Background: an optimization exercise with open tools, aiming at small area, a short achievable clock period and few clock cycles. Do not read the settings as production practice.
Function was checked by simulation only, so behaviour that the tests miss may differ from the original.
Not every run is shown, and edits may drop behaviour that the tests do not exercise.

Run 1, where the registers sit:
Scale bar: 200 um. Other sequential cells in the stronger grey, the rest of the logic in the fainter grey.
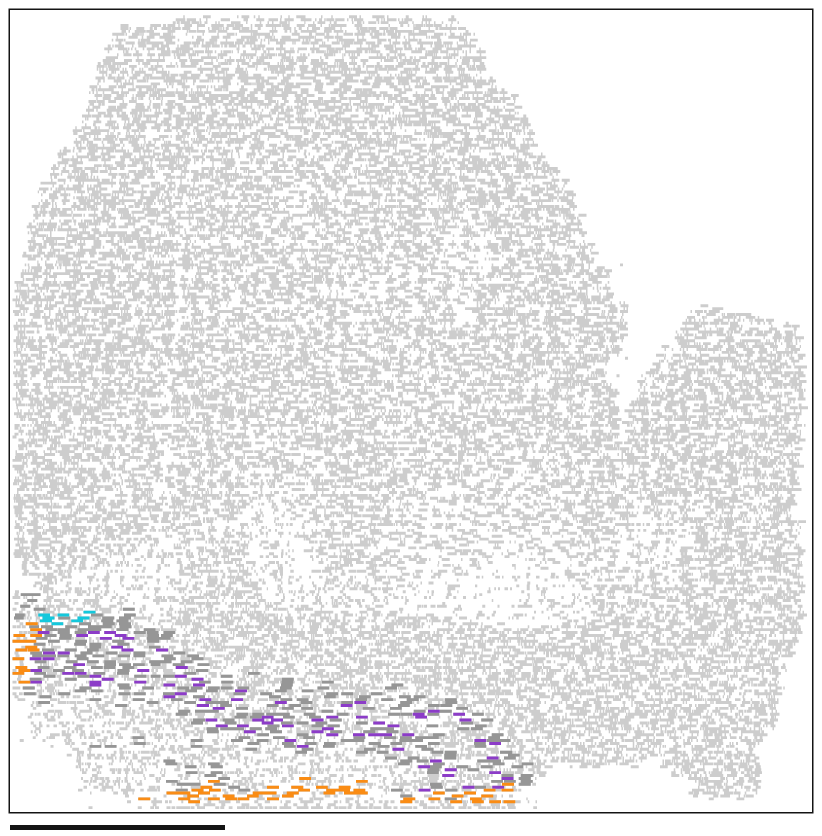
Run 1, wires at chosen ports, followed through buffers:
Scale bar: 200 um.
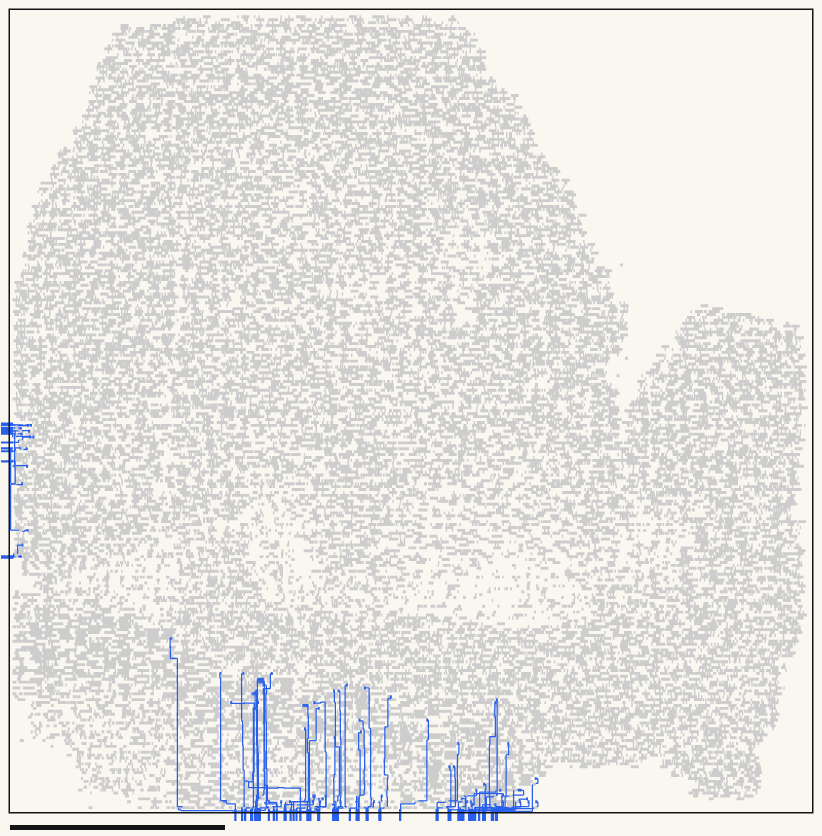
Run 1, floorplan with the power grid:
Pins as bars on the die edge.
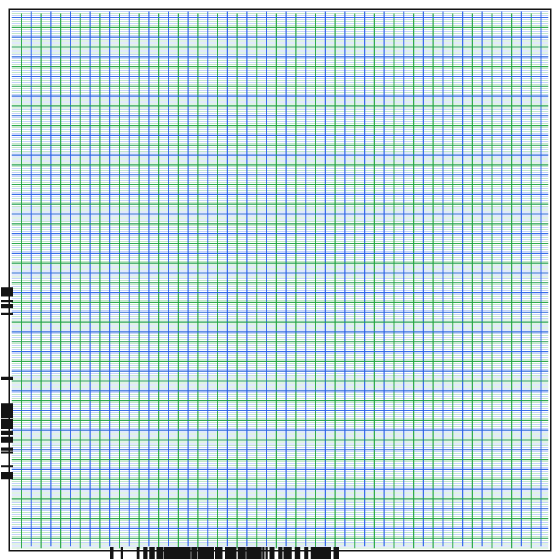
Run 1, clock wiring as the flow saved it:
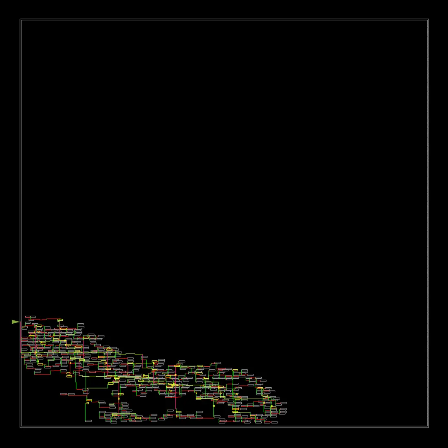
--- flow/design.v ---
module MUL81 (
    input logic [80:0] MUL_data_in_a,
    input logic [80:0] MUL_data_in_b,
    input logic        MUL_data_valid,
    output logic [80:0] MUL_data_out
);
    logic [161:0] MUL_data_out_ex;
    assign MUL_data_out_ex = MUL_data_in_a * MUL_data_in_b;
always_comb begin
    if (MUL_data_valid) begin
        MUL_data_out = MUL_data_out_ex[152:72];
    end else begin
        MUL_data_out = 'b0;
    end
end
endmodule
module SUB81 (
    input logic [80:0] data_in_a,
    input logic [80:0] data_in_b,
    input logic        data_valid,
    output logic [80:0] data_out
);
    always_comb begin
        if (data_valid) begin
            data_out = data_in_a - data_in_b;
        end else begin
            data_out = 'b0;
        end
    end
endmodule
module bef_loop #(
parameter iLN2 = 73'h171547652b820000000, 
parameter LN2  = 72'hb17217f7d1d0000000
)
( 
   input clk,
    input rst_n,
    input logic valid,
    input logic [7:0] rdm8,
    input logic [4:0] z0,
    input logic [71:0] r_72,
    input logic [71:0] sqr2_isigma,
    output logic [62:0] z_63,
    output logic [5:0] s_6,
    input logic [80:0] MUL_data_out,
    output logic      MUL_data_valid,
    output logic [80:0] MUL_data_in_a,
    output logic [80:0] MUL_data_in_b,
    output logic done
);
logic [80:0] SUB_data_out;
logic       SUB_data_valid;
logic [80:0] SUB_data_in_a;
logic [80:0] SUB_data_in_b;
logic [2:0] cnt;
logic [80:0] z_r;
logic [80:0] sqr_z_r;
logic [7:0] s_tmp; 
logic [80:0] MUL_tmp; 
logic [80:0] MUL_tmp2,MUL_tmp3; 
logic [80:0] x_81;
logic [71:0] r_Ber; 
wire b = rdm8[0]; 
always_ff @(posedge clk or negedge rst_n) begin
    if (!rst_n) begin
        cnt <= 'd0;
    end else if (valid) begin
        cnt <= (cnt < 'd7)? cnt + 'd1 : cnt;
    end else begin
        cnt <= 'd0;
    end
end
always_ff @(posedge clk or negedge rst_n) begin
    if (!rst_n) begin
        done <= 'b0;
    end else if (valid && (cnt == 'd6)) begin
        done <= 'b1;
    end else begin
        done <= 'b0;
    end
end
always_comb begin
    case (cnt) 
        'd1: begin SUB_data_valid = '1;
                  SUB_data_in_a = (b == 'd0)? {4'b0,z0,r_72} : {4'b0,z0,72'b0} + '1; 
                  SUB_data_in_b = (b == 'd0)? 'd0             : {9'b0,r_72};
        end
        'd4: begin SUB_data_valid = 'd1; SUB_data_in_a = MUL_tmp; SUB_data_in_b = MUL_tmp2; end
        'd7: begin SUB_data_valid = 'd1; SUB_data_in_a = x_81 ; SUB_data_in_b = MUL_tmp3; end
        default : begin SUB_data_valid = 'd0; SUB_data_in_a = 'd0; SUB_data_in_b = 'd0; end
        endcase
end
always_ff @(posedge clk) begin if (cnt == 'd1) z_r <= SUB_data_out; end
always_ff @(posedge clk) begin if (cnt == 'd4) x_81 <= SUB_data_out; end
always_ff @(posedge clk) begin if (cnt == 'd7) r_Ber <= SUB_data_out[71:0]; end
always_comb begin
    case (cnt)
    'd2: begin MUL_data_valid = 'd1; MUL_data_in_a = z_r; MUL_data_in_b = z_r; end
    'd3: begin MUL_data_valid = 'd1; MUL_data_in_a = sqr_z_r; MUL_data_in_b = sqr2_isigma; end
    'd5: begin MUL_data_valid = 'd1; MUL_data_in_a = x_81; MUL_data_in_b = {8'b0,iLN2}; end
    'd6: begin MUL_data_valid = 'd1; MUL_data_in_a = {1'b0,s_tmp,72'b0}; MUL_data_in_b = {9'b0,LN2}; end
    default: begin MUL_data_valid = 'd0; MUL_data_in_a = 'd0; MUL_data_in_b = 'd0;end
    endcase
end
always_ff @(posedge clk) begin if (cnt == 'd2) sqr_z_r <= MUL_data_out;end
always_ff @(posedge clk) begin if (cnt == 'd3) MUL_tmp <= MUL_data_out;end
always_ff @(posedge clk) begin if (cnt == 'd5) s_tmp = MUL_data_out[79:72];end
always_ff @(posedge clk) begin if (cnt == 'd6) MUL_tmp3 = MUL_data_out;end
always_comb begin
    case (z0)
    'd0:  MUL_tmp2 = 81'h000000000000000000000000000;
    'd1:  MUL_tmp2 = 81'h0000000004d3e2f060ef0000000;
    'd2:  MUL_tmp2 = 81'h00000000134f8bc183bc0000000;
    'd3:  MUL_tmp2 = 81'h000000002b72fa7368670000000;
    'd4:  MUL_tmp2 = 81'h000000004d3e2f060ef00000000;
    'd5:  MUL_tmp2 = 81'h0000000078b1297977570000000;
    'd6:  MUL_tmp2 = 81'h00000000adcbe9cda19c0000000;
    'd7:  MUL_tmp2 = 81'h00000000ec8e70028dbf0000000;
    'd8:  MUL_tmp2 = 81'h0000000134f8bc183bc00000000;
    'd9:  MUL_tmp2 = 81'h00000001870ace0eab9f0000000;
    'd10: MUL_tmp2 = 81'h00000001e2c4a5e5dd5c0000000;
    'd11: MUL_tmp2 = 81'h000000024826439dd0f70000000;
    'd12: MUL_tmp2 = 81'h00000002b72fa73686700000000;
    'd13: MUL_tmp2 = 81'h000000032fe0d0affdc70000000;
    'd14: MUL_tmp2 = 81'h00000003b239c00a36fc0000000;
    'd15: MUL_tmp2 = 81'h000000043e3a7545320f0000000;
    'd16: MUL_tmp2 = 81'h00000004d3e2f060ef000000000;
    'd17: MUL_tmp2 = 81'h000000057333315d6dcf0000000;
    'd18: MUL_tmp2 = 81'h000000061c2b383aae7c0000000;
    default: MUL_tmp2 = 81'h000000000000000000000000000;
    endcase
end
always_ff @(posedge clk or negedge rst_n) begin 
    if (!rst_n) begin 
        s_6 <= 'd0;
    end else if (cnt == 'd6) begin
        s_6 <= (s_tmp < 'd63)? s_tmp[5:0] : 'd63;
    end
end
assign z_63   = r_Ber[71:9];
SUB81 uSUB81 (
    .data_in_a(SUB_data_in_a),
    .data_in_b(SUB_data_in_b),
    .data_out(SUB_data_out),
    .data_valid(SUB_data_valid)
);
endmodule
module berexp_x (
    input  logic        clk,
    input  logic        rst_n,
    input  logic        valid,
    input  logic        b,
    input  logic [4:0]  z0,
    input  logic [71:0] r_72,
    input  logic [71:0] sqr2_isigma,
    output logic [62:0] z_63,
    output logic [5:0]  s_6,
    output logic        done
);
    logic [80:0] mul_a;
    logic [80:0] mul_b;
    logic [80:0] mul_out;
    logic        mul_valid;
    bef_loop u_bef_loop (
        .clk            (clk),
        .rst_n          (rst_n),
        .valid          (valid),
        .rdm8           ({7'd0, b}),
        .z0             (z0),
        .r_72           (r_72),
        .sqr2_isigma    (sqr2_isigma),
        .z_63           (z_63),
        .s_6            (s_6),
        .MUL_data_out   (mul_out),
        .MUL_data_valid (mul_valid),
        .MUL_data_in_a  (mul_a),
        .MUL_data_in_b  (mul_b),
        .done           (done)
    );
    MUL81 u_mul81 (
        .MUL_data_in_a  (mul_a),
        .MUL_data_in_b  (mul_b),
        .MUL_data_out   (mul_out),
        .MUL_data_valid (mul_valid)
    );
endmodule
--- flow/config.mk ---
export PLATFORM = sky130hd
export DESIGN_NAME = berexp_x
export DESIGN_NICKNAME = berexp_x
export VERILOG_FILES = /design/flow/design.v
export SDC_FILE = /design/flow/constraint.sdc
export NUM_CORES = 4
export LEC_CHECK = 0
export CAP_MARGIN = 20
export CORE_MARGIN = 2
export CORE_UTILIZATION = 40
export PLACE_DENSITY = 0.55
export SETUP_SLACK_MARGIN = 0.8
export SLEW_MARGIN = 20
--- flow/run.sh ---
#!/bin/bash
# synth_recipe.tcl (not shown) runs the flow's synth.tcl, then flattens the netlist and writes it again
# the make line also repeats each setting of config.mk as NAME=value (left out here)
make -C /OpenROAD-flow-scripts/flow DESIGN_CONFIG=/design/flow/config.mk WORK_HOME=/design/flow/orfs CLKGATE_MAP_FILE= SYNTH_SCRIPT=/design/flow/synth_recipe.tcl finish
--- flow/constraint.sdc ---
create_clock -name core_clock -period 18.0 [get_ports {clk}]
set_input_delay 3.6000 -clock core_clock [delete_from_list [all_inputs] [get_ports {clk}]]
set_output_delay 3.6000 -clock core_clock [all_outputs]
set_load 0.01 [all_outputs]
==> results.ini, run 1 <==
[hold_path]
holdPathStages=2
min_path_type=flop to flop

[route]
drc=0
finalWirelength_um=1031000
dr_total_vias=180500
dr_wl_met3_um=125200
via_per_inst=5.661
routed.top_layer=met5
dr.pass1.iters=7
postRouteAntennaNets=0

[logic_synthesis]
synth_cell_types=90
yosys.area_share.simple=0.1459
ys_seq_area_frac=0.06577
yosys_register_bits=486
synth_compound_area_frac=0.03756
yosysTopAreaCellShare=0.5622
yosys.area.top_type=fa_1
synth_nets=32350
syn_area_um2=221100

[final_layout]
buf_share=0.02990
inverters_excl_clock=6390
clock_buffers=50
layout_commonest_cell=inv_1
nMultiInputCombCells=16770
layout-drive-gt1-share=0.03957
nNetsFinal=31670

[place]
dp_hpwl_um=831000
place.gp.congestion=1.107

[timing]
setup_viol=0
tightest_slew_ns=1.280
finalHoldViolCount=0
slew_headroom=0.1465
whs_ns=0.5080
rsz0062_at_grt=false
drv_slew=0
period_share=0.9019

[setup_path]
endpoint=u_bef_loop.MUL_tmp[73]$_DFFE_PN_
critPathMaxStageDelay_ns=0.97
end_kind=flop
ff2ff_setup_slack_ns=2.58
worstSetupPathType=input pin to flop
crit_required_ns=18.31
crit_fanout=22

[status]
status=no timing/DRC/antenna violations

[global_route]
grt_antenna_before_repair=111
grt_pass1_vias=188900
grt_overflow_total=0
met2_usage=0.5586

[clocking]
cts_setup_buffers=0
cts_max_level=2
cts_resized=0
path_clk_slew_ns=0.08
cts_sinks=486

[flow_run]
max-cap-violations=0

[floorplan]
start_util=0.4009

Testbench counts for the RTL of run 1, summed over its fixed seeds: cycles 12,800.
About 'where the registers sit':
legend:
  purple:
    name_in_the_netlist: `u_bef_loop.x_81`
    placed_flops: 81
  cyan:
    name_in_the_netlist: `u_bef_loop.s_tmp`
    placed_flops: 8
    where: lower left
  orange:
    name_in_the_netlist: `u_bef_loop.r_Ber`
    placed_flops: 63
not coloured: 334
area taken by flip-flops and latches: 14550 um^2
fraction of area in registers: 0.06189
Util after Layout: 0.4260

About 'wires at chosen ports, followed through buffers':
legend:
  blue:
    port: `sqr2_isigma`
    bits: 72
    direction: input
    end_cells: 72
    buffers: 72
    wire: 4740 um
Port Buffers: 222
Ports: 223

About 'floorplan with the power grid':
legend:
  green:
    net: VSS
  blue:
    net: VDD
signal pins: 223
met1 rails: 274
met4 straps: 54
core area: 551600 um^2
Die Width: 747.5 um

About 'clock wiring as the flow saved it':
Worst Clk Skew: 0.06063 ns
total CTS buffers: 45

[run 1: worst register-to-register path: cells and delay by family, from the launching register on]
kind / cells / cell delay (ns)
AO/OA/AOI/OAI: 6 / 3.16
buffers and inverters: 12 / 3.10
flip-flops: 1 / 0.43
AND/OR/NAND/NOR: 7 / 3.10
adder cells (fa/ha/maj): 12 / 5.31
[run 1: sequential cells by signal, indices dropped and copies added (netlist names)]
| signal | cells |
|---|---|
| u_bef_loop.s_tmp | 8 |
| u_bef_loop.MUL_tmp | 81 |
| u_bef_loop.cnt | 3 |
| u_bef_loop.done | 1 |
| u_bef_loop.r_Ber | 63 |
| u_bef_loop.x_81 | 81 |
| u_bef_loop.sqr_z_r | 81 |
| u_bef_loop.z_r | 81 |
| u_bef_loop.s_6 | 6 |
| u_bef_loop.MUL_tmp3 | 81 |
## Run 2: files that changed since run 1, shown whole
==> flow/design.v <==
module berexp_x (
    input  logic        clk,
    input  logic        rst_n,
    input  logic        valid,
    input  logic        b,
    input  logic [4:0]  z0,
    input  logic [71:0] r_72,
    input  logic [71:0] sqr2_isigma,
    output logic [62:0] z_63,
    output logic [5:0]  s_6,
    output logic        done
);
    localparam int W   = 9;                     
    localparam int MW  = 81 + W;                
    localparam int K1  = (72 + W - 1) / W + 1;  
    localparam int O1  = W * (K1 - 1) - 72;     
    localparam int K2  = (72 + W - 1) / W;      
    localparam int O2  = W * K2 - 72;           
    localparam int K3  = (45 + W - 1) / W;      
    localparam int SB  = 116 - W * (K3 - 1);    
    localparam int S_SQ  = 1;
    localparam int S_M2  = S_SQ + K1;
    localparam int S_T   = S_M2 + K2;
    localparam int S_M3  = S_T + 1;
    localparam int S_RR  = S_M3 + K3;
    localparam int S_END = S_RR + 1;
    localparam logic [80:0] NC1  = 81'h1ffb2c1d0f9f110000000;  
    localparam logic [80:0] NLN2 = 81'h1ff4e8de8082e30000000;  
    localparam logic [W*K3-1:0] KI = (W*K3)'(45'h171547652b82);  
    logic [5:0]    st;
    logic [80:0]   a_reg;
    logic [W-1:0]  d_reg;
    logic [MW-1:0] acc;
    logic [80:0]     zr;
    logic [W*K1-1:0] zr_sh;
    logic [W*K2-1:0] isg_sh;
    logic [8:0]      z0sq;
    assign zr     = {(b ? {4'b0, z0} + 9'h1ff : {4'b0, z0}), r_72 ^ {72{b}}};
    assign zr_sh  = (W*K1)'(zr) << O1;
    assign isg_sh = (W*K2)'(sqr2_isigma) << O2;
    always_comb begin
        case (z0)
            5'd1: z0sq = 9'd1;
            5'd2: z0sq = 9'd4;
            5'd3: z0sq = 9'd9;
            5'd4: z0sq = 9'd16;
            5'd5: z0sq = 9'd25;
            5'd6: z0sq = 9'd36;
            5'd7: z0sq = 9'd49;
            5'd8: z0sq = 9'd64;
            5'd9: z0sq = 9'd81;
            5'd10: z0sq = 9'd100;
            5'd11: z0sq = 9'd121;
            5'd12: z0sq = 9'd144;
            5'd13: z0sq = 9'd169;
            5'd14: z0sq = 9'd196;
            5'd15: z0sq = 9'd225;
            5'd16: z0sq = 9'd256;
            5'd17: z0sq = 9'd289;
            5'd18: z0sq = 9'd324;
            default: z0sq = 9'd0;
        endcase
    end
    logic          c_fb_sh, c_fb_x, c_a_c1, c_a_ln2;
    logic [80:0]   a_eff;
    logic [MW-1:0] fb;
    logic [MW-1:0] mac;
    always_comb begin
        a_eff = c_a_c1 ? NC1 : (c_a_ln2 ? NLN2 : a_reg);
        fb    = c_fb_sh ? acc >> W : (c_fb_x ? MW'(a_reg) : '0);
    end
    localparam int NR = 4;
    localparam logic [MW-1:0] BC = MW'(0) - (MW'(1) << 82) - (MW'(1) << 84)
                                   - (MW'(1) << 86) - (MW'(1) << 88);
    logic [W:0]    dx;
    logic [MW-1:0] row [0:NR];
    logic [MW-1:0] negs;
    assign dx = {1'b0, d_reg};
    always_comb begin
        negs = '0;
        for (int j = 0; j <= NR; j++) begin
            logic b0, b1, b2, one, two, neg;
            logic [81:0] sel;
            b0  = (j == 0) ? 1'b0 : dx[2*j-1];
            b1  = dx[2*j];
            b2  = dx[2*j+1];
            one = b1 ^ b0;
            two = (b2 & ~b1 & ~b0) | (~b2 & b1 & b0);
            neg = b2 & ~(b1 & b0);
            sel = ({1'b0, a_eff} & {82{one}}) | ({a_eff, 1'b0} & {82{two}});
            if (j < NR) begin
                row[j] = MW'({~neg, sel ^ {82{neg}}}) << (2*j);
                negs[2*j] = neg;
            end else begin
                row[j] = MW'(sel) << (2*j);
            end
        end
    end
    assign mac = fb + row[0] + row[1] + row[2] + row[3] + row[4] + negs + BC;
    logic [W-1:0] d_nxt;
    always_comb begin
        d_nxt = '0;
        if (st == 0)
            d_nxt = zr_sh[W-1:0];
        for (int k = 1; k < K1; k++)
            if (st == S_SQ + k - 1) d_nxt = zr_sh[k*W +: W];
        if (st == S_M2 - 1) d_nxt = isg_sh[W-1:0];
        for (int k = 1; k < K2; k++)
            if (st == S_M2 + k - 1) d_nxt = isg_sh[k*W +: W];
        if (st == S_T - 1) d_nxt = W'(z0sq);
        if (st == S_M3 - 1) d_nxt = KI[W-1:0];
        for (int k = 1; k < K3; k++)
            if (st == S_M3 + k - 1) d_nxt = KI[k*W +: W];
        if (st == S_RR - 1) d_nxt = W'(mac[SB+7:SB]);
    end
    always_ff @(posedge clk) begin
        acc   <= mac;
        d_reg <= d_nxt;
        if (st == 0)
            a_reg <= zr;
        else if (st == S_M2 - 1 || st == S_T)
            a_reg <= mac[80:0];
    end
    logic [5:0] st_n;
    always_comb begin
        if (!valid)           st_n = '0;
        else if (st != S_END) st_n = st + 6'd1;
        else                  st_n = st;
    end
    always_ff @(posedge clk) begin
        c_fb_sh <= (st_n > S_SQ && st_n < S_M2) || (st_n > S_M2 && st_n <= S_T)
                || (st_n > S_M3 && st_n < S_RR);
        c_fb_x  <= (st_n == S_RR);
        c_a_c1  <= (st_n == S_T);
        c_a_ln2 <= (st_n == S_RR);
    end
    always_ff @(posedge clk or negedge rst_n) begin
        if (!rst_n) begin
            st   <= '0;
            done <= 1'b0;
        end else begin
            done <= valid && (st == S_RR - 1);
            st   <= st_n;
        end
    end
    assign s_6  = (d_reg[7:6] != 2'b00) ? 6'd63 : d_reg[5:0];
    assign z_63 = acc[71:9];
endmodule
==> run 2 against run 1 <==
  * Fmax rose by 84%
  * Worst setup slack improved by 7.4 ns
  * Cell count fell by 85%
  * First-iteration DRC count fell by 83%
  * Non-clock buffer count fell by 521
  * Count of clock-buffer cells in the layout fell by 32
  * Area after synthesis fell by 85%
  * Die area fell by 85%
  * Critical endpoint is now a_reg[79]$_DFFE_PP_
  * Highest routed layer unchanged
==> results.ini, run 2 <==
[floorplan]
die_x_um=287.9  ; -61%
rows=104
ios=223  ; unchanged
start_util=0.4021  ; +0.001236

[setup_path]
crit_fanout=51  ; +130%
crit_path_start=d_reg[1]$_DFF_P_
crit_chain=buf_4 > ha_2 > buf_4 > buf_4 > and2_1 > a22oi_1 > xnor2_1 > fa_1 > fa_1 > inv_1 > fa_1 > inv_1 > ha_1 > nand4_2 > or4_4 > nor3_1 > o211ai_1 > a2111oi_0 > a41oi_1 > nand2_1 > xor2_1 > a21o_1
endpoint=a_reg[79]$_DFFE_PP_
cpLargestDelayFamily=adder cells
end_kind=flop
critPathBufInv=5
slowest_stage=dfxtp_4
worstSetupPathType=flop to flop
worst-path-stages=22
crit_required_ns=18.27  ; -0.04 ns
ff2ff_setup_slack_ns=9.17  ; +6.59 ns
critPathMaxStageDelay_ns=0.73  ; -0.24 ns

[logic_synthesis]
syn_area_um2=32230  ; -85%
synth_top_family_by_area=compound AO/OA/AOI/OAI gates
synth_compound_area_frac=0.2587  ; +0.2211
yosysWarnings=2
synth_cell_types=99  ; +10%
synthXorXnorAreaFrac=0.1122
yosys.area_share.simple=0.1139  ; -0.03202
synth_nets=4551  ; -86%
syn_inst=3954
yosysTopAreaCellShare=0.1988  ; -0.3634
yosys.area.top_type=fa_1
synth_flop_cell=dfxtp_1
yosys_register_bits=181  ; -63%
ys_seq_area_frac=0.1387  ; +0.07289

[clocking]
cts_max_level=4  ; +2
cts_buffer_depth=2
cts_resized=0  ; unchanged
path_clk_slew_ns=0.08  ; about the same
cts_sinks=181  ; -63%
numCtsBuffers=17  ; -62%
cts_setup_buffers=0  ; unchanged

[final_layout]
fill_cells=8138
inverters_excl_clock=435  ; -93%
nNetsFinal=4427  ; -86%
clock_buffers=18  ; -64%
multi_input_area_um2=24310
antenna_cells=0
layout-drive-gt1-share=0.04241  ; +0.002846
buf_share=0.07425  ; +0.04435
nMultiInputCombCells=2924  ; -83%

[route]
drt_iter0_drc=3469
finalWirelength_um=134600  ; -87%
drc=0  ; unchanged
routed.top_layer=met5
via_per_inst=6.198  ; +9.5%
postRouteAntennaNets=0  ; unchanged
dr_wl_met3_um=13370  ; -89%
dr.pass1.iters=6  ; -1
dr_total_vias=30390  ; -83%
wire_per_inst_um=27.46

[timing]
finalHoldViolCount=0  ; unchanged
rsz0062_at_grt=false
tightest_slew_ns=1.045  ; -0.2355 ns
drv_slew=0  ; unchanged
finClkSkew_ns=0.01363  ; -0.04699 ns
period_share=0.4908  ; -0.4110
setup_viol=0  ; unchanged
slew_headroom=0.2985  ; +0.1520

[place]
port_buffers=222  ; unchanged
dp_hpwl_um=99680  ; -88%
place.gp.congestion=0.9954  ; -10%

[global_route]
grt_pass1_vias=29550  ; -84%
grt_antenna_before_repair=4  ; -96%
grt_overflow_total=0  ; unchanged
met2_usage=0.4951  ; -0.06344

[hold_path]
min_path_type=flop to flop
whs_endpoint=a_reg[0]$_DFFE_PP_
holdPathStages=3  ; +1

[flow_run]
max-cap-violations=0  ; unchanged

[status]
status=no timing/DRC/antenna violations

Testbench counts for the RTL of run 2, summed over its fixed seeds: cycles 40,000.
-- run 2: logic make-up after synthesis --
logic type	Yosys count
compound gates	1182
xor+xnor	412
fa+ha+maj	444
buf+inv	849
flops	181
mux	61
simple gates	825
-- run 2: worst register-to-register path, cell delays in order, from the launching register on --
cell,delay (ns)
dfxtp_4,0.73
buf_4,0.73
ha_2,0.34
buf_4,0.38
buf_4,0.70
and2_1,0.44
a22oi_1,0.16
xnor2_1,0.20
fa_1,0.51
fa_1,0.49
inv_1,0.05
fa_1,0.50
inv_1,0.06
ha_1,0.49
nand4_2,0.18
or4_4,0.55
nor3_1,0.38
o211ai_1,0.29
a2111oi_0,0.71
a41oi_1,0.20
nand2_1,0.25
xor2_1,0.11
a21o_1,0.17
-- run 2: stage by stage --
stage                     area, um^2  hold WS (ns)    util
final                          34900        0.8456  0.4354
after global routing           34900        0.9210  0.4354
after detailed placement       34340        0.8400  0.4285
after CTS                      34900        0.8612  0.4354
after floorplan                32230        0.7094       -
after global placement         34340        0.8323  0.4285
Run 2, logic cells by family:
Scale bar: 100 um.
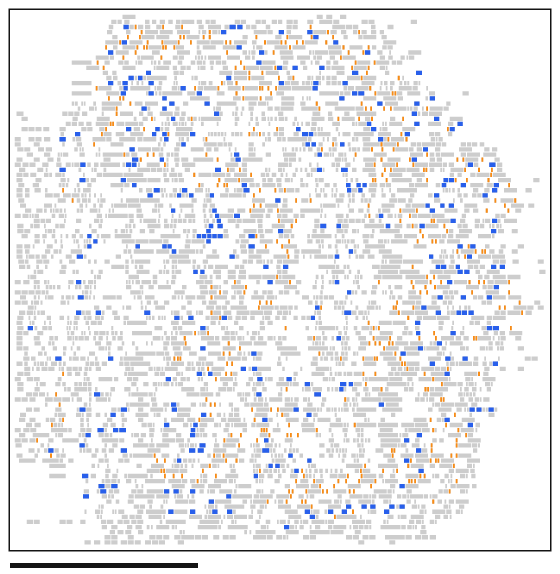
legend:
  blue:
    family: non-inverting ao/oa cells
    cells: 296
    where: spread over the die
  orange:
    family: inv cells
    cells: 435
multi-input gate share of the layout cell area: 0.6966
most common cell after layout, fill and taps aside: inv_1
Non-Filler Instances: 4903

Run 2, where the registers sit:
Scale bar: 100 um. Other sequential cells in the stronger grey, the rest of the logic in the fainter grey.
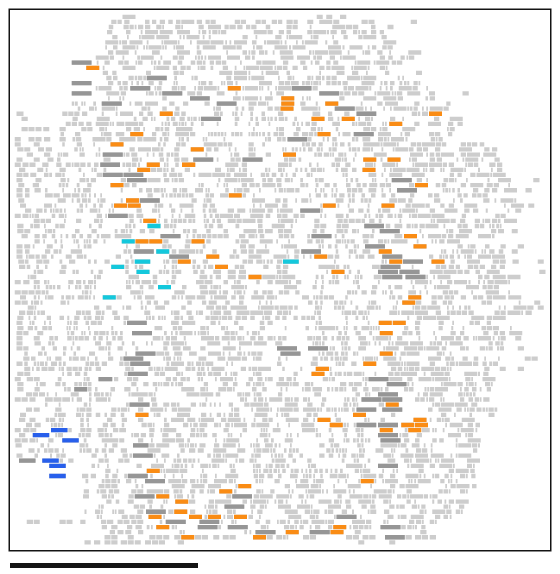
legend:
  blue:
    name_in_the_netlist: `st`
    placed_flops: 6
    where: lower left
  cyan:
    name_in_the_netlist: `d_reg`
    placed_flops: 9
    where: middle left
  orange:
    name_in_the_netlist: `acc`
    placed_flops: 81
area taken by flip-flops and latches: 4482 um^2
fraction of area in registers: 0.1284
Util after Layout: 0.4354

Run 2, wires at chosen ports, followed through buffers:
Scale bar: 100 um.
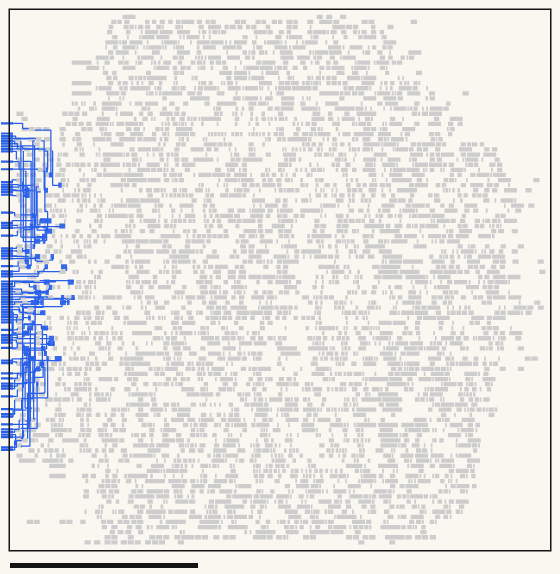
legend:
  blue:
    port: `sqr2_isigma`
    bits: 72
    direction: input
    end_cells: 60
    buffers: 72
    wire: 2180 um

Run 2, floorplan with the power grid:
Pins as bars on the die edge.
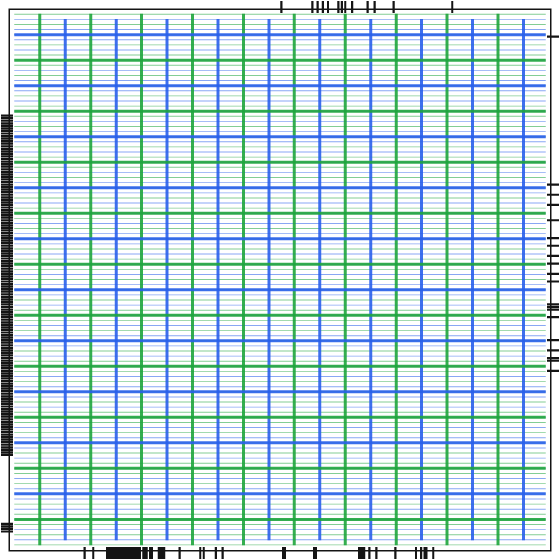
Die H: 287.9 um
core area: 80160 um^2

==> run 2 -> run 3 <==
--- a/flow/design.v
+++ b/flow/design.v
@@ -31,3 +31,3 @@
     logic [80:0]   a_reg;
-    logic [W-1:0]  d_reg;
+    logic [5:0]    s6_r;
     logic [MW-1:0] acc;
@@ -74,6 +74,5 @@
                                    - (MW'(1) << 86) - (MW'(1) << 88);
-    logic [W:0]    dx;
+    logic [NR:0]   b_one, b_two, b_neg;      
     logic [MW-1:0] row [0:NR];
     logic [MW-1:0] negs;
-    assign dx = {1'b0, d_reg};
     always_comb begin
@@ -81,14 +80,7 @@
         for (int j = 0; j <= NR; j++) begin
-            logic b0, b1, b2, one, two, neg;
             logic [81:0] sel;
-            b0  = (j == 0) ? 1'b0 : dx[2*j-1];
-            b1  = dx[2*j];
-            b2  = dx[2*j+1];
-            one = b1 ^ b0;
-            two = (b2 & ~b1 & ~b0) | (~b2 & b1 & b0);
-            neg = b2 & ~(b1 & b0);
-            sel = ({1'b0, a_eff} & {82{one}}) | ({a_eff, 1'b0} & {82{two}});
+            sel = ({1'b0, a_eff} & {82{b_one[j]}}) | ({a_eff, 1'b0} & {82{b_two[j]}});
             if (j < NR) begin
-                row[j] = MW'({~neg, sel ^ {82{neg}}}) << (2*j);
-                negs[2*j] = neg;
+                row[j] = MW'({~b_neg[j], sel ^ {82{b_neg[j]}}}) << (2*j);
+                negs[2*j] = b_neg[j];
             end else begin
@@ -115,5 +107,18 @@
     end
+    logic [W:0] dx;
+    assign dx = {1'b0, d_nxt};
+    always_ff @(posedge clk) begin
+        for (int j = 0; j <= NR; j++) begin
+            logic b0, b1, b2;
+            b0 = (j == 0) ? 1'b0 : dx[2*j-1];
+            b1 = dx[2*j];
+            b2 = dx[2*j+1];
+            b_one[j] <= b1 ^ b0;
+            b_two[j] <= (b2 & ~b1 & ~b0) | (~b2 & b1 & b0);
+            b_neg[j] <= b2 & ~(b1 & b0);
+        end
+    end
     always_ff @(posedge clk) begin
         acc   <= mac;
-        d_reg <= d_nxt;
+        s6_r  <= (mac[SB+7:SB+6] != 2'b00) ? 6'd63 : mac[SB+5:SB];
         if (st == 0)
@@ -145,3 +150,3 @@
     end
-    assign s_6  = (d_reg[7:6] != 2'b00) ? 6'd63 : d_reg[5:0];
+    assign s_6  = s6_r;
     assign z_63 = acc[71:9];
==> flow/flow/run.sh (new file) <==
#!/bin/bash
# The standard layout (standard synthesis, floorplan, placement, CTS,
# routing), with one change: the timing repair steps aim for a setup slack
# of 11 ns at the design's 18 ns clock, so that the resizer works on the
# design's real critical paths instead of stopping once 18 ns is met.
# The clock period and the SDC constraints are those of the design.
set -euo pipefail
bash standard.sh SETUP_SLACK_MARGIN=11 finish > standard_flow.log 2>&1
==> flow/standard.sh (new file) <==
#!/bin/bash
# synth_recipe.tcl (not shown) runs the flow's synth.tcl, then flattens the netlist and writes it again
# the make line also repeats each setting of config.mk as NAME=value (left out here)
make -C /OpenROAD-flow-scripts/flow DESIGN_CONFIG=/design/flow/config.mk WORK_HOME=/design/flow/orfs CLKGATE_MAP_FILE= SYNTH_SCRIPT=/design/flow/synth_recipe.tcl "${@:-finish}"
--- a/flow/config.mk
+++ b/flow/config.mk
@@ -11,3 +11,2 @@
 export PLACE_DENSITY = 0.55
-export SETUP_SLACK_MARGIN = 0.8
 export SLEW_MARGIN = 20
removed: flow/run.sh
==> run 3 against run 2 <==
  * Critical endpoint is now a_reg[58]$_DFFE_PP_
  * Die area down 0.90%
  * Register-to-register slack better by 2.0 ns
  * Still clean
  * Via count down 2.9%
  * Routed wire length down 2.7%
  * Area after synthesis down 0.92%
  * Cell count down 1.7%
==> results.ini, run 3 <==
[logic_synthesis]
yosysWarnings=2  ; unchanged
synth-edff-count=81
synth_nets=4459  ; -2.0%
yosys_register_bits=192  ; +6.1%
yosysTopAreaCellShare=0.2006  ; +0.001838
synthArstFlopShare=0.03646
synth_flop_cell=dfxtp_1
netlist_top_cells_area=fa_1, xnor2_1, a22oi_1, edfxtp_1, dfxtp_1
synth_cell_types=97  ; -2.0%
synth_most_common_cell=inv_1
yosys.area.top_type=fa_1
post_synth.cell_area_avg_um2=8.267
synth_common_cells=inv_1, xnor2_1, a22oi_1
syn_area_um2=31940  ; -0.92%
syn_inst=3863  ; -2.3%
ys_seq_area_frac=0.1468  ; +0.008178

[timing]
fmax_mhz=146.4
setup_viol=0  ; unchanged
tightest_slew_ns=1.107  ; +0.06234 ns
finalSetupTns_ns=0
fin_crit_ns=6.829
rsz0062_at_grt=false
finalWorstSetupSlack_ns=11.17
finalHoldViolCount=0  ; unchanged
period_share=0.3794  ; -0.1114
slew_headroom=0.2620  ; -0.03655
whs_ns=0.7996  ; -0.04598 ns
finClkSkew_ns=0.01346  ; -0.0001785 ns
drv_slew=0  ; unchanged

[setup_path]
crit_path_start=c_a_ln2$_DFF_P_
ff2ff_path_depth=23
crit_fanout=49  ; -3.9%
reg2reg_to=a_reg[58]$_DFFE_PP_
worstSetupPathType=flop to flop
end_kind=flop
critPathMaxStageDelay_ns=0.52  ; -0.21 ns
crit_chain=buf_12 > clkinvlp_4 > buf_4 > nor2_4 > buf_12 > a22o_1 > fa_1 > fa_1 > inv_1 > fa_1 > inv_1 > ha_1 > a21oi_1 > o21ai_0 > a221oi_1 > nand2b_1 > o21ba_2 > a21oi_1 > o21bai_1 > a21oi_1 > o21bai_1 > xor2_1 > mux2_2
endpoint=a_reg[58]$_DFFE_PP_
ff2ff_setup_slack_ns=11.17  ; +2.01 ns
slowest_stage=a21oi_1
critPathBufInv=6  ; +1
startpoint_type=flop
crit_arrival_ns=7.09
crit_required_ns=18.27  ; about the same
r2r-start=c_a_ln2$_DFF_P_
cpLargestDelayFamily=compound AO/OA/AOI/OAI gates
worst-path-stages=23  ; +4.5%

[final_layout]
area.growth.synth_to_final_pct=9.364
multi_input_area_um2=23930  ; -1.6%
layout-drive-gt1-share=0.04805  ; +0.005634
fill_cells=7995  ; -1.8%
nNetsFinal=4350  ; -1.7%
layout_commonest_cell=inv_1
fin_area_um2=34930  ; about the same
final_cell_mix=inv_1, xnor2_1, a22oi_1, fa_1, nor2_1

[global_route]
grt_pass1_wl_um=196000
grt_antenna_before_repair=8  ; +4
grt_max_degree=88
grt_pass1_vias=29490  ; -0.19%
grt_overflow_total=0  ; unchanged
grt_usage=0.3170

[place]
place_inst=4777
place.gp.congestion=0.9721  ; -2.3%
placed_area_um2=34040  ; -0.88%
dp_slack_ns=9.827
dp_hpwl_um=96350  ; -3.3%
port_buffers=222  ; unchanged

[route]
postRouteAntennaNets=0  ; unchanged
dr_total_vias=29500  ; -2.9%
drc=0  ; unchanged
via_per_inst=6.121  ; -1.2%
dr.pass1.iters=9  ; +3
wire_per_inst_um=27.19  ; -0.97%
finalWirelength_um=131000  ; -2.7%
drt_iter0_drc=3409  ; -1.7%

[clocking]
clk_latency_ns=0.52
ctsHoldBuffers=0
cts_buffer_depth=2  ; unchanged
cts_resized=26  ; +26
cts_sinks=192  ; +6.1%
cts_root_buf=clkbuf_16
tritoncts=built
path_clk_slew_ns=0.08  ; about the same
numCtsBuffers=17  ; unchanged
cts_max_level=4  ; unchanged
cts_setup_buffers=2  ; +2

[floorplan]
ios=223  ; unchanged
rows=103  ; -0.96%
die_area_um2=82120
start_util=0.4043  ; +0.002153

[hold_path]
min-delay-start=acc[9]$_DFF_P_
holdPathStages=2  ; -1
whs_endpoint=a_reg[0]$_DFFE_PP_
min_path_type=flop to flop

[flow_run]
max-cap-violations=0  ; unchanged

[status]
status=no timing/DRC/antenna violations

Testbench counts for the RTL of run 3, summed over its fixed seeds: cycles 40,000.
==> run 3: cell types whose count changed after synthesis, moves of 21 or more <==
cell	previous run	this run
o21ai_0	220	175
nand2_1	271	244
mux2i_1	52	7
a22o_1	162	110
a22oi_1	276	339
a21oi_1	171	150
xnor2_1	359	382
xor2_1	52	108
==> run 3: cells by family after synthesis <==
family,after synthesis,synth area share
flops,192,0.1468
simple gates,779,0.1102
mux,16,0.005368
buf+inv,846,0.1094
xor+xnor,491,0.1349
fa+ha+maj,443,0.2488
compound gates,1096,0.2445
==> run 3: metal layers <==
metal	global-route usage	up-vias	share of wire
li1	-	12950	-
met1	0.4356	14500	0.42
met2	0.4972	1800	0.45
met3	0.06486	244	0.099
met4	0.1043	2	0.034
met5	0	-	0.000099
==> run 3: final cells by class <==
cell class,instances,area share
clock inverters,10,0.002472
inverters,443,0.04772
clock buffers,22,0.01419
repair buffers,273,0.07749
diodes,2,0.0001433
flip-flops and latches,192,0.1352
well taps,1050,0.03762
multi-input cells,2827,0.6851
Run 3, logic cells by family:
Scale bar: 100 um.
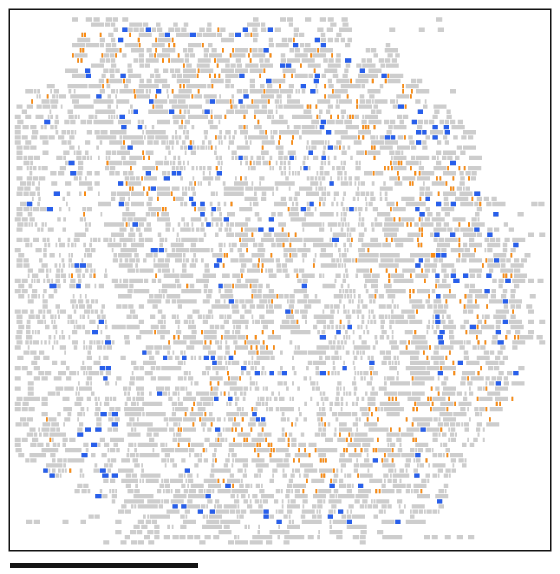
legend:
  blue:
    family: non-inverting ao/oa cells
    cells: 208
    where: spread over the die
  orange:
    family: inv cells
    cells: 443
multi-input gate share of the layout cell area: 0.6851
Non-Filler Instances: 4819

Run 3, where the registers sit:
Scale bar: 100 um. Other sequential cells in the stronger grey, the rest of the logic in the fainter grey.
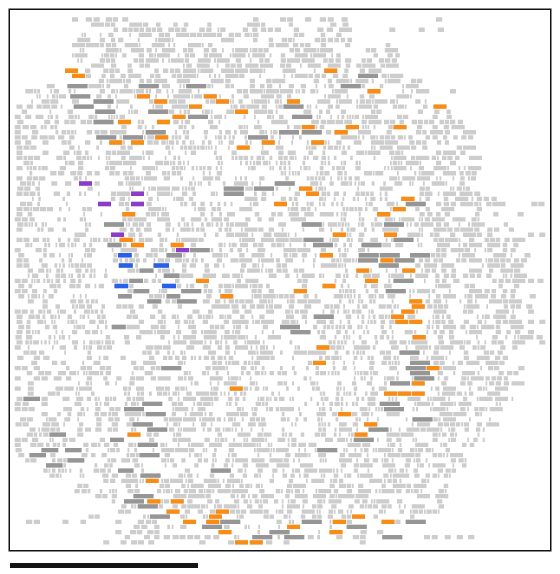
legend:
  orange:
    name_in_the_netlist: `acc`
    placed_flops: 81
  purple:
    name_in_the_netlist: `s6_r`
    placed_flops: 6
  blue:
    name_in_the_netlist: `b_two`
    placed_flops: 5
    where: middle left
not coloured: 100
Util after Layout: 0.4421
fraction of area in registers: 0.1352
area taken by flip-flops and latches: 4723 um^2

Run 3, wires at chosen ports, followed through buffers:
Scale bar: 100 um.
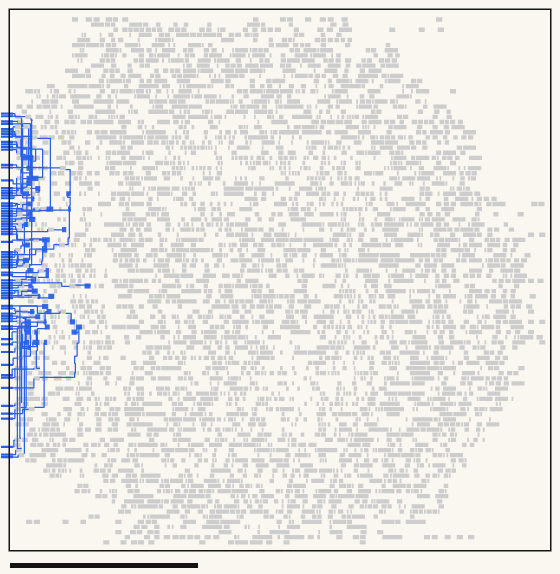
legend:
  blue:
    port: `sqr2_isigma`
    bits: 72
    direction: input
    end_cells: 52
    buffers: 72
    wire: 1860 um

Run 3, floorplan with the power grid:
Pins as bars on the die edge.
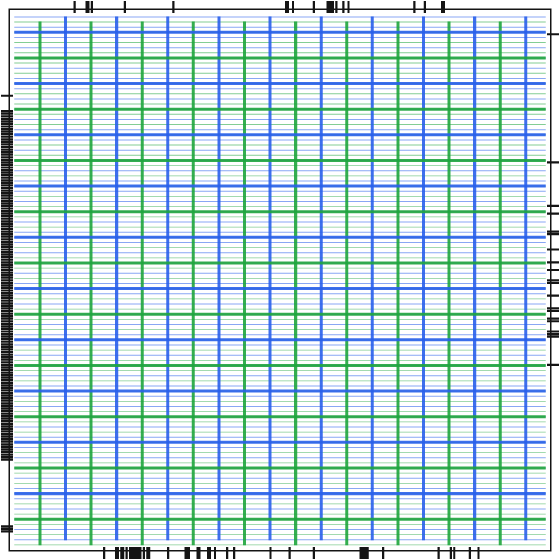
legend:
  green:
    net: VSS
  blue:
    net: VDD
signal pins: 223
met5 straps: 20
met1 rails: 104
Die Width: 286.6 um
Die H: 286.6 um
core area: 79000 um^2

--- run 4 (changed files replaced; the others as in run 3) ---
==> flow/design.v <==
module berexp_x (
    input  logic        clk,
    input  logic        rst_n,
    input  logic        valid,
    input  logic        b,
    input  logic [4:0]  z0,
    input  logic [71:0] r_72,
    input  logic [71:0] sqr2_isigma,
    output logic [62:0] z_63,
    output logic [5:0]  s_6,
    output logic        done
);
    localparam int W  = 9;
    localparam int MW = 90;
    localparam logic [80:0] NC1  = 81'h1ffb2c1d0f9f110000000;  
    localparam logic [80:0] NLN2 = 81'h1ff4e8de8082e30000000;  
    localparam logic [44:0] KI = 45'(45'h171547652b82);  
    localparam logic [MW-1:0] BC = 90'h2ac00000000000000000000;  
    logic [4:0] st, st_n;
    logic [80:0]   a_reg;
    logic [5:0]    s6_r;
    logic [MW-1:0] acc, ps, pc;
    logic [80:0]      zr;
    logic [80:0] zr_sh;
    logic [71:0] isg_sh;
    logic [8:0]       z0sq;
    assign zr     = {(b ? {4'b0, z0} + 9'h1ff : {4'b0, z0}), r_72 ^ {72{b}}};
    assign zr_sh  = 81'(zr) << 0;
    assign isg_sh = 72'(sqr2_isigma) << 0;
    always_comb begin
        case (z0)
            5'd1: z0sq = 9'd1;
            5'd2: z0sq = 9'd4;
            5'd3: z0sq = 9'd9;
            5'd4: z0sq = 9'd16;
            5'd5: z0sq = 9'd25;
            5'd6: z0sq = 9'd36;
            5'd7: z0sq = 9'd49;
            5'd8: z0sq = 9'd64;
            5'd9: z0sq = 9'd81;
            5'd10: z0sq = 9'd100;
            5'd11: z0sq = 9'd121;
            5'd12: z0sq = 9'd144;
            5'd13: z0sq = 9'd169;
            5'd14: z0sq = 9'd196;
            5'd15: z0sq = 9'd225;
            5'd16: z0sq = 9'd256;
            5'd17: z0sq = 9'd289;
            5'd18: z0sq = 9'd324;
            default: z0sq = 9'd0;
        endcase
    end
    logic c_fb_sh, c_fb_z, c_a_ln2, c_am, c_ao, c_az, c_s;
    logic [4:0] b_one, b_two, b_neg;
    logic [80:0] a_eff;
    assign a_eff = c_a_ln2 ? NLN2 : a_reg;
    logic [81:0] sel0;
    assign sel0 = ({1'b0, a_eff} & {82{b_one[0]}}) | ({a_eff, 1'b0} & {82{b_two[0]}});
    logic [81:0] sel1;
    assign sel1 = ({1'b0, a_eff} & {82{b_one[1]}}) | ({a_eff, 1'b0} & {82{b_two[1]}});
    logic [81:0] sel2;
    assign sel2 = ({1'b0, a_eff} & {82{b_one[2]}}) | ({a_eff, 1'b0} & {82{b_two[2]}});
    logic [81:0] sel3;
    assign sel3 = ({1'b0, a_eff} & {82{b_one[3]}}) | ({a_eff, 1'b0} & {82{b_two[3]}});
    logic [81:0] sel4;
    assign sel4 = ({1'b0, a_eff} & {82{b_one[4]}}) | ({a_eff, 1'b0} & {82{b_two[4]}});
    logic [MW-1:0] r0_0;
    assign r0_0 = 90'({~b_neg[0], sel0 ^ {82{b_neg[0]}}});
    logic [MW-1:0] r0_1;
    assign r0_1 = (90'({~b_neg[1], sel1 ^ {82{b_neg[1]}}}) << 2) | (90'(b_neg[0]) << 0);
    logic [MW-1:0] r0_2;
    assign r0_2 = (90'({~b_neg[2], sel2 ^ {82{b_neg[2]}}}) << 4) | (90'(b_neg[1]) << 2);
    logic [MW-1:0] r0_3;
    assign r0_3 = (90'({~b_neg[3], sel3 ^ {82{b_neg[3]}}}) << 6) | (90'(b_neg[2]) << 4);
    logic [MW-1:0] r0_4;
    assign r0_4 = (90'(sel4) << 8) | (90'(b_neg[3]) << 6);
    logic [MW-1:0] s1_0, c1_0;
    assign s1_0 = r0_0 ^ r0_1 ^ r0_2;
    assign c1_0 = ((r0_0 & r0_1) | (r0_0 & r0_2) | (r0_1 & r0_2)) << 1;
    logic [MW-1:0] s1_1, c1_1;
    assign s1_1 = r0_3 ^ r0_4 ^ BC;
    assign c1_1 = ((r0_3 & r0_4) | (r0_3 & BC) | (r0_4 & BC)) << 1;
    logic [MW-1:0] s2_0, c2_0;
    assign s2_0 = s1_0 ^ c1_0 ^ s1_1;
    assign c2_0 = ((s1_0 & c1_0) | (s1_0 & s1_1) | (c1_0 & s1_1)) << 1;
    logic [MW-1:0] s3_0, c3_0;
    assign s3_0 = s2_0 ^ c2_0 ^ c1_1;
    assign c3_0 = ((s2_0 & c2_0) | (s2_0 & c1_1) | (c2_0 & c1_1)) << 1;
    always_ff @(posedge clk) begin
        ps <= s3_0;
        pc <= c3_0;
    end
    logic [MW-1:0] fb, mac;
    assign fb  = c_fb_sh ? acc >> W : (c_fb_z ? '0 : MW'(a_reg));
    assign mac = fb + ps + pc;
    always_ff @(posedge clk) begin
        acc <= mac;
        if (c_am || c_ao)
            a_reg <= c_am ? mac[80:0] : (c_az ? zr : NC1);
        if (c_s)
            s6_r <= (mac[87:86] != 2'b00) ? 6'd63 : mac[85:80];
    end
    logic [W-1:0] d_stage, d_nxt;
    always_comb begin
        d_nxt = '0;
        case (st)
            5'd0: d_nxt = zr_sh[17:9];
            5'd1: d_nxt = zr_sh[26:18];
            5'd2: d_nxt = zr_sh[35:27];
            5'd3: d_nxt = zr_sh[44:36];
            5'd4: d_nxt = zr_sh[53:45];
            5'd5: d_nxt = zr_sh[62:54];
            5'd6: d_nxt = zr_sh[71:63];
            5'd7: d_nxt = zr_sh[80:72];
            5'd9: d_nxt = isg_sh[8:0];
            5'd10: d_nxt = isg_sh[17:9];
            5'd11: d_nxt = isg_sh[26:18];
            5'd12: d_nxt = isg_sh[35:27];
            5'd13: d_nxt = isg_sh[44:36];
            5'd14: d_nxt = isg_sh[53:45];
            5'd15: d_nxt = isg_sh[62:54];
            5'd16: d_nxt = isg_sh[71:63];
            5'd17: d_nxt = W'(z0sq);
            5'd19: d_nxt = KI[8:0];
            5'd20: d_nxt = KI[17:9];
            5'd21: d_nxt = KI[26:18];
            5'd22: d_nxt = KI[35:27];
            5'd23: d_nxt = KI[44:36];
            default: d_nxt = '0;
        endcase
    end
    always_ff @(posedge clk) d_stage <= d_nxt;
    function automatic logic [14:0] booth_enc(input logic [W-1:0] d);
        logic [W+1:0] x;
        x = 11'(d);
        for (int j = 0; j <= 4; j++) begin
            logic b0, b1, b2;
            b0 = (j == 0) ? 1'b0 : x[2*j-1];
            b1 = x[2*j];
            b2 = x[2*j+1];
            booth_enc[3*j]   = b1 ^ b0;
            booth_enc[3*j+1] = (b2 & ~b1 & ~b0) | (~b2 & b1 & b0);
            booth_enc[3*j+2] = b2 & ~(b1 & b0);
        end
    endfunction
    logic [14:0] enc_d, enc_s, enc_n;
    assign enc_d = c_az ? booth_enc(zr_sh[8:0]) : booth_enc(d_stage);
    assign enc_s = booth_enc(W'(mac[87:80]));
    assign enc_n = c_s ? enc_s : enc_d;
    always_ff @(posedge clk) begin
        for (int j = 0; j <= 4; j++) begin
            b_one[j] <= enc_n[3*j];
            b_two[j] <= enc_n[3*j+1];
            b_neg[j] <= enc_n[3*j+2];
        end
    end
    always_comb begin
        if (!valid)             st_n = '0;
        else if (st != 5'd29) st_n = st + 5'd1;
        else                    st_n = st;
    end
    always_ff @(posedge clk) begin
        c_fb_sh <= !(st_n == 5'd2 || st_n == 5'd12 || st_n == 5'd22
                     || st_n == 5'd28);
        c_fb_z  <= (st_n != 5'd28);
        c_a_ln2 <= (st_n == 5'd27);
        c_am    <= (st_n == 5'd10) || (st_n == 5'd20);
        c_ao    <= (st_n == 5'd0) || (st_n == 5'd18);
        c_az    <= (st_n == 5'd0);
        c_s     <= (st_n == 5'd26);
    end
    always_ff @(posedge clk or negedge rst_n) begin
        if (!rst_n) begin
            st   <= '0;
            done <= 1'b0;
        end else begin
            done <= valid && (st == 5'd27);
            st   <= st_n;
        end
    end
    assign s_6  = s6_r;
    assign z_63 = acc[71:9];
endmodule
==> flow/flow/run.sh <==
#!/bin/bash
# The standard layout (standard synthesis, floorplan, placement, CTS,
# routing), with one change: the timing repair steps aim for a setup slack
# of 13 ns at the design's 18 ns clock, so that the resizer works on the
# design's real critical paths instead of stopping once 18 ns is met.
# The clock period and the SDC constraints are those of the design.
set -euo pipefail
bash standard.sh SETUP_SLACK_MARGIN=13 finish > standard_flow.log 2>&1
==> run 4 against run 3 <==
  * Via count up 4.8%
  * Routed wire length increased by 15%
  * Critical path depth fell by 22
  * Register-to-register slack improved by 1.9 ns
  * Worst setup slack gained 1.9 ns
  * Sequential share of layout area up 8.0 points
==> results.ini, run 4 <==
[clocking]
tritoncts=built
cts_buffer_depth=3  ; +1
cts_root_buf=clkbuf_16

[place]
place_inst=4802  ; +0.52%
place.gp.congestion=0.9930  ; +2.1%

[setup_path]
worst-path-stages=1  ; -96%
crit_required_ns=14.40  ; -3.87 ns
ff2ff_setup_slack_ns=13.05  ; +1.88 ns
slowest_stage=dfxtp_1
reg2reg_to=s6_r[0]$_SDFFCE_PP1P_
worstSetupPathType=flop to primary output
crit_fanout=2  ; -96%
critPathBufInv=1  ; -5

[global_route]
grt_pass1_vias=30700  ; +4.1%
grt_antenna_before_repair=10  ; +2
met2_usage=0.4995  ; +0.002292

[floorplan]
ios=223  ; unchanged
start_util=0.4026  ; -0.001689
rows=109  ; +5.8%

[status]
status=no timing/DRC/antenna violations

[logic_synthesis]
synthXorXnorAreaFrac=0.1225  ; -0.01241
synthArstFlopShare=0.01579  ; -0.02067
synth_nets=4447  ; -0.27%
synth-edff-count=87  ; +7.4%
syn_inst=3760  ; -2.7%
post_synth.cell_area_avg_um2=9.433  ; +14%
netlist_top_cells_area=fa_1, dfxtp_1, xnor2_1, ha_1, edfxtp_1
ys_seq_area_frac=0.2399  ; +0.09305
synthAdderAreaFrac=0.2557  ; +0.006912
synth_most_common_cell=xnor2_1
synth_cell_types=84  ; -13%

[timing]
setup_viol=0  ; unchanged
slew_headroom=0.2245  ; -0.03749
finalSetupTns_ns=0  ; unchanged
tightest_slew_ns=1.163  ; +0.05624 ns
fin_crit_ns=4.961  ; -1.869 ns

[route]
drc=0  ; unchanged
finalWirelength_um=150700  ; +15%
postRouteAntennaNets=0  ; unchanged
via_per_inst=6.295  ; +2.9%

[hold_path]
holdPathStages=3  ; +1
min_path_type=flop to flop
min-delay-start=ps[0]$_DFF_P_

[final_layout]
final_cell_mix=xnor2_1, nor2_1, a22oi_1, fa_1, dfxtp_1
area.growth.synth_to_final_pct=12.56

Testbench counts for the RTL of run 4, summed over its fixed seeds: cycles 46,400.
## run 4: cell types whose count changed in the layout (fill, tap and decap cells not counted), moves of 40 or more
cell             change
o21ai_0             -47
inv_1              -362
dlygate4sd2_1       +69
dfxtp_1            +144
a221oi_1            +66
ha_1                +88
clkdlybuf4s50_1     -75
nand2_1             -52
xnor2_1             +52
xor2_1              -51
dfxtp_2             +40
## run 4: metrics by stage
| step | hold WS [ns] | area [um^2] | worst slack (ns) |
|---|---|---|---|
| final | 0.6755 | 39920 | 13.04 |
| after global routing | 0.7107 | 39910 | 12.98 |
| after CTS | 0.6739 | 39740 | 13.01 |
| after detailed placement | 0.6591 | 37870 | 11.92 |
| after global placement | 0.6569 | 37860 | 11.93 |
| after floorplan | 0.5386 | 35490 | 13.02 |
## run 4: final cells by class
type | instances | area share
well taps | 1165 | 0.03651
multi-input cells | 2897 | 0.6309
diodes | 3 | 0.0001881
repair buffers | 289 | 0.06764
flip-flops and latches | 380 | 0.2151
clock inverters | 21 | 0.005610
inverters | 87 | 0.008368
clock buffers | 68 | 0.03560
Run 4, logic cells by family:
Scale bar: 100 um.
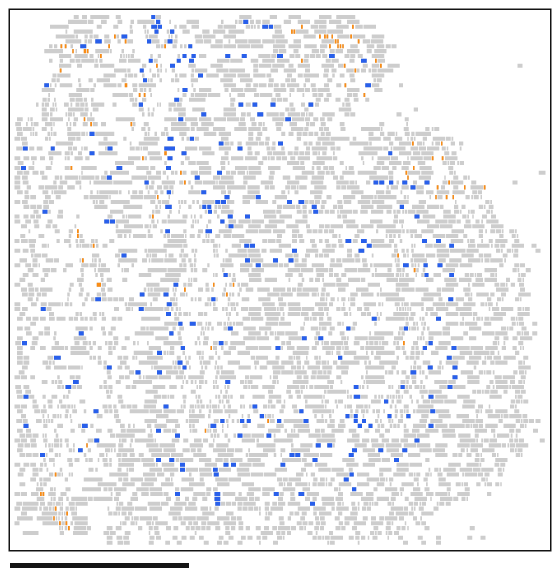
legend:
  blue:
    family: non-inverting ao/oa cells
    cells: 226
  orange:
    family: inv cells
    cells: 87
    where: spread over the die
most common cell after layout, fill and taps aside: xnor2_1
multi-input gate share of the layout cell area: 0.6309
Non-Filler Instances: 4910

Run 4, where the registers sit:
Scale bar: 100 um. Other sequential cells in the stronger grey, the rest of the logic in the fainter grey.
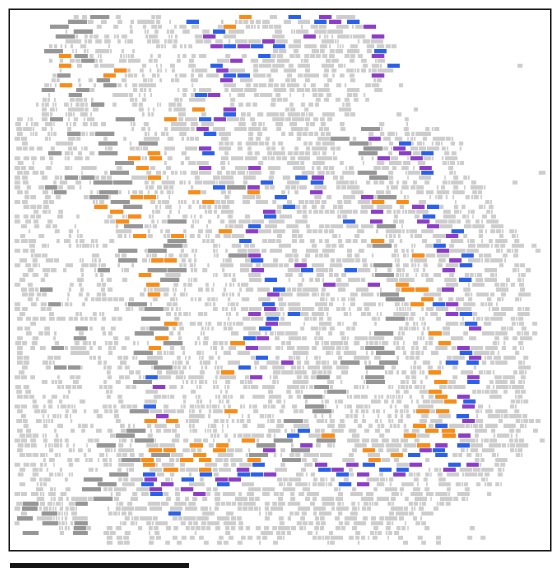
Util after Layout: 0.4531
fraction of area in registers: 0.2151
area taken by flip-flops and latches: 8588 um^2

Run 4, floorplan with the power grid:
Pins as bars on the die edge.
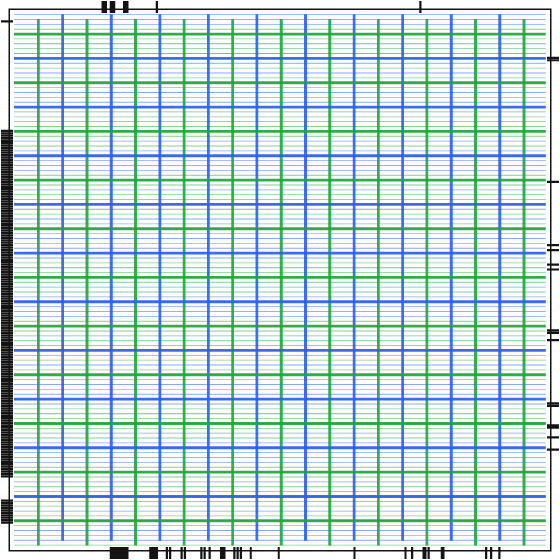
legend:
  green:
    net: VSS
  blue:
    net: VDD
met4 straps: 21
signal pins: 223
rows: 109
met5 straps: 21
Die H: 301.8 um
Die Width: 301.8 um
core area: 88100 um^2

Run 4, wires at chosen ports, followed through buffers:
Scale bar: 100 um.
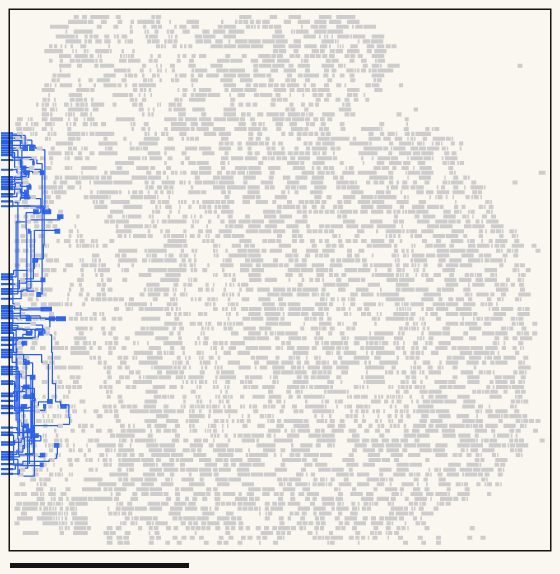

==> run 4 -> run 5 <==
--- a/flow/design.v
+++ b/flow/design.v
@@ -17,3 +17,3 @@
     localparam logic [44:0] KI = 45'(45'h171547652b82);  
-    localparam logic [MW-1:0] BC = 90'h2ac00000000000000000000;  
+    localparam logic [MW-1:0] BC0 = 90'h2a000000000000000000000;  
     logic [4:0] st, st_n;
@@ -67,3 +67,3 @@
     logic [MW-1:0] r0_0;
-    assign r0_0 = 90'({~b_neg[0], sel0 ^ {82{b_neg[0]}}});
+    assign r0_0 = BC0 | 90'({~b_neg[0], b_neg[0], b_neg[0], sel0 ^ {82{b_neg[0]}}});
     logic [MW-1:0] r0_1;
@@ -79,11 +79,8 @@
     assign c1_0 = ((r0_0 & r0_1) | (r0_0 & r0_2) | (r0_1 & r0_2)) << 1;
-    logic [MW-1:0] s1_1, c1_1;
-    assign s1_1 = r0_3 ^ r0_4 ^ BC;
-    assign c1_1 = ((r0_3 & r0_4) | (r0_3 & BC) | (r0_4 & BC)) << 1;
     logic [MW-1:0] s2_0, c2_0;
-    assign s2_0 = s1_0 ^ c1_0 ^ s1_1;
-    assign c2_0 = ((s1_0 & c1_0) | (s1_0 & s1_1) | (c1_0 & s1_1)) << 1;
+    assign s2_0 = s1_0 ^ c1_0 ^ r0_3;
+    assign c2_0 = ((s1_0 & c1_0) | (s1_0 & r0_3) | (c1_0 & r0_3)) << 1;
     logic [MW-1:0] s3_0, c3_0;
-    assign s3_0 = s2_0 ^ c2_0 ^ c1_1;
-    assign c3_0 = ((s2_0 & c2_0) | (s2_0 & c1_1) | (c2_0 & c1_1)) << 1;
+    assign s3_0 = s2_0 ^ c2_0 ^ r0_4;
+    assign c3_0 = ((s2_0 & c2_0) | (s2_0 & r0_4) | (c2_0 & r0_4)) << 1;
     always_ff @(posedge clk) begin
==> flow/flow/run.sh (replaced) <==
#!/bin/bash
# The standard layout (standard synthesis, floorplan, placement, CTS,
# routing) with two changes:
#  - the timing repair steps aim for a setup slack of 13 ns at the design's
#    18 ns clock, so that the resizer works on the design's real critical
#    paths instead of stopping once 18 ns is met;
#  - every input and output port still gets its own buffer, but a plain
#    sky130_fd_sc_hd__buf_2 rather than the delay cell ORFS picks by default.
# The clock period and the SDC constraints are those of the design.
set -euo pipefail
bash standard.sh SETUP_SLACK_MARGIN=13 "BUFFER_PORTS_ARGS=-buffer_cell sky130_fd_sc_hd__buf_2" finish > standard_flow.log 2>&1
==> run 5 against run 4 <==
  * Still clean
  * Die area is essentially flat
  * Synthesized cell count grew 5.0%
  * Area after synthesis is essentially flat
  * Worst hold slack lost 0.11 ns
  * Via count shrank 1.1%
==> results.ini, run 5 <==
[timing]
tightest_slew_ns=1.258  ; +0.09457 ns
whs_ns=0.5622  ; -0.1133 ns
fin_crit_ns=4.975  ; +0.01420 ns
setup_viol=0  ; unchanged
rsz0062_at_grt=false
finalWorstSetupSlack_ns=13.03  ; -0.01420 ns
finalSetupTns_ns=0  ; unchanged
slew_headroom=0.1537  ; -0.07078
finClkSkew_ns=0.01872

[setup_path]
crit_chain=buf_2
slowest_stage=dfxtp_1
crit_required_ns=14.40  ; about the same
critPathBufInv=1  ; unchanged
reg2reg_to=a_reg[80]$_DFFE_PP_
startpoint_type=flop
endpoint=z_63[55]
crit_fanout=2  ; unchanged
worst-path-stages=1  ; unchanged
ff2ff_setup_slack_ns=13.09  ; +0.04 ns
worstSetupPathType=flop to primary output

[logic_synthesis]
yosysTopAreaCellShare=0.1814
synth_nets=4551  ; +2.3%
yosysWarnings=1
ys_seq_area_frac=0.2401  ; about the same
syn_inst=3948  ; +5.0%
post_synth.cell_area_avg_um2=8.975  ; -4.8%
synth_cell_types=91  ; +8.3%
synth-edff-count=87  ; unchanged
netlist_top_cells_area=fa_1, dfxtp_1, xnor2_1, edfxtp_1, a22oi_1
synthArstFlopShare=0.01579  ; unchanged
synth_most_common_cell=xnor2_1

[hold_path]
holdPathStages=2  ; -1
min_path_type=flop to flop
whs_endpoint=acc[89]$_DFF_P_
min-delay-start=pc[89]$_DFF_P_

[floorplan]
die_area_um2=90980
rows=109  ; unchanged
core_area_um2=88100  ; unchanged
start_util=0.4022  ; about the same
ios=223  ; unchanged

[route]
via_per_inst=5.994  ; -4.8%
postRouteAntennaNets=0  ; unchanged
finalWirelength_um=144300  ; -4.2%
drc=0  ; unchanged

[clocking]
tritoncts=built
cts_root_buf=clkbuf_16
cts_buffer_depth=3  ; unchanged
cts_max_level=2

[place]
placed_area_um2=36680  ; -3.1%
place_inst=4988  ; +3.9%
place.gp.congestion=0.9931  ; about the same
dp_slack_ns=11.67  ; -0.2500 ns

[final_layout]
final_cell_mix=xnor2_1, inv_1, nor2_1, a22oi_1, fa_1
fin_area_um2=39130  ; -2.0%
area.growth.synth_to_final_pct=10.42
final_util=0.4441  ; -0.009018
layout_commonest_cell=xnor2_1
nNetsFinal=4499

[global_route]
grt_antenna_before_repair=7  ; -3
met2_usage=0.4863  ; -0.01316
grt_pass1_wl_um=211500
grt_usage=0.3144
grt_pass1_vias=30520  ; -0.57%

[status]
status=no timing/DRC/antenna violations

Testbench counts for the RTL of run 5, summed over its fixed seeds: cycles 46,400.
[run 5: area by class of cell]
class                           count  area [um^2]
Timing Repair Buffer              289         1809
Clock inverter                     23        320.3
Fill cell                        8737        48980
Antenna cell                        4        10.01
Sequential cell                   380         8538
Multi-Input combinational cell   2811        24220
Tap cell                         1165         1458
Clock buffer                       65         1398
Inverter                          366         1375
[run 5: kinds of logic after synthesis]
family | after synthesis | share of synthesized area
and+or+nand+nor | 757 | 0.09548
muxes | 10 | 0.002931
AOI/OAI and AO/OA | 1097 | 0.2232
buffers and inverters | 758 | 0.08796
DFF | 380 | 0.2401
adders and majority gates | 450 | 0.2269
xor gates and xnor gates | 496 | 0.1234
[run 5: repair_timing]
action / 4_1_cts / 5_1_grt
pin swaps: 8 / 11
gates cloned: 3 / 1
resized for setup: 41 / 51
setup endpoints to repair: 156 / 34
setup buffers: 10 / 9
Run 5, floorplan with the power grid:
Pins as bars on the die edge.
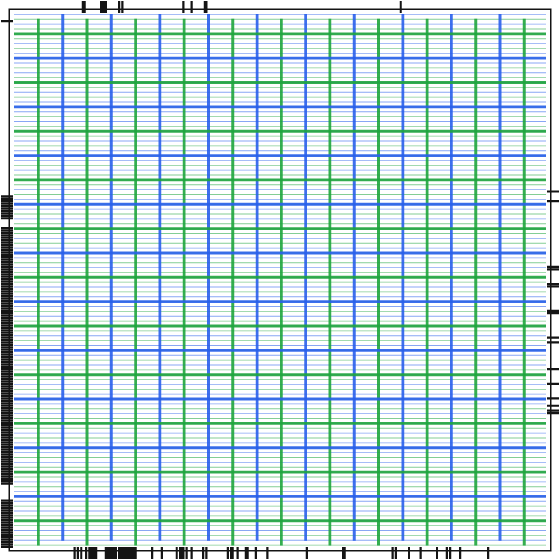
legend:
  blue:
    net: VDD
  green:
    net: VSS
met4 straps: 21
met5 straps: 21
rows: 109
met1 rails: 110
Die Width: 301.6 um
Die H: 301.6 um

Run 5, logic cells by family:
Scale bar: 100 um.
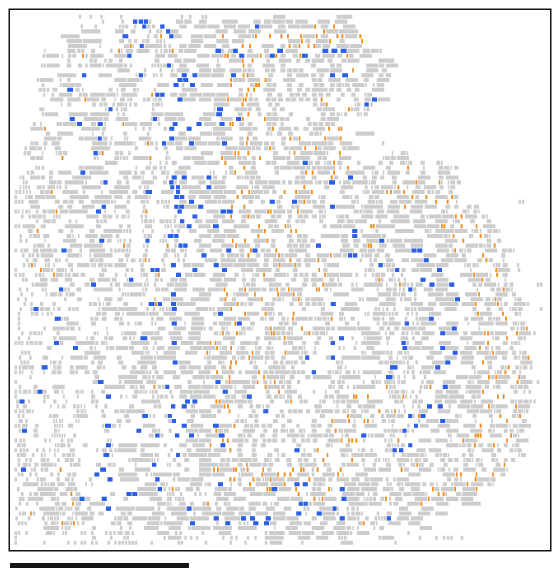
legend:
  orange:
    family: inv cells
    cells: 366
  blue:
    family: non-inverting ao/oa cells
    cells: 236
Non-Filler Instances: 5103
multi-input gate share of the layout cell area: 0.6190

Run 5, clock wiring as the flow saved it:
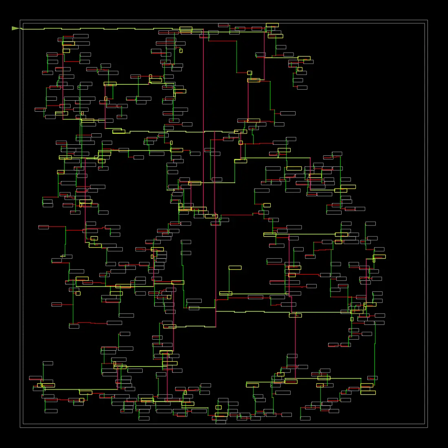
CLK BUF: 65
total CTS buffers: 48
seq_cells: 380

Run 5, wires at chosen ports, followed through buffers:
Scale bar: 100 um.
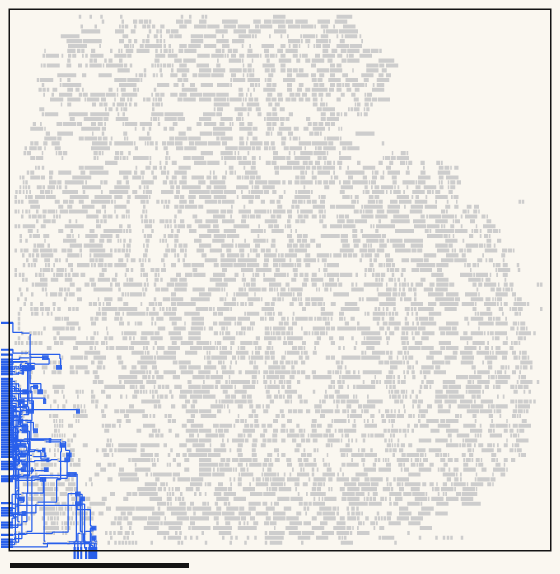
legend:
  blue:
    port: `sqr2_isigma`
    bits: 72
    direction: input
    end_cells: 42
    buffers: 72
    wire: 2030 um

==> run 6: a larger rewrite; changed files in full <==
==> flow/design.v <==
module berexp_x (
    input  logic        clk,
    input  logic        rst_n,
    input  logic        valid,
    input  logic        b,
    input  logic [4:0]  z0,
    input  logic [71:0] r_72,
    input  logic [71:0] sqr2_isigma,
    output logic [62:0] z_63,
    output logic [5:0]  s_6,
    output logic        done
);
    localparam int W  = 9;
    localparam int MW = 91;
    localparam logic [80:0] NC1  = 81'h1ffb2c1d0f9f110000000;  
    localparam logic [80:0] NLN2 = 81'h1ff4e8de8082e30000000;  
    localparam logic [44:0] KI = 45'(45'h171547652b82);  
    localparam logic [MW-1:0] BC = 91'h55800000000000000000000;  
    logic [4:0] st, st_n;
    logic [81:0]   a_reg;
    logic [8:0]    h2_r;
    logic [5:0]    s6_r;
    logic [MW-1:0] acc, ps, pc;
    logic [80:0]      zr;
    logic [81:0]      zr2;
    logic [8:0]       h, h2;
    logic [71:0] zr_sh;
    logic [71:0] isg_sh;
    logic [8:0]       z0sq;
    assign zr     = {(b ? {4'b0, z0} + 9'h1ff : {4'b0, z0}), r_72 ^ {72{b}}};
    assign h      = zr[80:72];
    assign zr2    = {h, 1'b0, zr[71:0]};
    assign h2     = 9'(h * h);
    assign zr_sh  = 72'(zr[71:0]) << 0;
    assign isg_sh = 72'(sqr2_isigma) << 0;
    always_comb begin
        case (z0)
            5'd1: z0sq = 9'd1;
            5'd2: z0sq = 9'd4;
            5'd3: z0sq = 9'd9;
            5'd4: z0sq = 9'd16;
            5'd5: z0sq = 9'd25;
            5'd6: z0sq = 9'd36;
            5'd7: z0sq = 9'd49;
            5'd8: z0sq = 9'd64;
            5'd9: z0sq = 9'd81;
            5'd10: z0sq = 9'd100;
            5'd11: z0sq = 9'd121;
            5'd12: z0sq = 9'd144;
            5'd13: z0sq = 9'd169;
            5'd14: z0sq = 9'd196;
            5'd15: z0sq = 9'd225;
            5'd16: z0sq = 9'd256;
            5'd17: z0sq = 9'd289;
            5'd18: z0sq = 9'd324;
            default: z0sq = 9'd0;
        endcase
    end
    logic c_fb_sh, c_fb_z, c_a_ln2, c_amq, c_amx, c_ao, c_az, c_s, c_h;
    logic [4:0] b_one, b_two, b_neg;
    logic [81:0] a_eff;
    assign a_eff = c_a_ln2 ? {1'b0, NLN2} : a_reg;
    logic [82:0] sel0;
    assign sel0 = ({1'b0, a_eff} & {83{b_one[0]}}) | ({a_eff, 1'b0} & {83{b_two[0]}});
    logic [82:0] sel1;
    assign sel1 = ({1'b0, a_eff} & {83{b_one[1]}}) | ({a_eff, 1'b0} & {83{b_two[1]}});
    logic [82:0] sel2;
    assign sel2 = ({1'b0, a_eff} & {83{b_one[2]}}) | ({a_eff, 1'b0} & {83{b_two[2]}});
    logic [82:0] sel3;
    assign sel3 = ({1'b0, a_eff} & {83{b_one[3]}}) | ({a_eff, 1'b0} & {83{b_two[3]}});
    logic [82:0] sel4;
    assign sel4 = ({1'b0, a_eff} & {83{b_one[4]}}) | ({a_eff, 1'b0} & {83{b_two[4]}});
    logic [MW-1:0] r0_0;
    assign r0_0 = 91'({~b_neg[0], sel0 ^ {83{b_neg[0]}}});
    logic [MW-1:0] r0_1;
    assign r0_1 = (91'({~b_neg[1], sel1 ^ {83{b_neg[1]}}}) << 2) | (91'(b_neg[0]) << 0);
    logic [MW-1:0] r0_2;
    assign r0_2 = (91'({~b_neg[2], sel2 ^ {83{b_neg[2]}}}) << 4) | (91'(b_neg[1]) << 2);
    logic [MW-1:0] r0_3;
    assign r0_3 = (91'({~b_neg[3], sel3 ^ {83{b_neg[3]}}}) << 6) | (91'(b_neg[2]) << 4);
    logic [MW-1:0] r0_4;
    assign r0_4 = (91'(sel4) << 8) | (91'(b_neg[3]) << 6);
    logic [MW-1:0] r0_h;
    assign r0_h = 91'(h2_r & {9{c_h}}) << 81;   
    logic [MW-1:0] s1_0, c1_0;
    assign s1_0 = r0_0 ^ r0_1 ^ r0_2;
    assign c1_0 = ((r0_0 & r0_1) | (r0_0 & r0_2) | (r0_1 & r0_2)) << 1;
    logic [MW-1:0] s1_1, c1_1;
    assign s1_1 = r0_3 ^ r0_4 ^ BC;
    assign c1_1 = ((r0_3 & r0_4) | (r0_3 & BC) | (r0_4 & BC)) << 1;
    logic [MW-1:0] s2_0, c2_0;
    assign s2_0 = s1_0 ^ c1_0 ^ s1_1;
    assign c2_0 = ((s1_0 & c1_0) | (s1_0 & s1_1) | (c1_0 & s1_1)) << 1;
    logic [MW-1:0] s3_0, c3_0;
    assign s3_0 = s2_0 ^ c2_0 ^ c1_1;
    assign c3_0 = ((s2_0 & c2_0) | (s2_0 & c1_1) | (c2_0 & c1_1)) << 1;
    logic [MW-1:0] s4_0, c4_0;
    assign s4_0 = s3_0 ^ c3_0 ^ r0_h;
    assign c4_0 = ((s3_0 & c3_0) | (s3_0 & r0_h) | (c3_0 & r0_h)) << 1;
    always_ff @(posedge clk) begin
        ps <= s4_0;
        pc <= c4_0;
    end
    logic [MW-1:0] fb, mac;
    assign fb  = c_fb_sh ? acc >> W : (c_fb_z ? '0 : MW'(a_reg[80:0]));
    assign mac = fb + ps + pc;
    always_ff @(posedge clk) begin
        acc <= mac;
        if (c_amq || c_amx || c_ao)
            a_reg <= c_amq ? 82'(mac[89:9]) : c_amx ? 82'(mac[80:0]) : (c_az ? zr2 : 82'(NC1));
        if (c_az)
            h2_r <= h2;
        if (c_s)
            s6_r <= (mac[87:86] != 2'b00) ? 6'd63 : mac[85:80];
    end
    logic [W-1:0] d_stage, d_nxt;
    always_comb begin
        d_nxt = '0;
        case (st)
            5'd0: d_nxt = zr_sh[17:9];
            5'd1: d_nxt = zr_sh[26:18];
            5'd2: d_nxt = zr_sh[35:27];
            5'd3: d_nxt = zr_sh[44:36];
            5'd4: d_nxt = zr_sh[53:45];
            5'd5: d_nxt = zr_sh[62:54];
            5'd6: d_nxt = zr_sh[71:63];
            5'd8: d_nxt = isg_sh[8:0];
            5'd9: d_nxt = isg_sh[17:9];
            5'd10: d_nxt = isg_sh[26:18];
            5'd11: d_nxt = isg_sh[35:27];
            5'd12: d_nxt = isg_sh[44:36];
            5'd13: d_nxt = isg_sh[53:45];
            5'd14: d_nxt = isg_sh[62:54];
            5'd15: d_nxt = isg_sh[71:63];
            5'd16: d_nxt = W'(z0sq);
            5'd18: d_nxt = KI[8:0];
            5'd19: d_nxt = KI[17:9];
            5'd20: d_nxt = KI[26:18];
            5'd21: d_nxt = KI[35:27];
            5'd22: d_nxt = KI[44:36];
            default: d_nxt = '0;
        endcase
    end
    always_ff @(posedge clk) d_stage <= d_nxt;
    function automatic logic [14:0] booth_enc(input logic [W-1:0] d);
        logic [W+1:0] x;
        x = 11'(d);
        for (int j = 0; j <= 4; j++) begin
            logic b0, b1, b2;
            b0 = (j == 0) ? 1'b0 : x[2*j-1];
            b1 = x[2*j];
            b2 = x[2*j+1];
            booth_enc[3*j]   = b1 ^ b0;
            booth_enc[3*j+1] = (b2 & ~b1 & ~b0) | (~b2 & b1 & b0);
            booth_enc[3*j+2] = b2 & ~(b1 & b0);
        end
    endfunction
    logic [14:0] enc_d, enc_s, enc_n;
    assign enc_d = c_az ? booth_enc(zr_sh[8:0]) : booth_enc(d_stage);
    assign enc_s = booth_enc(W'(mac[87:80]));
    assign enc_n = c_s ? enc_s : enc_d;
    always_ff @(posedge clk) begin
        for (int j = 0; j <= 4; j++) begin
            b_one[j] <= enc_n[3*j];
            b_two[j] <= enc_n[3*j+1];
            b_neg[j] <= enc_n[3*j+2];
        end
    end
    always_comb begin
        if (!valid)             st_n = '0;
        else if (st != 5'd28) st_n = st + 5'd1;
        else                    st_n = st;
    end
    always_ff @(posedge clk) begin
        c_fb_sh <= !(st_n == 5'd2 || st_n == 5'd11 || st_n == 5'd21
                     || st_n == 5'd27);
        c_fb_z  <= (st_n != 5'd27);
        c_a_ln2 <= (st_n == 5'd26);
        c_amq   <= (st_n == 5'd9);
        c_amx   <= (st_n == 5'd19);
        c_h     <= (st_n == 5'd8);
        c_ao    <= (st_n == 5'd0) || (st_n == 5'd17);
        c_az    <= (st_n == 5'd0);
        c_s     <= (st_n == 5'd25);
    end
    always_ff @(posedge clk or negedge rst_n) begin
        if (!rst_n) begin
            st   <= '0;
            done <= 1'b0;
        end else begin
            done <= valid && (st == 5'd26);
            st   <= st_n;
        end
    end
    assign s_6  = s6_r;
    assign z_63 = acc[71:9];
endmodule
==> run 6 against run 5 <==
  * Fmax shrank 29%
  * Global-route usage shrank 0.28 points
  * Cell count grew 5.5%
  * Worst hold slack lost 0.0082 ns
  * Register-to-register slack lost 0.11 ns
  * Clock skew grew 0.0024 ns
  * Still clean on timing, DRC and antenna
  * Die area grew 8.4%
==> results.ini, run 6 <==
[status]
status=no timing/DRC/antenna violations

[setup_path]
ff2ff_setup_slack_ns=12.98  ; -0.11 ns
crit_fanout=6  ; +4
crit_path_start=z0[0]
crit_arrival_ns=7.38
reg2reg_to=b_two[3]$_DFF_P_
endpoint=h2_r[8]$_DFFE_PP_
startpoint_type=input pin
worstSetupPathType=input pin to flop
crit_required_ns=18.34  ; +3.94 ns

[route]
via_per_inst=6.260  ; +4.5%
drc=0  ; unchanged
finalWirelength_um=155900  ; +8.0%
dr_wl_met3_um=13900
m1WireLength_um=65170
postRouteAntennaNets=0  ; unchanged

[logic_synthesis]
synth-edff-count=96  ; +10%
yosysWarnings=1  ; unchanged
post_synth.cell_area_avg_um2=9.470  ; +5.5%
netlist_top_cells_area=fa_1, dfxtp_1, ha_1, xnor2_1, edfxtp_1
syn_inst=4061  ; +2.9%
ys_seq_area_frac=0.2303  ; -0.009772
yosysTopAreaCellShare=0.1780  ; -0.003329
synthArstFlopShare=0.01527  ; -0.0005223
synth_most_common_cell=xnor2_1
synth_nets=4867  ; +6.9%
synth_cell_types=90  ; -1.1%

[final_layout]
area.growth.synth_to_final_pct=13.60
fin_area_um2=43690  ; +12%
seq_area_um2=8889  ; +4.1%
n_all_buffers=379  ; +31%
inverters_excl_clock=165  ; -55%
nNetsFinal=4882  ; +8.5%
clock_cell_area_share=0.04038  ; -0.003524
seq_cells=393  ; +3.4%
layout_commonest_cell=xnor2_1
fill_cells=9179  ; +5.1%
largest_class=multi-input gates
multi_input_area_um2=28210  ; +16%
clock_buffers=59  ; -9.2%
nMultiInputCombCells=3091  ; +10%
antenna_cells=3  ; -1
seq_share=0.2035  ; -0.01476
final_util=0.4591  ; +0.01502
buf_share=0.05977  ; +0.01353
final_cell_mix=xnor2_1, nor2_1, a22oi_1, fa_1, dfxtp_1

[clocking]
tritoncts=built
cts_max_level=2  ; unchanged
cts_root_buf=clkbuf_16
cts_buffer_depth=3  ; unchanged

[timing]
setup_viol=0  ; unchanged
finalWorstSetupSlack_ns=10.96  ; -2.065 ns
slew_headroom=0.2233  ; +0.06962
tightest_slew_ns=1.161  ; -0.09677 ns
fin_crit_ns=7.039  ; +2.065 ns
fmax_mhz=142.1
whs_ns=0.5539  ; -0.008239 ns
finalSetupTns_ns=0  ; unchanged
rsz0062_at_grt=true

[floorplan]
rows=113  ; +3.7%
tapCellCount=1265  ; +8.6%
ios=223  ; unchanged
die_area_um2=98640  ; +8.4%
start_util=0.4042  ; +0.001981

[global_route]
grt_usage=0.3117  ; -0.002750
grt_antenna_before_repair=5  ; -2
grt_max_degree=132
met2_usage=0.4803  ; -0.005967
grt_pass1_wl_um=229400  ; +8.5%
grt_pass1_vias=33830  ; +11%

[place]
port_buffers=222
placed_area_um2=39870  ; +8.7%
place.gp.congestion=0.9657  ; -2.8%
dp_slack_ns=9.968  ; -1.698 ns
place_inst=5188  ; +4.0%

[hold_path]
whs_endpoint=ps[0]$_DFF_P_
min_path_type=flop to flop
min-delay-start=b_neg[0]$_DFF_P_
holdPathStages=1  ; -1

Testbench counts for the RTL of run 6, summed over its fixed seeds: cycles 44,800.
run 6: worst max-delay path: stages:
cell and delay, ns:
buf_12 0.10, clkinvlp_4 0.14, nand3_2 0.11, or4_4 0.51, nand2b_4 0.17, fa_1 0.53
inv_1 0.06, fa_1 0.50, inv_1 0.05, fa_1 0.46, fa_1 0.50, inv_1 0.06
ha_4 0.22, a21oi_2 0.14, xnor2_1 0.14, xnor2_1 0.08
run 6: cells by family (layout without fill, tap and decap cells):
kind of cell               count (synthesis)  in the layout  synth area share
AOI/OAI and AO/OA                       1138           1138            0.2149
xor gates and xnor gates                 515            515            0.1180
adders and majority gates                653            653            0.2792
buffers and inverters                    577            630           0.06513
DFF                                      393            393            0.2303
muxes                                      6              6          0.001627
other                                      0              3                 0
and+or+nand+nor                          779            779           0.09084
run 6: what timing repair did:
action | in CTS | in global routing
cloned | 3 | 0
pin swaps | 39 | 48
gates resized for setup | 120 | 99
setup buffers | 62 | 40
endpoints found under the setup margin | 172 | 66
hold buffers | 0 | 0
Run 6, floorplan with the power grid:
Pins as bars on the die edge.
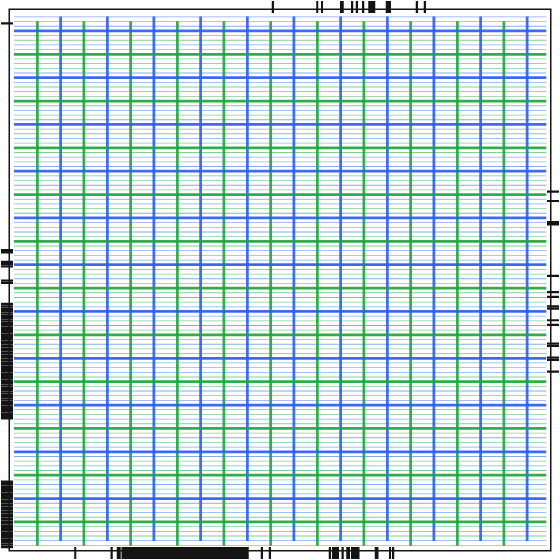
legend:
  green:
    net: VSS
  blue:
    net: VDD
met5 straps: 22
rows: 113
met1 rails: 114
signal pins: 223
met4 straps: 22
Die Width: 314.1 um
core area: 95150 um^2

Run 6, logic cells by family:
Scale bar: 100 um.
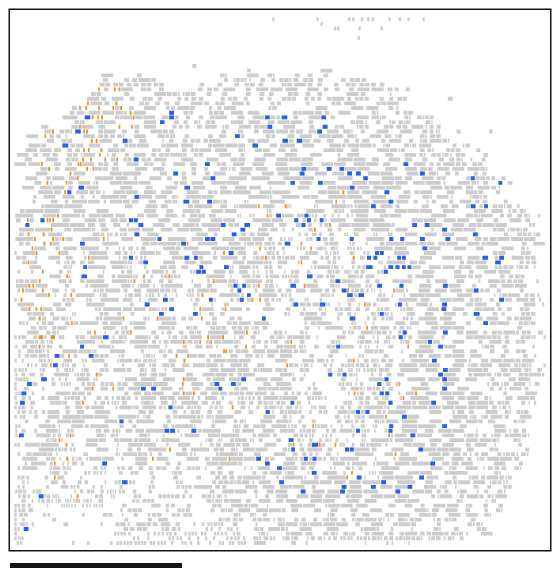
Non-Filler Instances: 5382
multi-input gate share of the layout cell area: 0.6456

Run 6, wires at chosen ports, followed through buffers:
Scale bar: 100 um.
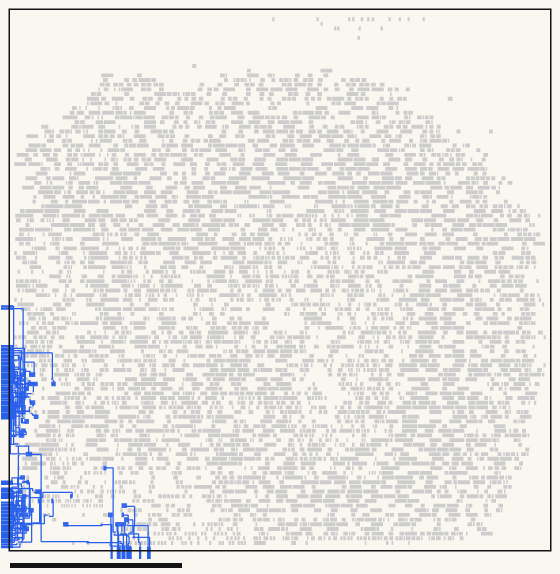

Run 6, clock wiring as the flow saved it:
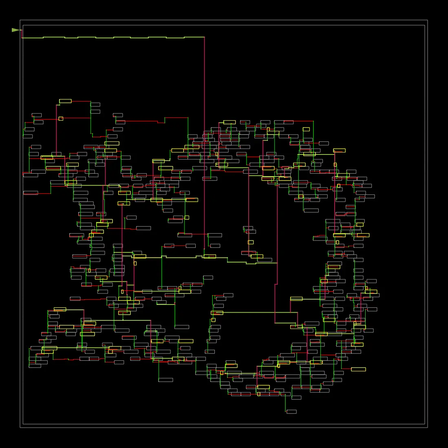
Sink Count: 393
Worst Clk Skew: 0.02107 ns
total CTS buffers: 46
Clock Latency Late Sink: 0.61 ns

==> run 6 -> run 7 <==
--- a/flow/design.v
+++ b/flow/design.v
@@ -26,2 +26,3 @@
     logic [8:0]       h, h2;
+    assign h2 = 9'(a_reg[81:73] * a_reg[81:73]);   
     logic [71:0] zr_sh;
@@ -32,3 +33,2 @@
     assign zr2    = {h, 1'b0, zr[71:0]};
-    assign h2     = 9'(h * h);
     assign zr_sh  = 72'(zr[71:0]) << 0;
@@ -58,3 +58,3 @@
     end
-    logic c_fb_sh, c_fb_z, c_a_ln2, c_amq, c_amx, c_ao, c_az, c_s, c_h;
+    logic c_fb_sh, c_fb_z, c_a_ln2, c_amq, c_amx, c_ao, c_az, c_s, c_h, c_h1;
     logic [4:0] b_one, b_two, b_neg;
@@ -110,3 +110,3 @@
             a_reg <= c_amq ? 82'(mac[89:9]) : c_amx ? 82'(mac[80:0]) : (c_az ? zr2 : 82'(NC1));
-        if (c_az)
+        if (c_h1)
             h2_r <= h2;
@@ -181,2 +181,3 @@
         c_h     <= (st_n == 5'd8);
+        c_h1    <= (st_n == 5'd1);
         c_ao    <= (st_n == 5'd0) || (st_n == 5'd17);
==> run 7 against run 6 <==
  * Non-clock buffer count down 88
  * Critical path depth down 9
  * Die area up 0.31%
  * Routed wire length up 0.45%
  * First-iteration DRC count down 4.5%
  * Synthesized cell count up 0.79%
  * Via count down 1.5%
  * Final area down 3.0%
  * Core utilization down 1.4 points
  * Critical path type unchanged
  * Critical endpoint is now a_reg[79]$_DFFE_PP_
  * Highest routed layer unchanged
==> results.ini, run 7 <==
[route]
postRouteAntennaNets=0  ; unchanged
dr_total_vias=33190
via_per_inst=6.229  ; -0.51%
drc=0  ; unchanged

[setup_path]
endpoint=a_reg[79]$_DFFE_PP_
crit_required_ns=18.48  ; +0.14 ns
crit_fanout=51  ; +45
reg2reg_to=a_reg[72]$_DFFE_PP_
cpLargestDelayFamily=buffers and inverters
crit_chain=clkbuf_8 > buf_12 > nand3_1 > or2_2 > a2bb2oi_1 > o22ai_1 > a31oi_1
startpoint_type=input pin
worst-path-stages=7  ; -9
crit_path_start=b
crit_arrival_ns=5.44  ; -1.94 ns
critPathBufInv=2  ; -3
critPathMaxStageDelay_ns=0.39  ; -0.14 ns
slowest_stage=clkbuf_8
worstSetupPathType=input pin to flop
ff2ff_setup_slack_ns=13.10  ; +0.12 ns

[final_layout]
multi_input_area_um2=27900  ; -1.1%
seq_area_um2=8912  ; +0.27%
nMultiInputCombCells=3131  ; +1.3%
fin_area_um2=42380  ; -3.0%
clock_buffers=66  ; +12%
largest_class=multi-input gates
nNetsFinal=4829  ; -1.1%
layout-drive-gt1-share=0.1337
area.growth.synth_to_final_pct=9.840
fill_cells=9327  ; +1.6%
clock_cell_area_share=0.03809  ; -0.002293
final_cell_mix=xnor2_1, a22oi_1, fa_1, nor2_1, ha_1
buf_share=0.04187  ; -0.01790
n_all_buffers=291  ; -23%
seq_cells=394  ; +0.25%
layout_commonest_cell=xnor2_1
antenna_cells=1  ; -2
inverters_excl_clock=158  ; -4.2%

[clocking]
ctsHoldBuffers=0  ; unchanged
numCtsBuffers=47  ; +2.2%
path_clk_slew_ns=0.06
cts_sinks=394  ; +0.25%
cts_buffer_depth=3  ; unchanged
clk_latency_ns=0.63  ; +0.02 ns
cts_root_buf=clkbuf_16
cts_max_level=2  ; unchanged
tritoncts=built

[logic_synthesis]
synth_nets=4899  ; +0.66%
synth-edff-count=96  ; unchanged
yosysWarnings=1  ; unchanged
synth_most_common_cell=xnor2_1
ys_seq_area_frac=0.2301  ; about the same
yosysTopAreaCellShare=0.1769  ; -0.001079
netlist_top_cells_area=fa_1, dfxtp_1, ha_1, xnor2_1, edfxtp_1
synthArstFlopShare=0.01523  ; -0.00003875
synth_cell_types=90  ; unchanged
post_synth.cell_area_avg_um2=9.426  ; -0.47%
yosys.area.top_type=fa_1
syn_inst=4093  ; +0.79%

[floorplan]
tapCellCount=1265  ; unchanged
die_area_um2=98950  ; +0.31%
ios=223  ; unchanged
start_util=0.4048  ; +0.0006739
rows=113  ; unchanged

[hold_path]
holdPathStages=2  ; +1
min-delay-start=h2_r[0]$_DFFE_PP_
min_path_type=flop to flop
whs_endpoint=ps[81]$_DFF_P_

[place]
placed_area_um2=39910  ; +0.11%
place.gp.congestion=0.9940  ; +2.9%
port_buffers=222  ; unchanged
dp_slack_ns=11.82  ; +1.848 ns
place_inst=5215  ; +0.52%

[global_route]
grt_max_degree=179  ; +36%
grt_pass1_vias=33210  ; -1.9%
grt_usage=0.3160  ; +0.004337
grt_antenna_before_repair=5  ; unchanged
grt_pass1_wl_um=232000  ; +1.1%

[timing]
finalSetupTns_ns=0  ; unchanged
slew_headroom=0.1983  ; -0.02504
finClkSkew_ns=0.04172  ; +0.02065 ns
fin_crit_ns=4.964  ; -2.076 ns
setup_viol=0  ; unchanged
whs_ns=0.6473  ; +0.09341 ns
fmax_mhz=201.5  ; +42%
rsz0062_at_grt=true
finalWorstSetupSlack_ns=13.04  ; +2.076 ns

[status]
status=no timing/DRC/antenna violations

[flow_run]
max-cap-violations=0

Testbench counts for the RTL of run 7, summed over its fixed seeds: cycles 44,800.
## run 7: changes by cell type in the layout (fill, tap and decap cells not counted), sizes merged, moves of 9 or more
cell	before	now
a21oi	162	181
and2	16	27
buf	377	289
inv	168	159
nand2	179	212
nor2	372	331
nor3	27	36
o21ai	107	133
xor2	102	93
## run 7: per-layer routing
metal	global-route usage	vias up	wire, um	share of wire
met4	0.1214	4	7127	0.046
met2	0.4691	1927	67090	0.43
li1	-	14420	-	-
met5	0	-	25	0.00016
met1	0.4299	16490	64880	0.41
met3	0.09618	345	17500	0.11
## run 7: kinds of logic after synthesis
logic type | Yosys count | synth area share
muxes | 10 | 0.002724
AOI/OAI and AO/OA | 1152 | 0.2155
and+or+nand+nor | 806 | 0.09496
DFF | 394 | 0.2301
buffers and inverters | 568 | 0.06194
adders and majority gates | 653 | 0.2781
xor gates and xnor gates | 510 | 0.1166
## run 7: tightest hold or removal path, stage by stage, from the launching register on
cell      delay, ns
edfxtp_1       0.31
and2_1         0.15
fa_1           0.16
## run 7: repair_timing
action / 4_1_cts / 5_1_grt
pin swaps: 8 / 11
gates cloned: 2 / 0
endpoints found under the setup margin: 138 / 53
setup buffers: 11 / 10
gates resized for setup: 60 / 61
Run 7, floorplan with the power grid:
Pins as bars on the die edge.
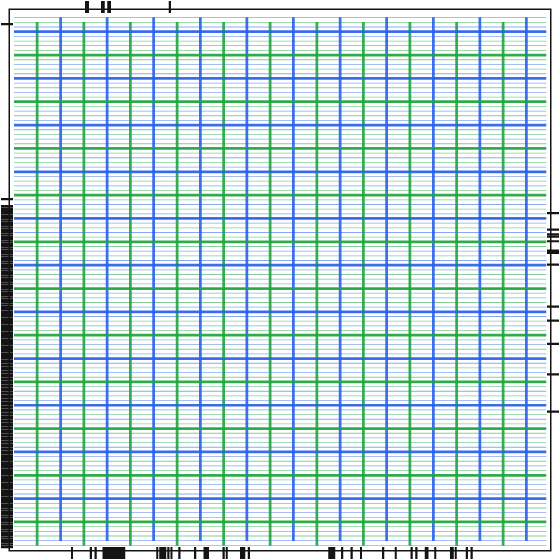
legend:
  blue:
    net: VDD
  green:
    net: VSS
signal pins: 223
met5 straps: 22
rows: 113
met1 rails: 114
core area: 95290 um^2
Die Width: 314.6 um
Die H: 314.6 um

Run 7, wires at chosen ports, followed through buffers:
Scale bar: 100 um.
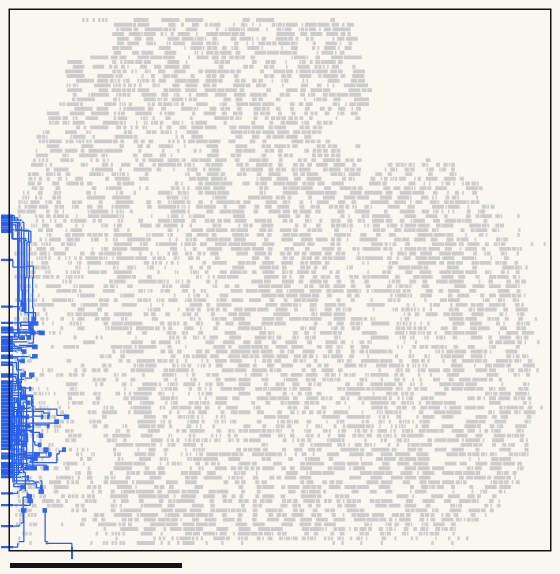

Run 7, where the registers sit:
Scale bar: 100 um. Other sequential cells in the stronger grey, the rest of the logic in the fainter grey.
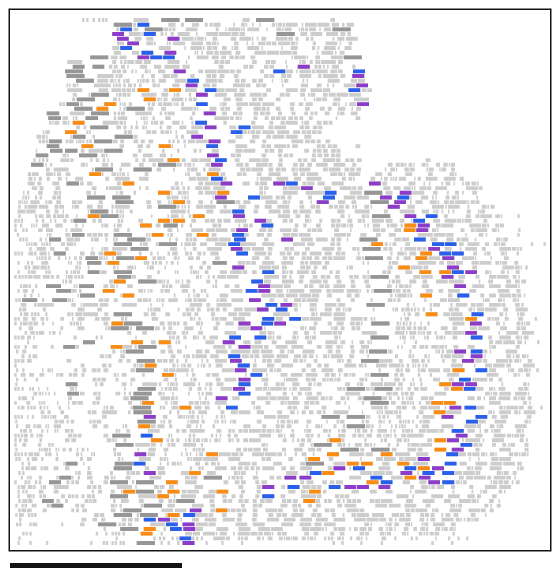
legend:
  purple:
    name_in_the_netlist: `ps`
    placed_flops: 91
  orange:
    name_in_the_netlist: `acc`
    placed_flops: 82
    where: spread over the die
  blue:
    name_in_the_netlist: `pc`
    placed_flops: 86
Util after Layout: 0.4447
fraction of area in registers: 0.2103

Run 7, logic cells by family:
Scale bar: 100 um.
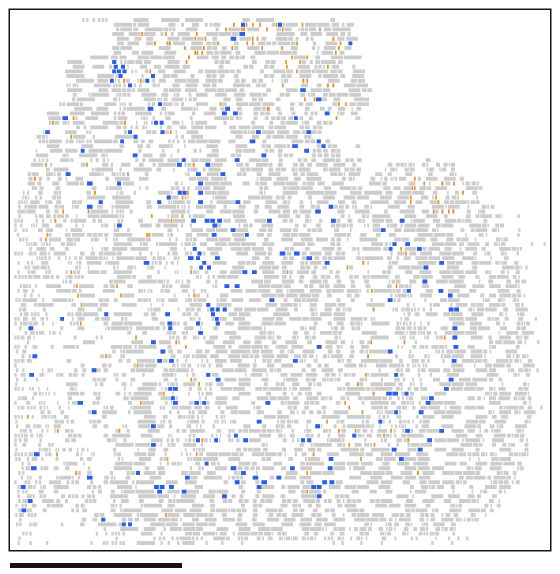
legend:
  orange:
    family: inv cells
    cells: 158
    where: spread over the die
  blue:
    family: non-inverting ao/oa cells
    cells: 209
multi-input gate share of the layout cell area: 0.6583
Non-Filler Instances: 5328

==> run 8: a larger rewrite; changed files in full <==
==> flow/design.v <==
module berexp_x (
    input  logic        clk,
    input  logic        rst_n,
    input  logic        valid,
    input  logic        b,
    input  logic [4:0]  z0,
    input  logic [71:0] r_72,
    input  logic [71:0] sqr2_isigma,
    output logic [62:0] z_63,
    output logic [5:0]  s_6,
    output logic        done
);
    localparam int W  = 12;
    localparam int MW = 93;
    localparam logic [80:0] NC1  = 81'h1ffb2c1d0f9f110000000;  
    localparam logic [80:0] NLN2 = 81'h1ff4e8de8082e30000000;  
    localparam logic [47:0] KI = 48'(45'h171547652b82);  
    localparam logic [MW-1:0] BC0 = 93'haa000000000000000000000;  
    logic [4:0] st, st_n;
    logic [80:0]   a_reg;
    logic [5:0]    s6_r;
    logic [MW-1:0] acc, ps, pc;
    logic [80:0]      zr;
    logic [83:0] zr_sh;
    logic [71:0] isg_sh;
    logic [8:0]       z0sq;
    assign zr     = {(b ? {4'b0, z0} + 9'h1ff : {4'b0, z0}), r_72 ^ {72{b}}};
    assign zr_sh  = 84'(zr) << 0;
    assign isg_sh = 72'(sqr2_isigma) << 0;
    always_comb begin
        case (z0)
            5'd1: z0sq = 9'd1;
            5'd2: z0sq = 9'd4;
            5'd3: z0sq = 9'd9;
            5'd4: z0sq = 9'd16;
            5'd5: z0sq = 9'd25;
            5'd6: z0sq = 9'd36;
            5'd7: z0sq = 9'd49;
            5'd8: z0sq = 9'd64;
            5'd9: z0sq = 9'd81;
            5'd10: z0sq = 9'd100;
            5'd11: z0sq = 9'd121;
            5'd12: z0sq = 9'd144;
            5'd13: z0sq = 9'd169;
            5'd14: z0sq = 9'd196;
            5'd15: z0sq = 9'd225;
            5'd16: z0sq = 9'd256;
            5'd17: z0sq = 9'd289;
            5'd18: z0sq = 9'd324;
            default: z0sq = 9'd0;
        endcase
    end
    logic c_fb_sh, c_fb_z, c_a_ln2, c_am, c_ao, c_az, c_s;
    logic [6:0] b_one, b_two, b_neg;
    logic [80:0] a_eff;
    assign a_eff = c_a_ln2 ? NLN2 : a_reg;
    logic [81:0] sel0;
    assign sel0 = ({1'b0, a_eff} & {82{b_one[0]}}) | ({a_eff, 1'b0} & {82{b_two[0]}});
    logic [81:0] sel1;
    assign sel1 = ({1'b0, a_eff} & {82{b_one[1]}}) | ({a_eff, 1'b0} & {82{b_two[1]}});
    logic [81:0] sel2;
    assign sel2 = ({1'b0, a_eff} & {82{b_one[2]}}) | ({a_eff, 1'b0} & {82{b_two[2]}});
    logic [81:0] sel3;
    assign sel3 = ({1'b0, a_eff} & {82{b_one[3]}}) | ({a_eff, 1'b0} & {82{b_two[3]}});
    logic [81:0] sel4;
    assign sel4 = ({1'b0, a_eff} & {82{b_one[4]}}) | ({a_eff, 1'b0} & {82{b_two[4]}});
    logic [81:0] sel5;
    assign sel5 = ({1'b0, a_eff} & {82{b_one[5]}}) | ({a_eff, 1'b0} & {82{b_two[5]}});
    logic [81:0] sel6;
    assign sel6 = ({1'b0, a_eff} & {82{b_one[6]}}) | ({a_eff, 1'b0} & {82{b_two[6]}});
    logic [MW-1:0] r0_0;
    assign r0_0 = BC0 | 93'({~b_neg[0], b_neg[0], b_neg[0], sel0 ^ {82{b_neg[0]}}});
    logic [MW-1:0] r0_1;
    assign r0_1 = (93'({~b_neg[1], sel1 ^ {82{b_neg[1]}}}) << 2) | (93'(b_neg[0]) << 0);
    logic [MW-1:0] r0_2;
    assign r0_2 = (93'({~b_neg[2], sel2 ^ {82{b_neg[2]}}}) << 4) | (93'(b_neg[1]) << 2);
    logic [MW-1:0] r0_3;
    assign r0_3 = (93'({~b_neg[3], sel3 ^ {82{b_neg[3]}}}) << 6) | (93'(b_neg[2]) << 4);
    logic [MW-1:0] r0_4;
    assign r0_4 = (93'({~b_neg[4], sel4 ^ {82{b_neg[4]}}}) << 8) | (93'(b_neg[3]) << 6);
    logic [MW-1:0] r0_5;
    assign r0_5 = (93'({~b_neg[5], sel5 ^ {82{b_neg[5]}}}) << 10) | (93'(b_neg[4]) << 8);
    logic [MW-1:0] r0_6;
    assign r0_6 = (93'(sel6) << 12) | (93'(b_neg[5]) << 10);
    logic [MW-1:0] s1_0, c1_0;
    assign s1_0 = r0_0 ^ r0_1 ^ r0_2;
    assign c1_0 = ((r0_0 & r0_1) | (r0_0 & r0_2) | (r0_1 & r0_2)) << 1;
    logic [MW-1:0] s1_1, c1_1;
    assign s1_1 = r0_3 ^ r0_4 ^ r0_5;
    assign c1_1 = ((r0_3 & r0_4) | (r0_3 & r0_5) | (r0_4 & r0_5)) << 1;
    logic [MW-1:0] s2_0, c2_0;
    assign s2_0 = s1_0 ^ c1_0 ^ s1_1;
    assign c2_0 = ((s1_0 & c1_0) | (s1_0 & s1_1) | (c1_0 & s1_1)) << 1;
    logic [MW-1:0] s3_0, c3_0;
    assign s3_0 = s2_0 ^ c2_0 ^ c1_1;
    assign c3_0 = ((s2_0 & c2_0) | (s2_0 & c1_1) | (c2_0 & c1_1)) << 1;
    logic [MW-1:0] s4_0, c4_0;
    assign s4_0 = s3_0 ^ c3_0 ^ r0_6;
    assign c4_0 = ((s3_0 & c3_0) | (s3_0 & r0_6) | (c3_0 & r0_6)) << 1;
    always_ff @(posedge clk) begin
        ps <= s4_0;
        pc <= c4_0;
    end
    logic [MW-1:0] fb, mac;
    assign fb  = c_fb_sh ? acc >> W : (c_fb_z ? '0 : MW'(a_reg));
    assign mac = fb + ps + pc;
    always_ff @(posedge clk) begin
        acc <= mac;
        if (c_am || c_ao)
            a_reg <= c_am ? mac[80:0] : (c_az ? zr : NC1);
        if (c_s)
            s6_r <= (mac[87:86] != 2'b00) ? 6'd63 : mac[85:80];
    end
    logic [W-1:0] d_stage, d_nxt;
    always_comb begin
        d_nxt = '0;
        case (st)
            5'd0: d_nxt = zr_sh[23:12];
            5'd1: d_nxt = zr_sh[35:24];
            5'd2: d_nxt = zr_sh[47:36];
            5'd3: d_nxt = zr_sh[59:48];
            5'd4: d_nxt = zr_sh[71:60];
            5'd5: d_nxt = zr_sh[83:72];
            5'd7: d_nxt = isg_sh[11:0];
            5'd8: d_nxt = isg_sh[23:12];
            5'd9: d_nxt = isg_sh[35:24];
            5'd10: d_nxt = isg_sh[47:36];
            5'd11: d_nxt = isg_sh[59:48];
            5'd12: d_nxt = isg_sh[71:60];
            5'd13: d_nxt = W'(z0sq);
            5'd15: d_nxt = KI[11:0];
            5'd16: d_nxt = KI[23:12];
            5'd17: d_nxt = KI[35:24];
            5'd18: d_nxt = KI[47:36];
            default: d_nxt = '0;
        endcase
    end
    always_ff @(posedge clk) d_stage <= d_nxt;
    function automatic logic [20:0] booth_enc(input logic [W-1:0] d);
        logic [W+1:0] x;
        x = 14'(d);
        for (int j = 0; j <= 6; j++) begin
            logic b0, b1, b2;
            b0 = (j == 0) ? 1'b0 : x[2*j-1];
            b1 = x[2*j];
            b2 = x[2*j+1];
            booth_enc[3*j]   = b1 ^ b0;
            booth_enc[3*j+1] = (b2 & ~b1 & ~b0) | (~b2 & b1 & b0);
            booth_enc[3*j+2] = b2 & ~(b1 & b0);
        end
    endfunction
    logic [20:0] enc_d, enc_s, enc_n;
    assign enc_d = c_az ? booth_enc(zr_sh[11:0]) : booth_enc(d_stage);
    assign enc_s = booth_enc(W'(mac[87:80]));
    assign enc_n = c_s ? enc_s : enc_d;
    always_ff @(posedge clk) begin
        for (int j = 0; j <= 6; j++) begin
            b_one[j] <= enc_n[3*j];
            b_two[j] <= enc_n[3*j+1];
            b_neg[j] <= enc_n[3*j+2];
        end
    end
    always_comb begin
        if (!valid)             st_n = '0;
        else if (st != 5'd24) st_n = st + 5'd1;
        else                    st_n = st;
    end
    always_ff @(posedge clk) begin
        c_fb_sh <= !(st_n == 5'd2 || st_n == 5'd10 || st_n == 5'd18
                     || st_n == 5'd23);
        c_fb_z  <= (st_n != 5'd23);
        c_a_ln2 <= (st_n == 5'd22);
        c_am    <= (st_n == 5'd8) || (st_n == 5'd16);
        c_ao    <= (st_n == 5'd0) || (st_n == 5'd14);
        c_az    <= (st_n == 5'd0);
        c_s     <= (st_n == 5'd21);
    end
    always_ff @(posedge clk or negedge rst_n) begin
        if (!rst_n) begin
            st   <= '0;
            done <= 1'b0;
        end else begin
            done <= valid && (st == 5'd22);
            st   <= st_n;
        end
    end
    assign s_6  = s6_r;
    assign z_63 = acc[71:9];
endmodule
==> run 8 against run 7 <==
  * Die area grew 10%
  * Synthesized cell count grew 14%
  * Worst setup slack gained 0.014 ns
  * Area after synthesis grew 10%
  * Fmax grew 0.29%
==> results.ini, run 8 <==
[route]
postRouteAntennaNets=0  ; unchanged
drc=0  ; unchanged
m1WireLength_um=70470  ; +8.6%
dr_total_vias=36230  ; +9.2%
wl_met2_um=77710  ; +16%

[logic_synthesis]
synth_most_common_cell=xnor2_1
yosys.area.top_type=fa_1
synthAdderAreaFrac=0.2711  ; -0.006987
ys_seq_area_frac=0.2078  ; -0.02231
synth_cell_types=94  ; +4.4%
syn_inst=4663  ; +14%
synth_top_family_by_area=adder cells
synth-edff-count=87  ; -9.4%
post_synth.cell_area_avg_um2=9.110  ; -3.3%
synth_compound_area_frac=0.1953  ; -0.02024
synthXorXnorAreaFrac=0.1385  ; +0.02193
synthArstFlopShare=0.01515  ; -0.00007691

[hold_path]
min_path_type=flop to flop
holdPathStages=2  ; unchanged
min-delay-start=d_stage[11]$_DFF_P_

[final_layout]
clock_cell_area_share=0.03239  ; -0.005695
layout.cells.non_filler=5969  ; +12%
inverters_excl_clock=442  ; +180%
antenna_cells=3  ; +2
final_cell_mix=xnor2_1, fa_1, inv_1, a22oi_1, nor2_1
fill_cells=10340  ; +11%
n_all_buffers=323  ; +11%
multi_input_area_share=0.6582  ; about the same
seq_area_um2=8899  ; -0.15%
layout-drive-gt1-share=0.1189  ; -0.01477
fin_area_um2=46390  ; +9.5%
multi_input_area_um2=30530  ; +9.5%
nMultiInputCombCells=3337  ; +6.6%

[clocking]
cts_max_level=2  ; unchanged
cts_root_buf=clkbuf_16
cts_buffer_depth=3  ; unchanged

[global_route]
grt_antenna_before_repair=7  ; +2
grt_pass1_wl_um=250900  ; +8.1%
grtUsageMet1=0.4302  ; about the same
grt_busiest_layer=met2
grt_usage=0.3128  ; -0.003231

[floorplan]
start_util=0.4036  ; -0.001296
tapCellCount=1391  ; +10%
rows=119  ; +5.3%

[setup_path]
crit_chain=buf_2
startpoint_type=flop
cpLargestDelayFamily=flip-flops
crit_fanout=2  ; -96%
endpoint=z_63[18]
critPathMaxStageDelay_ns=0.54  ; +0.15 ns
worst-path-stages=1  ; -6
slowest_stage=dfxtp_1
crit_path_start=acc[27]$_DFF_P_
critPathBufInv=1  ; -1

[timing]
slew_headroom=0.2197  ; +0.02139
fmax_mhz=202.1  ; +0.29%
setup_viol=0  ; unchanged
rsz0062_at_grt=true

[status]
status=no timing/DRC/antenna violations

[flow_run]
max-cap-violations=0  ; unchanged

Testbench counts for the RTL of run 8, summed over its fixed seeds: cycles 38,400.
==> run 8: cell types whose count changed after synthesis, moves of 37 or more <==
cell	before	now
inv_1	152	436
ha_1	312	151
fa_1	341	481
xnor2_1	414	525
a22oi_1	345	412
nor2_1	329	379
and2_1	26	75
xor2_1	92	138
buf_1	35	75
nand2_1	212	175
==> run 8: worst reg2reg max path, stage by stage, from the launching register on <==
cell,delay (ns)
dfxtp_4,0.41
nor2_4,0.19
buf_12,0.16
buf_12,0.19
a22o_1,0.23
fa_1,0.48
ha_4,0.35
nand2_1,0.13
or3_1,0.42
or4_1,0.57
a21oi_4,0.18
nor4_4,0.06
buf_4,0.18
o31ai_4,0.30
a21oi_4,0.13
xnor2_4,0.18
or3_2,0.48
==> run 8: timing repair <==
item	in CTS	in global routing
endpoints found under the setup margin	111	38
cloned	0	2
pin swaps	2	11
resized for setup	28	90
buffers inserted	13	25
endpoints found under the hold margin	0	0
Run 8, wires at chosen ports, followed through buffers:
Scale bar: 100 um.
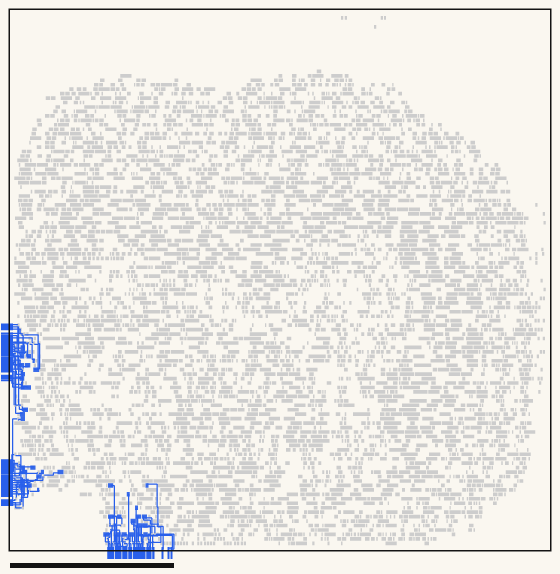
legend:
  blue:
    port: `sqr2_isigma`
    bits: 72
    direction: input
    end_cells: 46
    buffers: 72
    wire: 1470 um

Run 8, clock wiring as the flow saved it:
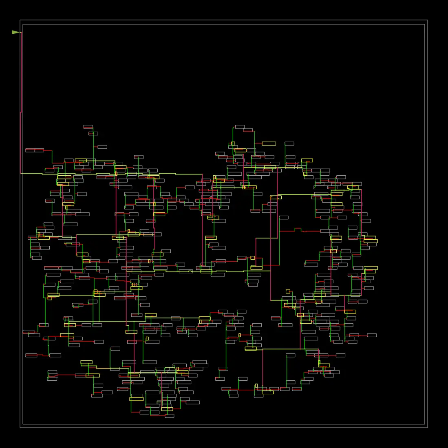
seq_cells: 396
total CTS buffers: 43
Sink Count: 396
Worst Clk Skew: 0.02779 ns
Clock Latency Late Sink: 0.59 ns

Run 8, floorplan with the power grid:
Pins as bars on the die edge.
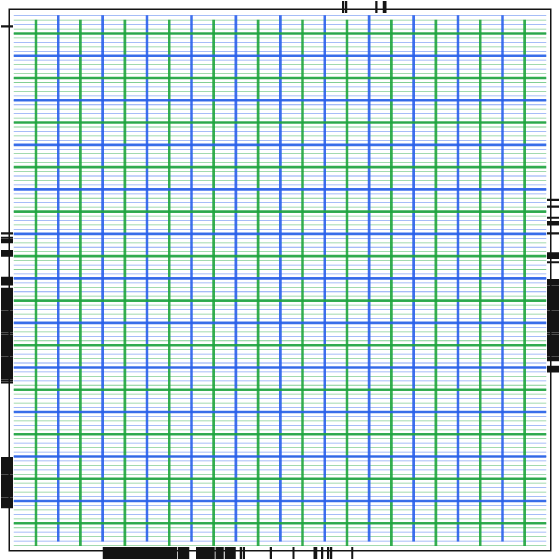
legend:
  blue:
    net: VDD
  green:
    net: VSS
met5 straps: 23
met4 straps: 23
rows: 119
Die Width: 329.9 um
core area: 105300 um^2
Die H: 329.9 um

Run 8, where the registers sit:
Scale bar: 100 um. Other sequential cells in the stronger grey, the rest of the logic in the fainter grey.
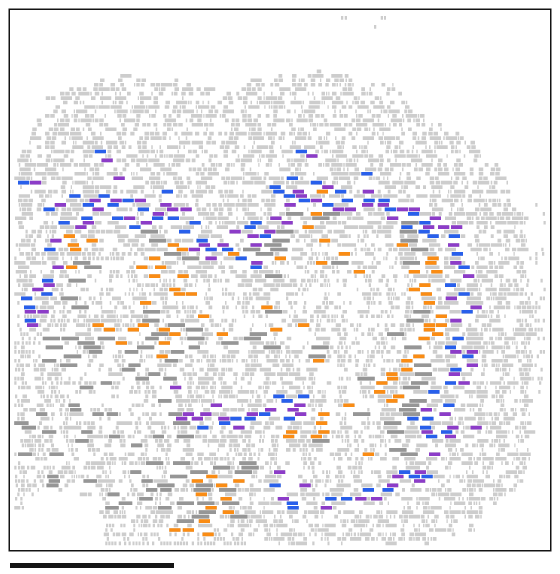
legend:
  blue:
    name_in_the_netlist: `pc`
    placed_flops: 88
  orange:
    name_in_the_netlist: `acc`
    placed_flops: 84
  purple:
    name_in_the_netlist: `ps`
    placed_flops: 93
Util after Layout: 0.4407

==> run 8 -> run 9 <==
--- a/flow/config.mk
+++ b/flow/config.mk
@@ -9,4 +9,4 @@
 export CORE_MARGIN = 2
-export CORE_UTILIZATION = 40
-export PLACE_DENSITY = 0.55
+export CORE_UTILIZATION = 55
+export PLACE_DENSITY = 0.7
 export SLEW_MARGIN = 20
==> run 9 against run 8 <==
  * Still clean on timing, DRC and antenna
  * Worst setup slack lost 0.036 ns
  * Area after synthesis stayed put
  * Critical path depth up 13
  * Die area down 27%
  * Sequential share of layout area is 0.20 points higher
  * Clock skew up 0.0017 ns
  * Largest cell class unchanged
==> results.ini, run 9 <==
[status]
status=no timing/DRC/antenna violations

[clocking]
cts_resized=42  ; +50%
cts_setup_buffers=6  ; -7
cts_sinks=396  ; unchanged
numCtsBuffers=47  ; +9.3%
cts_max_level=2  ; unchanged
cts_buffer_depth=3  ; unchanged

[timing]
rsz0062_at_grt=false
slew_headroom=0.2130  ; -0.006610
setup_viol=0  ; unchanged

[logic_synthesis]
synth_most_common_cell=xnor2_1
post_synth.cell_area_avg_um2=9.110  ; unchanged
yosys.area.top_type=fa_1
synthXorXnorAreaFrac=0.1385  ; unchanged
ys_seq_area_frac=0.2078  ; unchanged
synthArstFlopShare=0.01515  ; unchanged
synthAdderAreaFrac=0.2711  ; unchanged
synth_cell_types=94  ; unchanged
synth_top_family_by_area=adder cells
synth_compound_area_frac=0.1953  ; unchanged

[setup_path]
crit_path_start=a_reg[6]$_DFFE_PP_
startpoint_type=flop
crit_chain=a22o_1 > fa_1 > ha_1 > nand3_1 > o221ai_2 > o221ai_1 > a211oi_2 > buf_4 > nor3b_2 > nor2_1 > o21ai_4 > a31oi_2 > xnor2_2 > or3_2
worst-path-stages=14  ; +13
slowest_stage=edfxtp_1
crit_fanout=14  ; +12

[final_layout]
inverters_excl_clock=442  ; unchanged
nMultiInputCombCells=3338  ; +0.030%
n_all_buffers=314  ; -2.8%
antenna_cells=1  ; -2
seq_cells=396  ; unchanged
seq_area_um2=8890  ; about the same
fill_cells=6717  ; -35%
final_cell_mix=xnor2_1, fa_1, inv_1, a22oi_1, nor2_1

[global_route]
grt_pass1_wl_um=238800  ; -4.8%
grtUsageMet1=0.5254  ; +0.09520

[flow_run]
max-cap-violations=0  ; unchanged

[route]
wl_met2_um=72050  ; -7.3%
dr_total_vias=36820  ; +1.6%

[hold_path]
min_path_type=flop to flop

## run 9: cell counts after synthesis
Identical to the previous run, type by type.
## run 9: worst min path at each step
stage	to	start	depth (start not counted)	slack [ns]
after floorplan	b_one[6]$_SDFF_PP0_	d_stage[11]$_DFF_P_	2	0.48
after global placement	b_one[6]$_SDFF_PP0_	d_stage[11]$_DFF_P_	2	0.52
after detailed placement	b_one[6]$_SDFF_PP0_	d_stage[11]$_DFF_P_	2	0.51
after CTS	b_one[6]$_SDFF_PP0_	d_stage[11]$_DFF_P_	2	0.53
after global routing	b_one[6]$_SDFF_PP0_	d_stage[11]$_DFF_P_	2	0.56
final	b_one[6]$_SDFF_PP0_	d_stage[11]$_DFF_P_	2	0.54
## run 9: through the flow
stage	hold WS, ns	utilization	cell area (um^2)	std cells	setup WS [ns]
after global routing	0.5590	0.6017	45850	5608	12.97
after floorplan	0.4785	-	42520	4663	13.02
after global placement	0.5221	0.5676	43250	5477	11.55
final	0.5394	0.6017	45850	5609	13.01
after CTS	0.5309	0.5924	45140	5573	13.00
after detailed placement	0.5131	0.5676	43250	5477	11.47
Run 9, wires at chosen ports, followed through buffers:
Scale bar: 100 um.
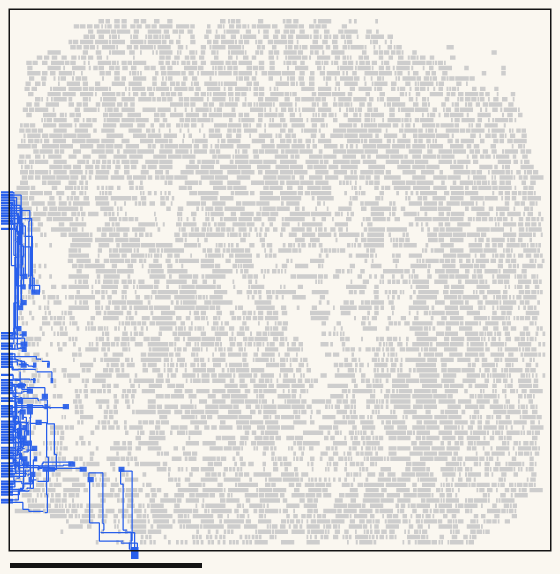
legend:
  blue:
    port: `sqr2_isigma`
    bits: 72
    direction: input
    end_cells: 46
    buffers: 72
    wire: 2120 um

Run 9, floorplan with the power grid:
Pins as bars on the die edge.
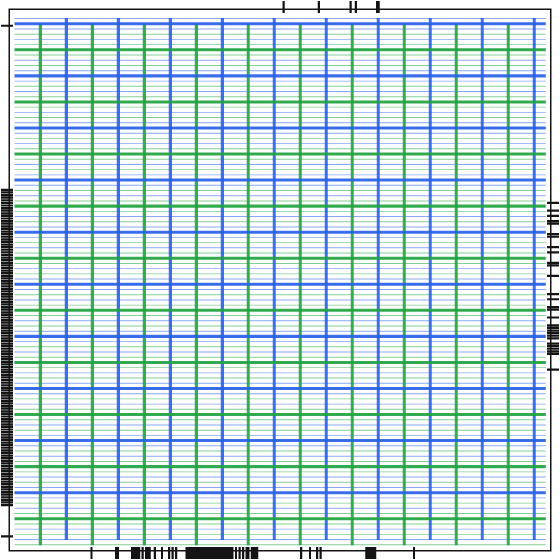
legend:
  blue:
    net: VDD
  green:
    net: VSS
met1 rails: 102
met4 straps: 20
rows: 101
met5 straps: 20
Die Width: 281.9 um
core area: 76200 um^2
Die H: 281.9 um

Run 9, logic cells by family:
Scale bar: 100 um.
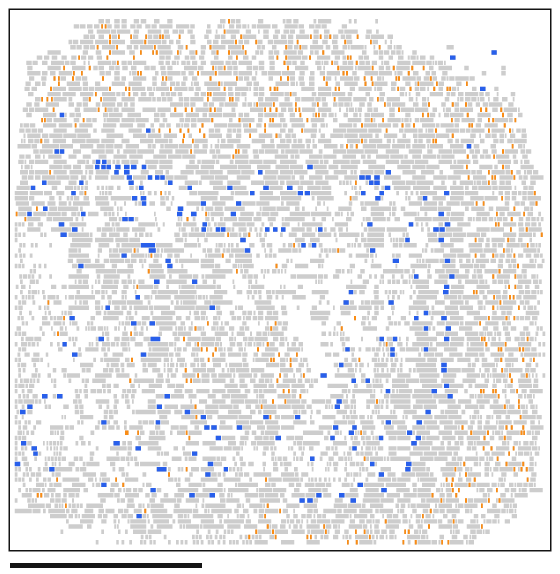
legend:
  orange:
    family: inv cells
    cells: 442
    where: spread over the die
  blue:
    family: non-inverting ao/oa cells
    cells: 199
multi-input gate share of the layout cell area: 0.6644
Non-Filler Instances: 5609

Run 9, clock wiring as the flow saved it:
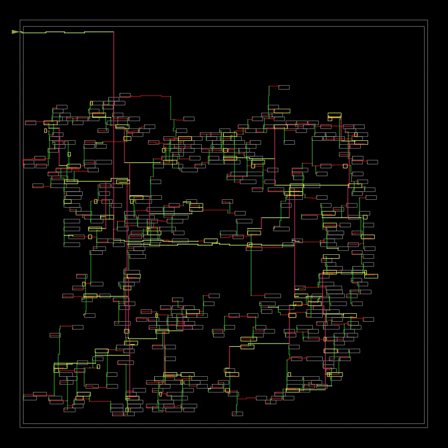
CLK BUF: 64
Worst Clk Skew: 0.02952 ns
Clock Latency Late Sink: 0.61 ns

==> port drivers added, routing unchanged <==
How much do the figures lean on ideal ports? The routed layouts below were timed once more, with nothing changed but the port constraints. Step 1 sets driving cells, clkbuf_16 on the clock port and buf_2 on the other inputs (assumed; they add their load-dependent delay and slew). Step 2 also shifts input and output timing later by t, the mid clock arrival at the registers, as if the neighbouring blocks saw the same clock. Slacks: no drivers / after step 1 / after step 2; pairs: no drivers / after step 1.
run | shift t [ns] | setup slack, ns | worst register clock-pin slew, ns
run 1 | 0.695 | 1.766 / 1.816 / 1.122 | 0.08 / 0.08
run 2 | 0.566 | 9.165 / 9.165 / 9.165 | 0.08 / 0.08
run 3 | 0.579 | 11.171 / 11.171 / 10.965 | 0.08 / 0.08
run 4 | 0.687 | 13.039 / 12.970 / 12.402 | 0.07 / 0.07
run 5 | 0.674 | 13.025 / 12.956 / 12.464 | 0.07 / 0.07
run 6 | 0.671 | 10.961 / 10.908 / 10.236 | 0.07 / 0.07
run 7 | 0.681 | 13.036 / 13.002 / 12.389 | 0.07 / 0.07
run 8 | 0.656 | 13.051 / 12.975 / 12.507 | 0.07 / 0.07
run 9 | 0.669 | 13.015 / 12.954 / 12.418 | 0.07 / 0.07
After both steps setup and hold are still met in every run listed. For run 6, which loses most, drivers alone change the setup slack by -0.053 ns; drivers and shift together by -0.725 ns.
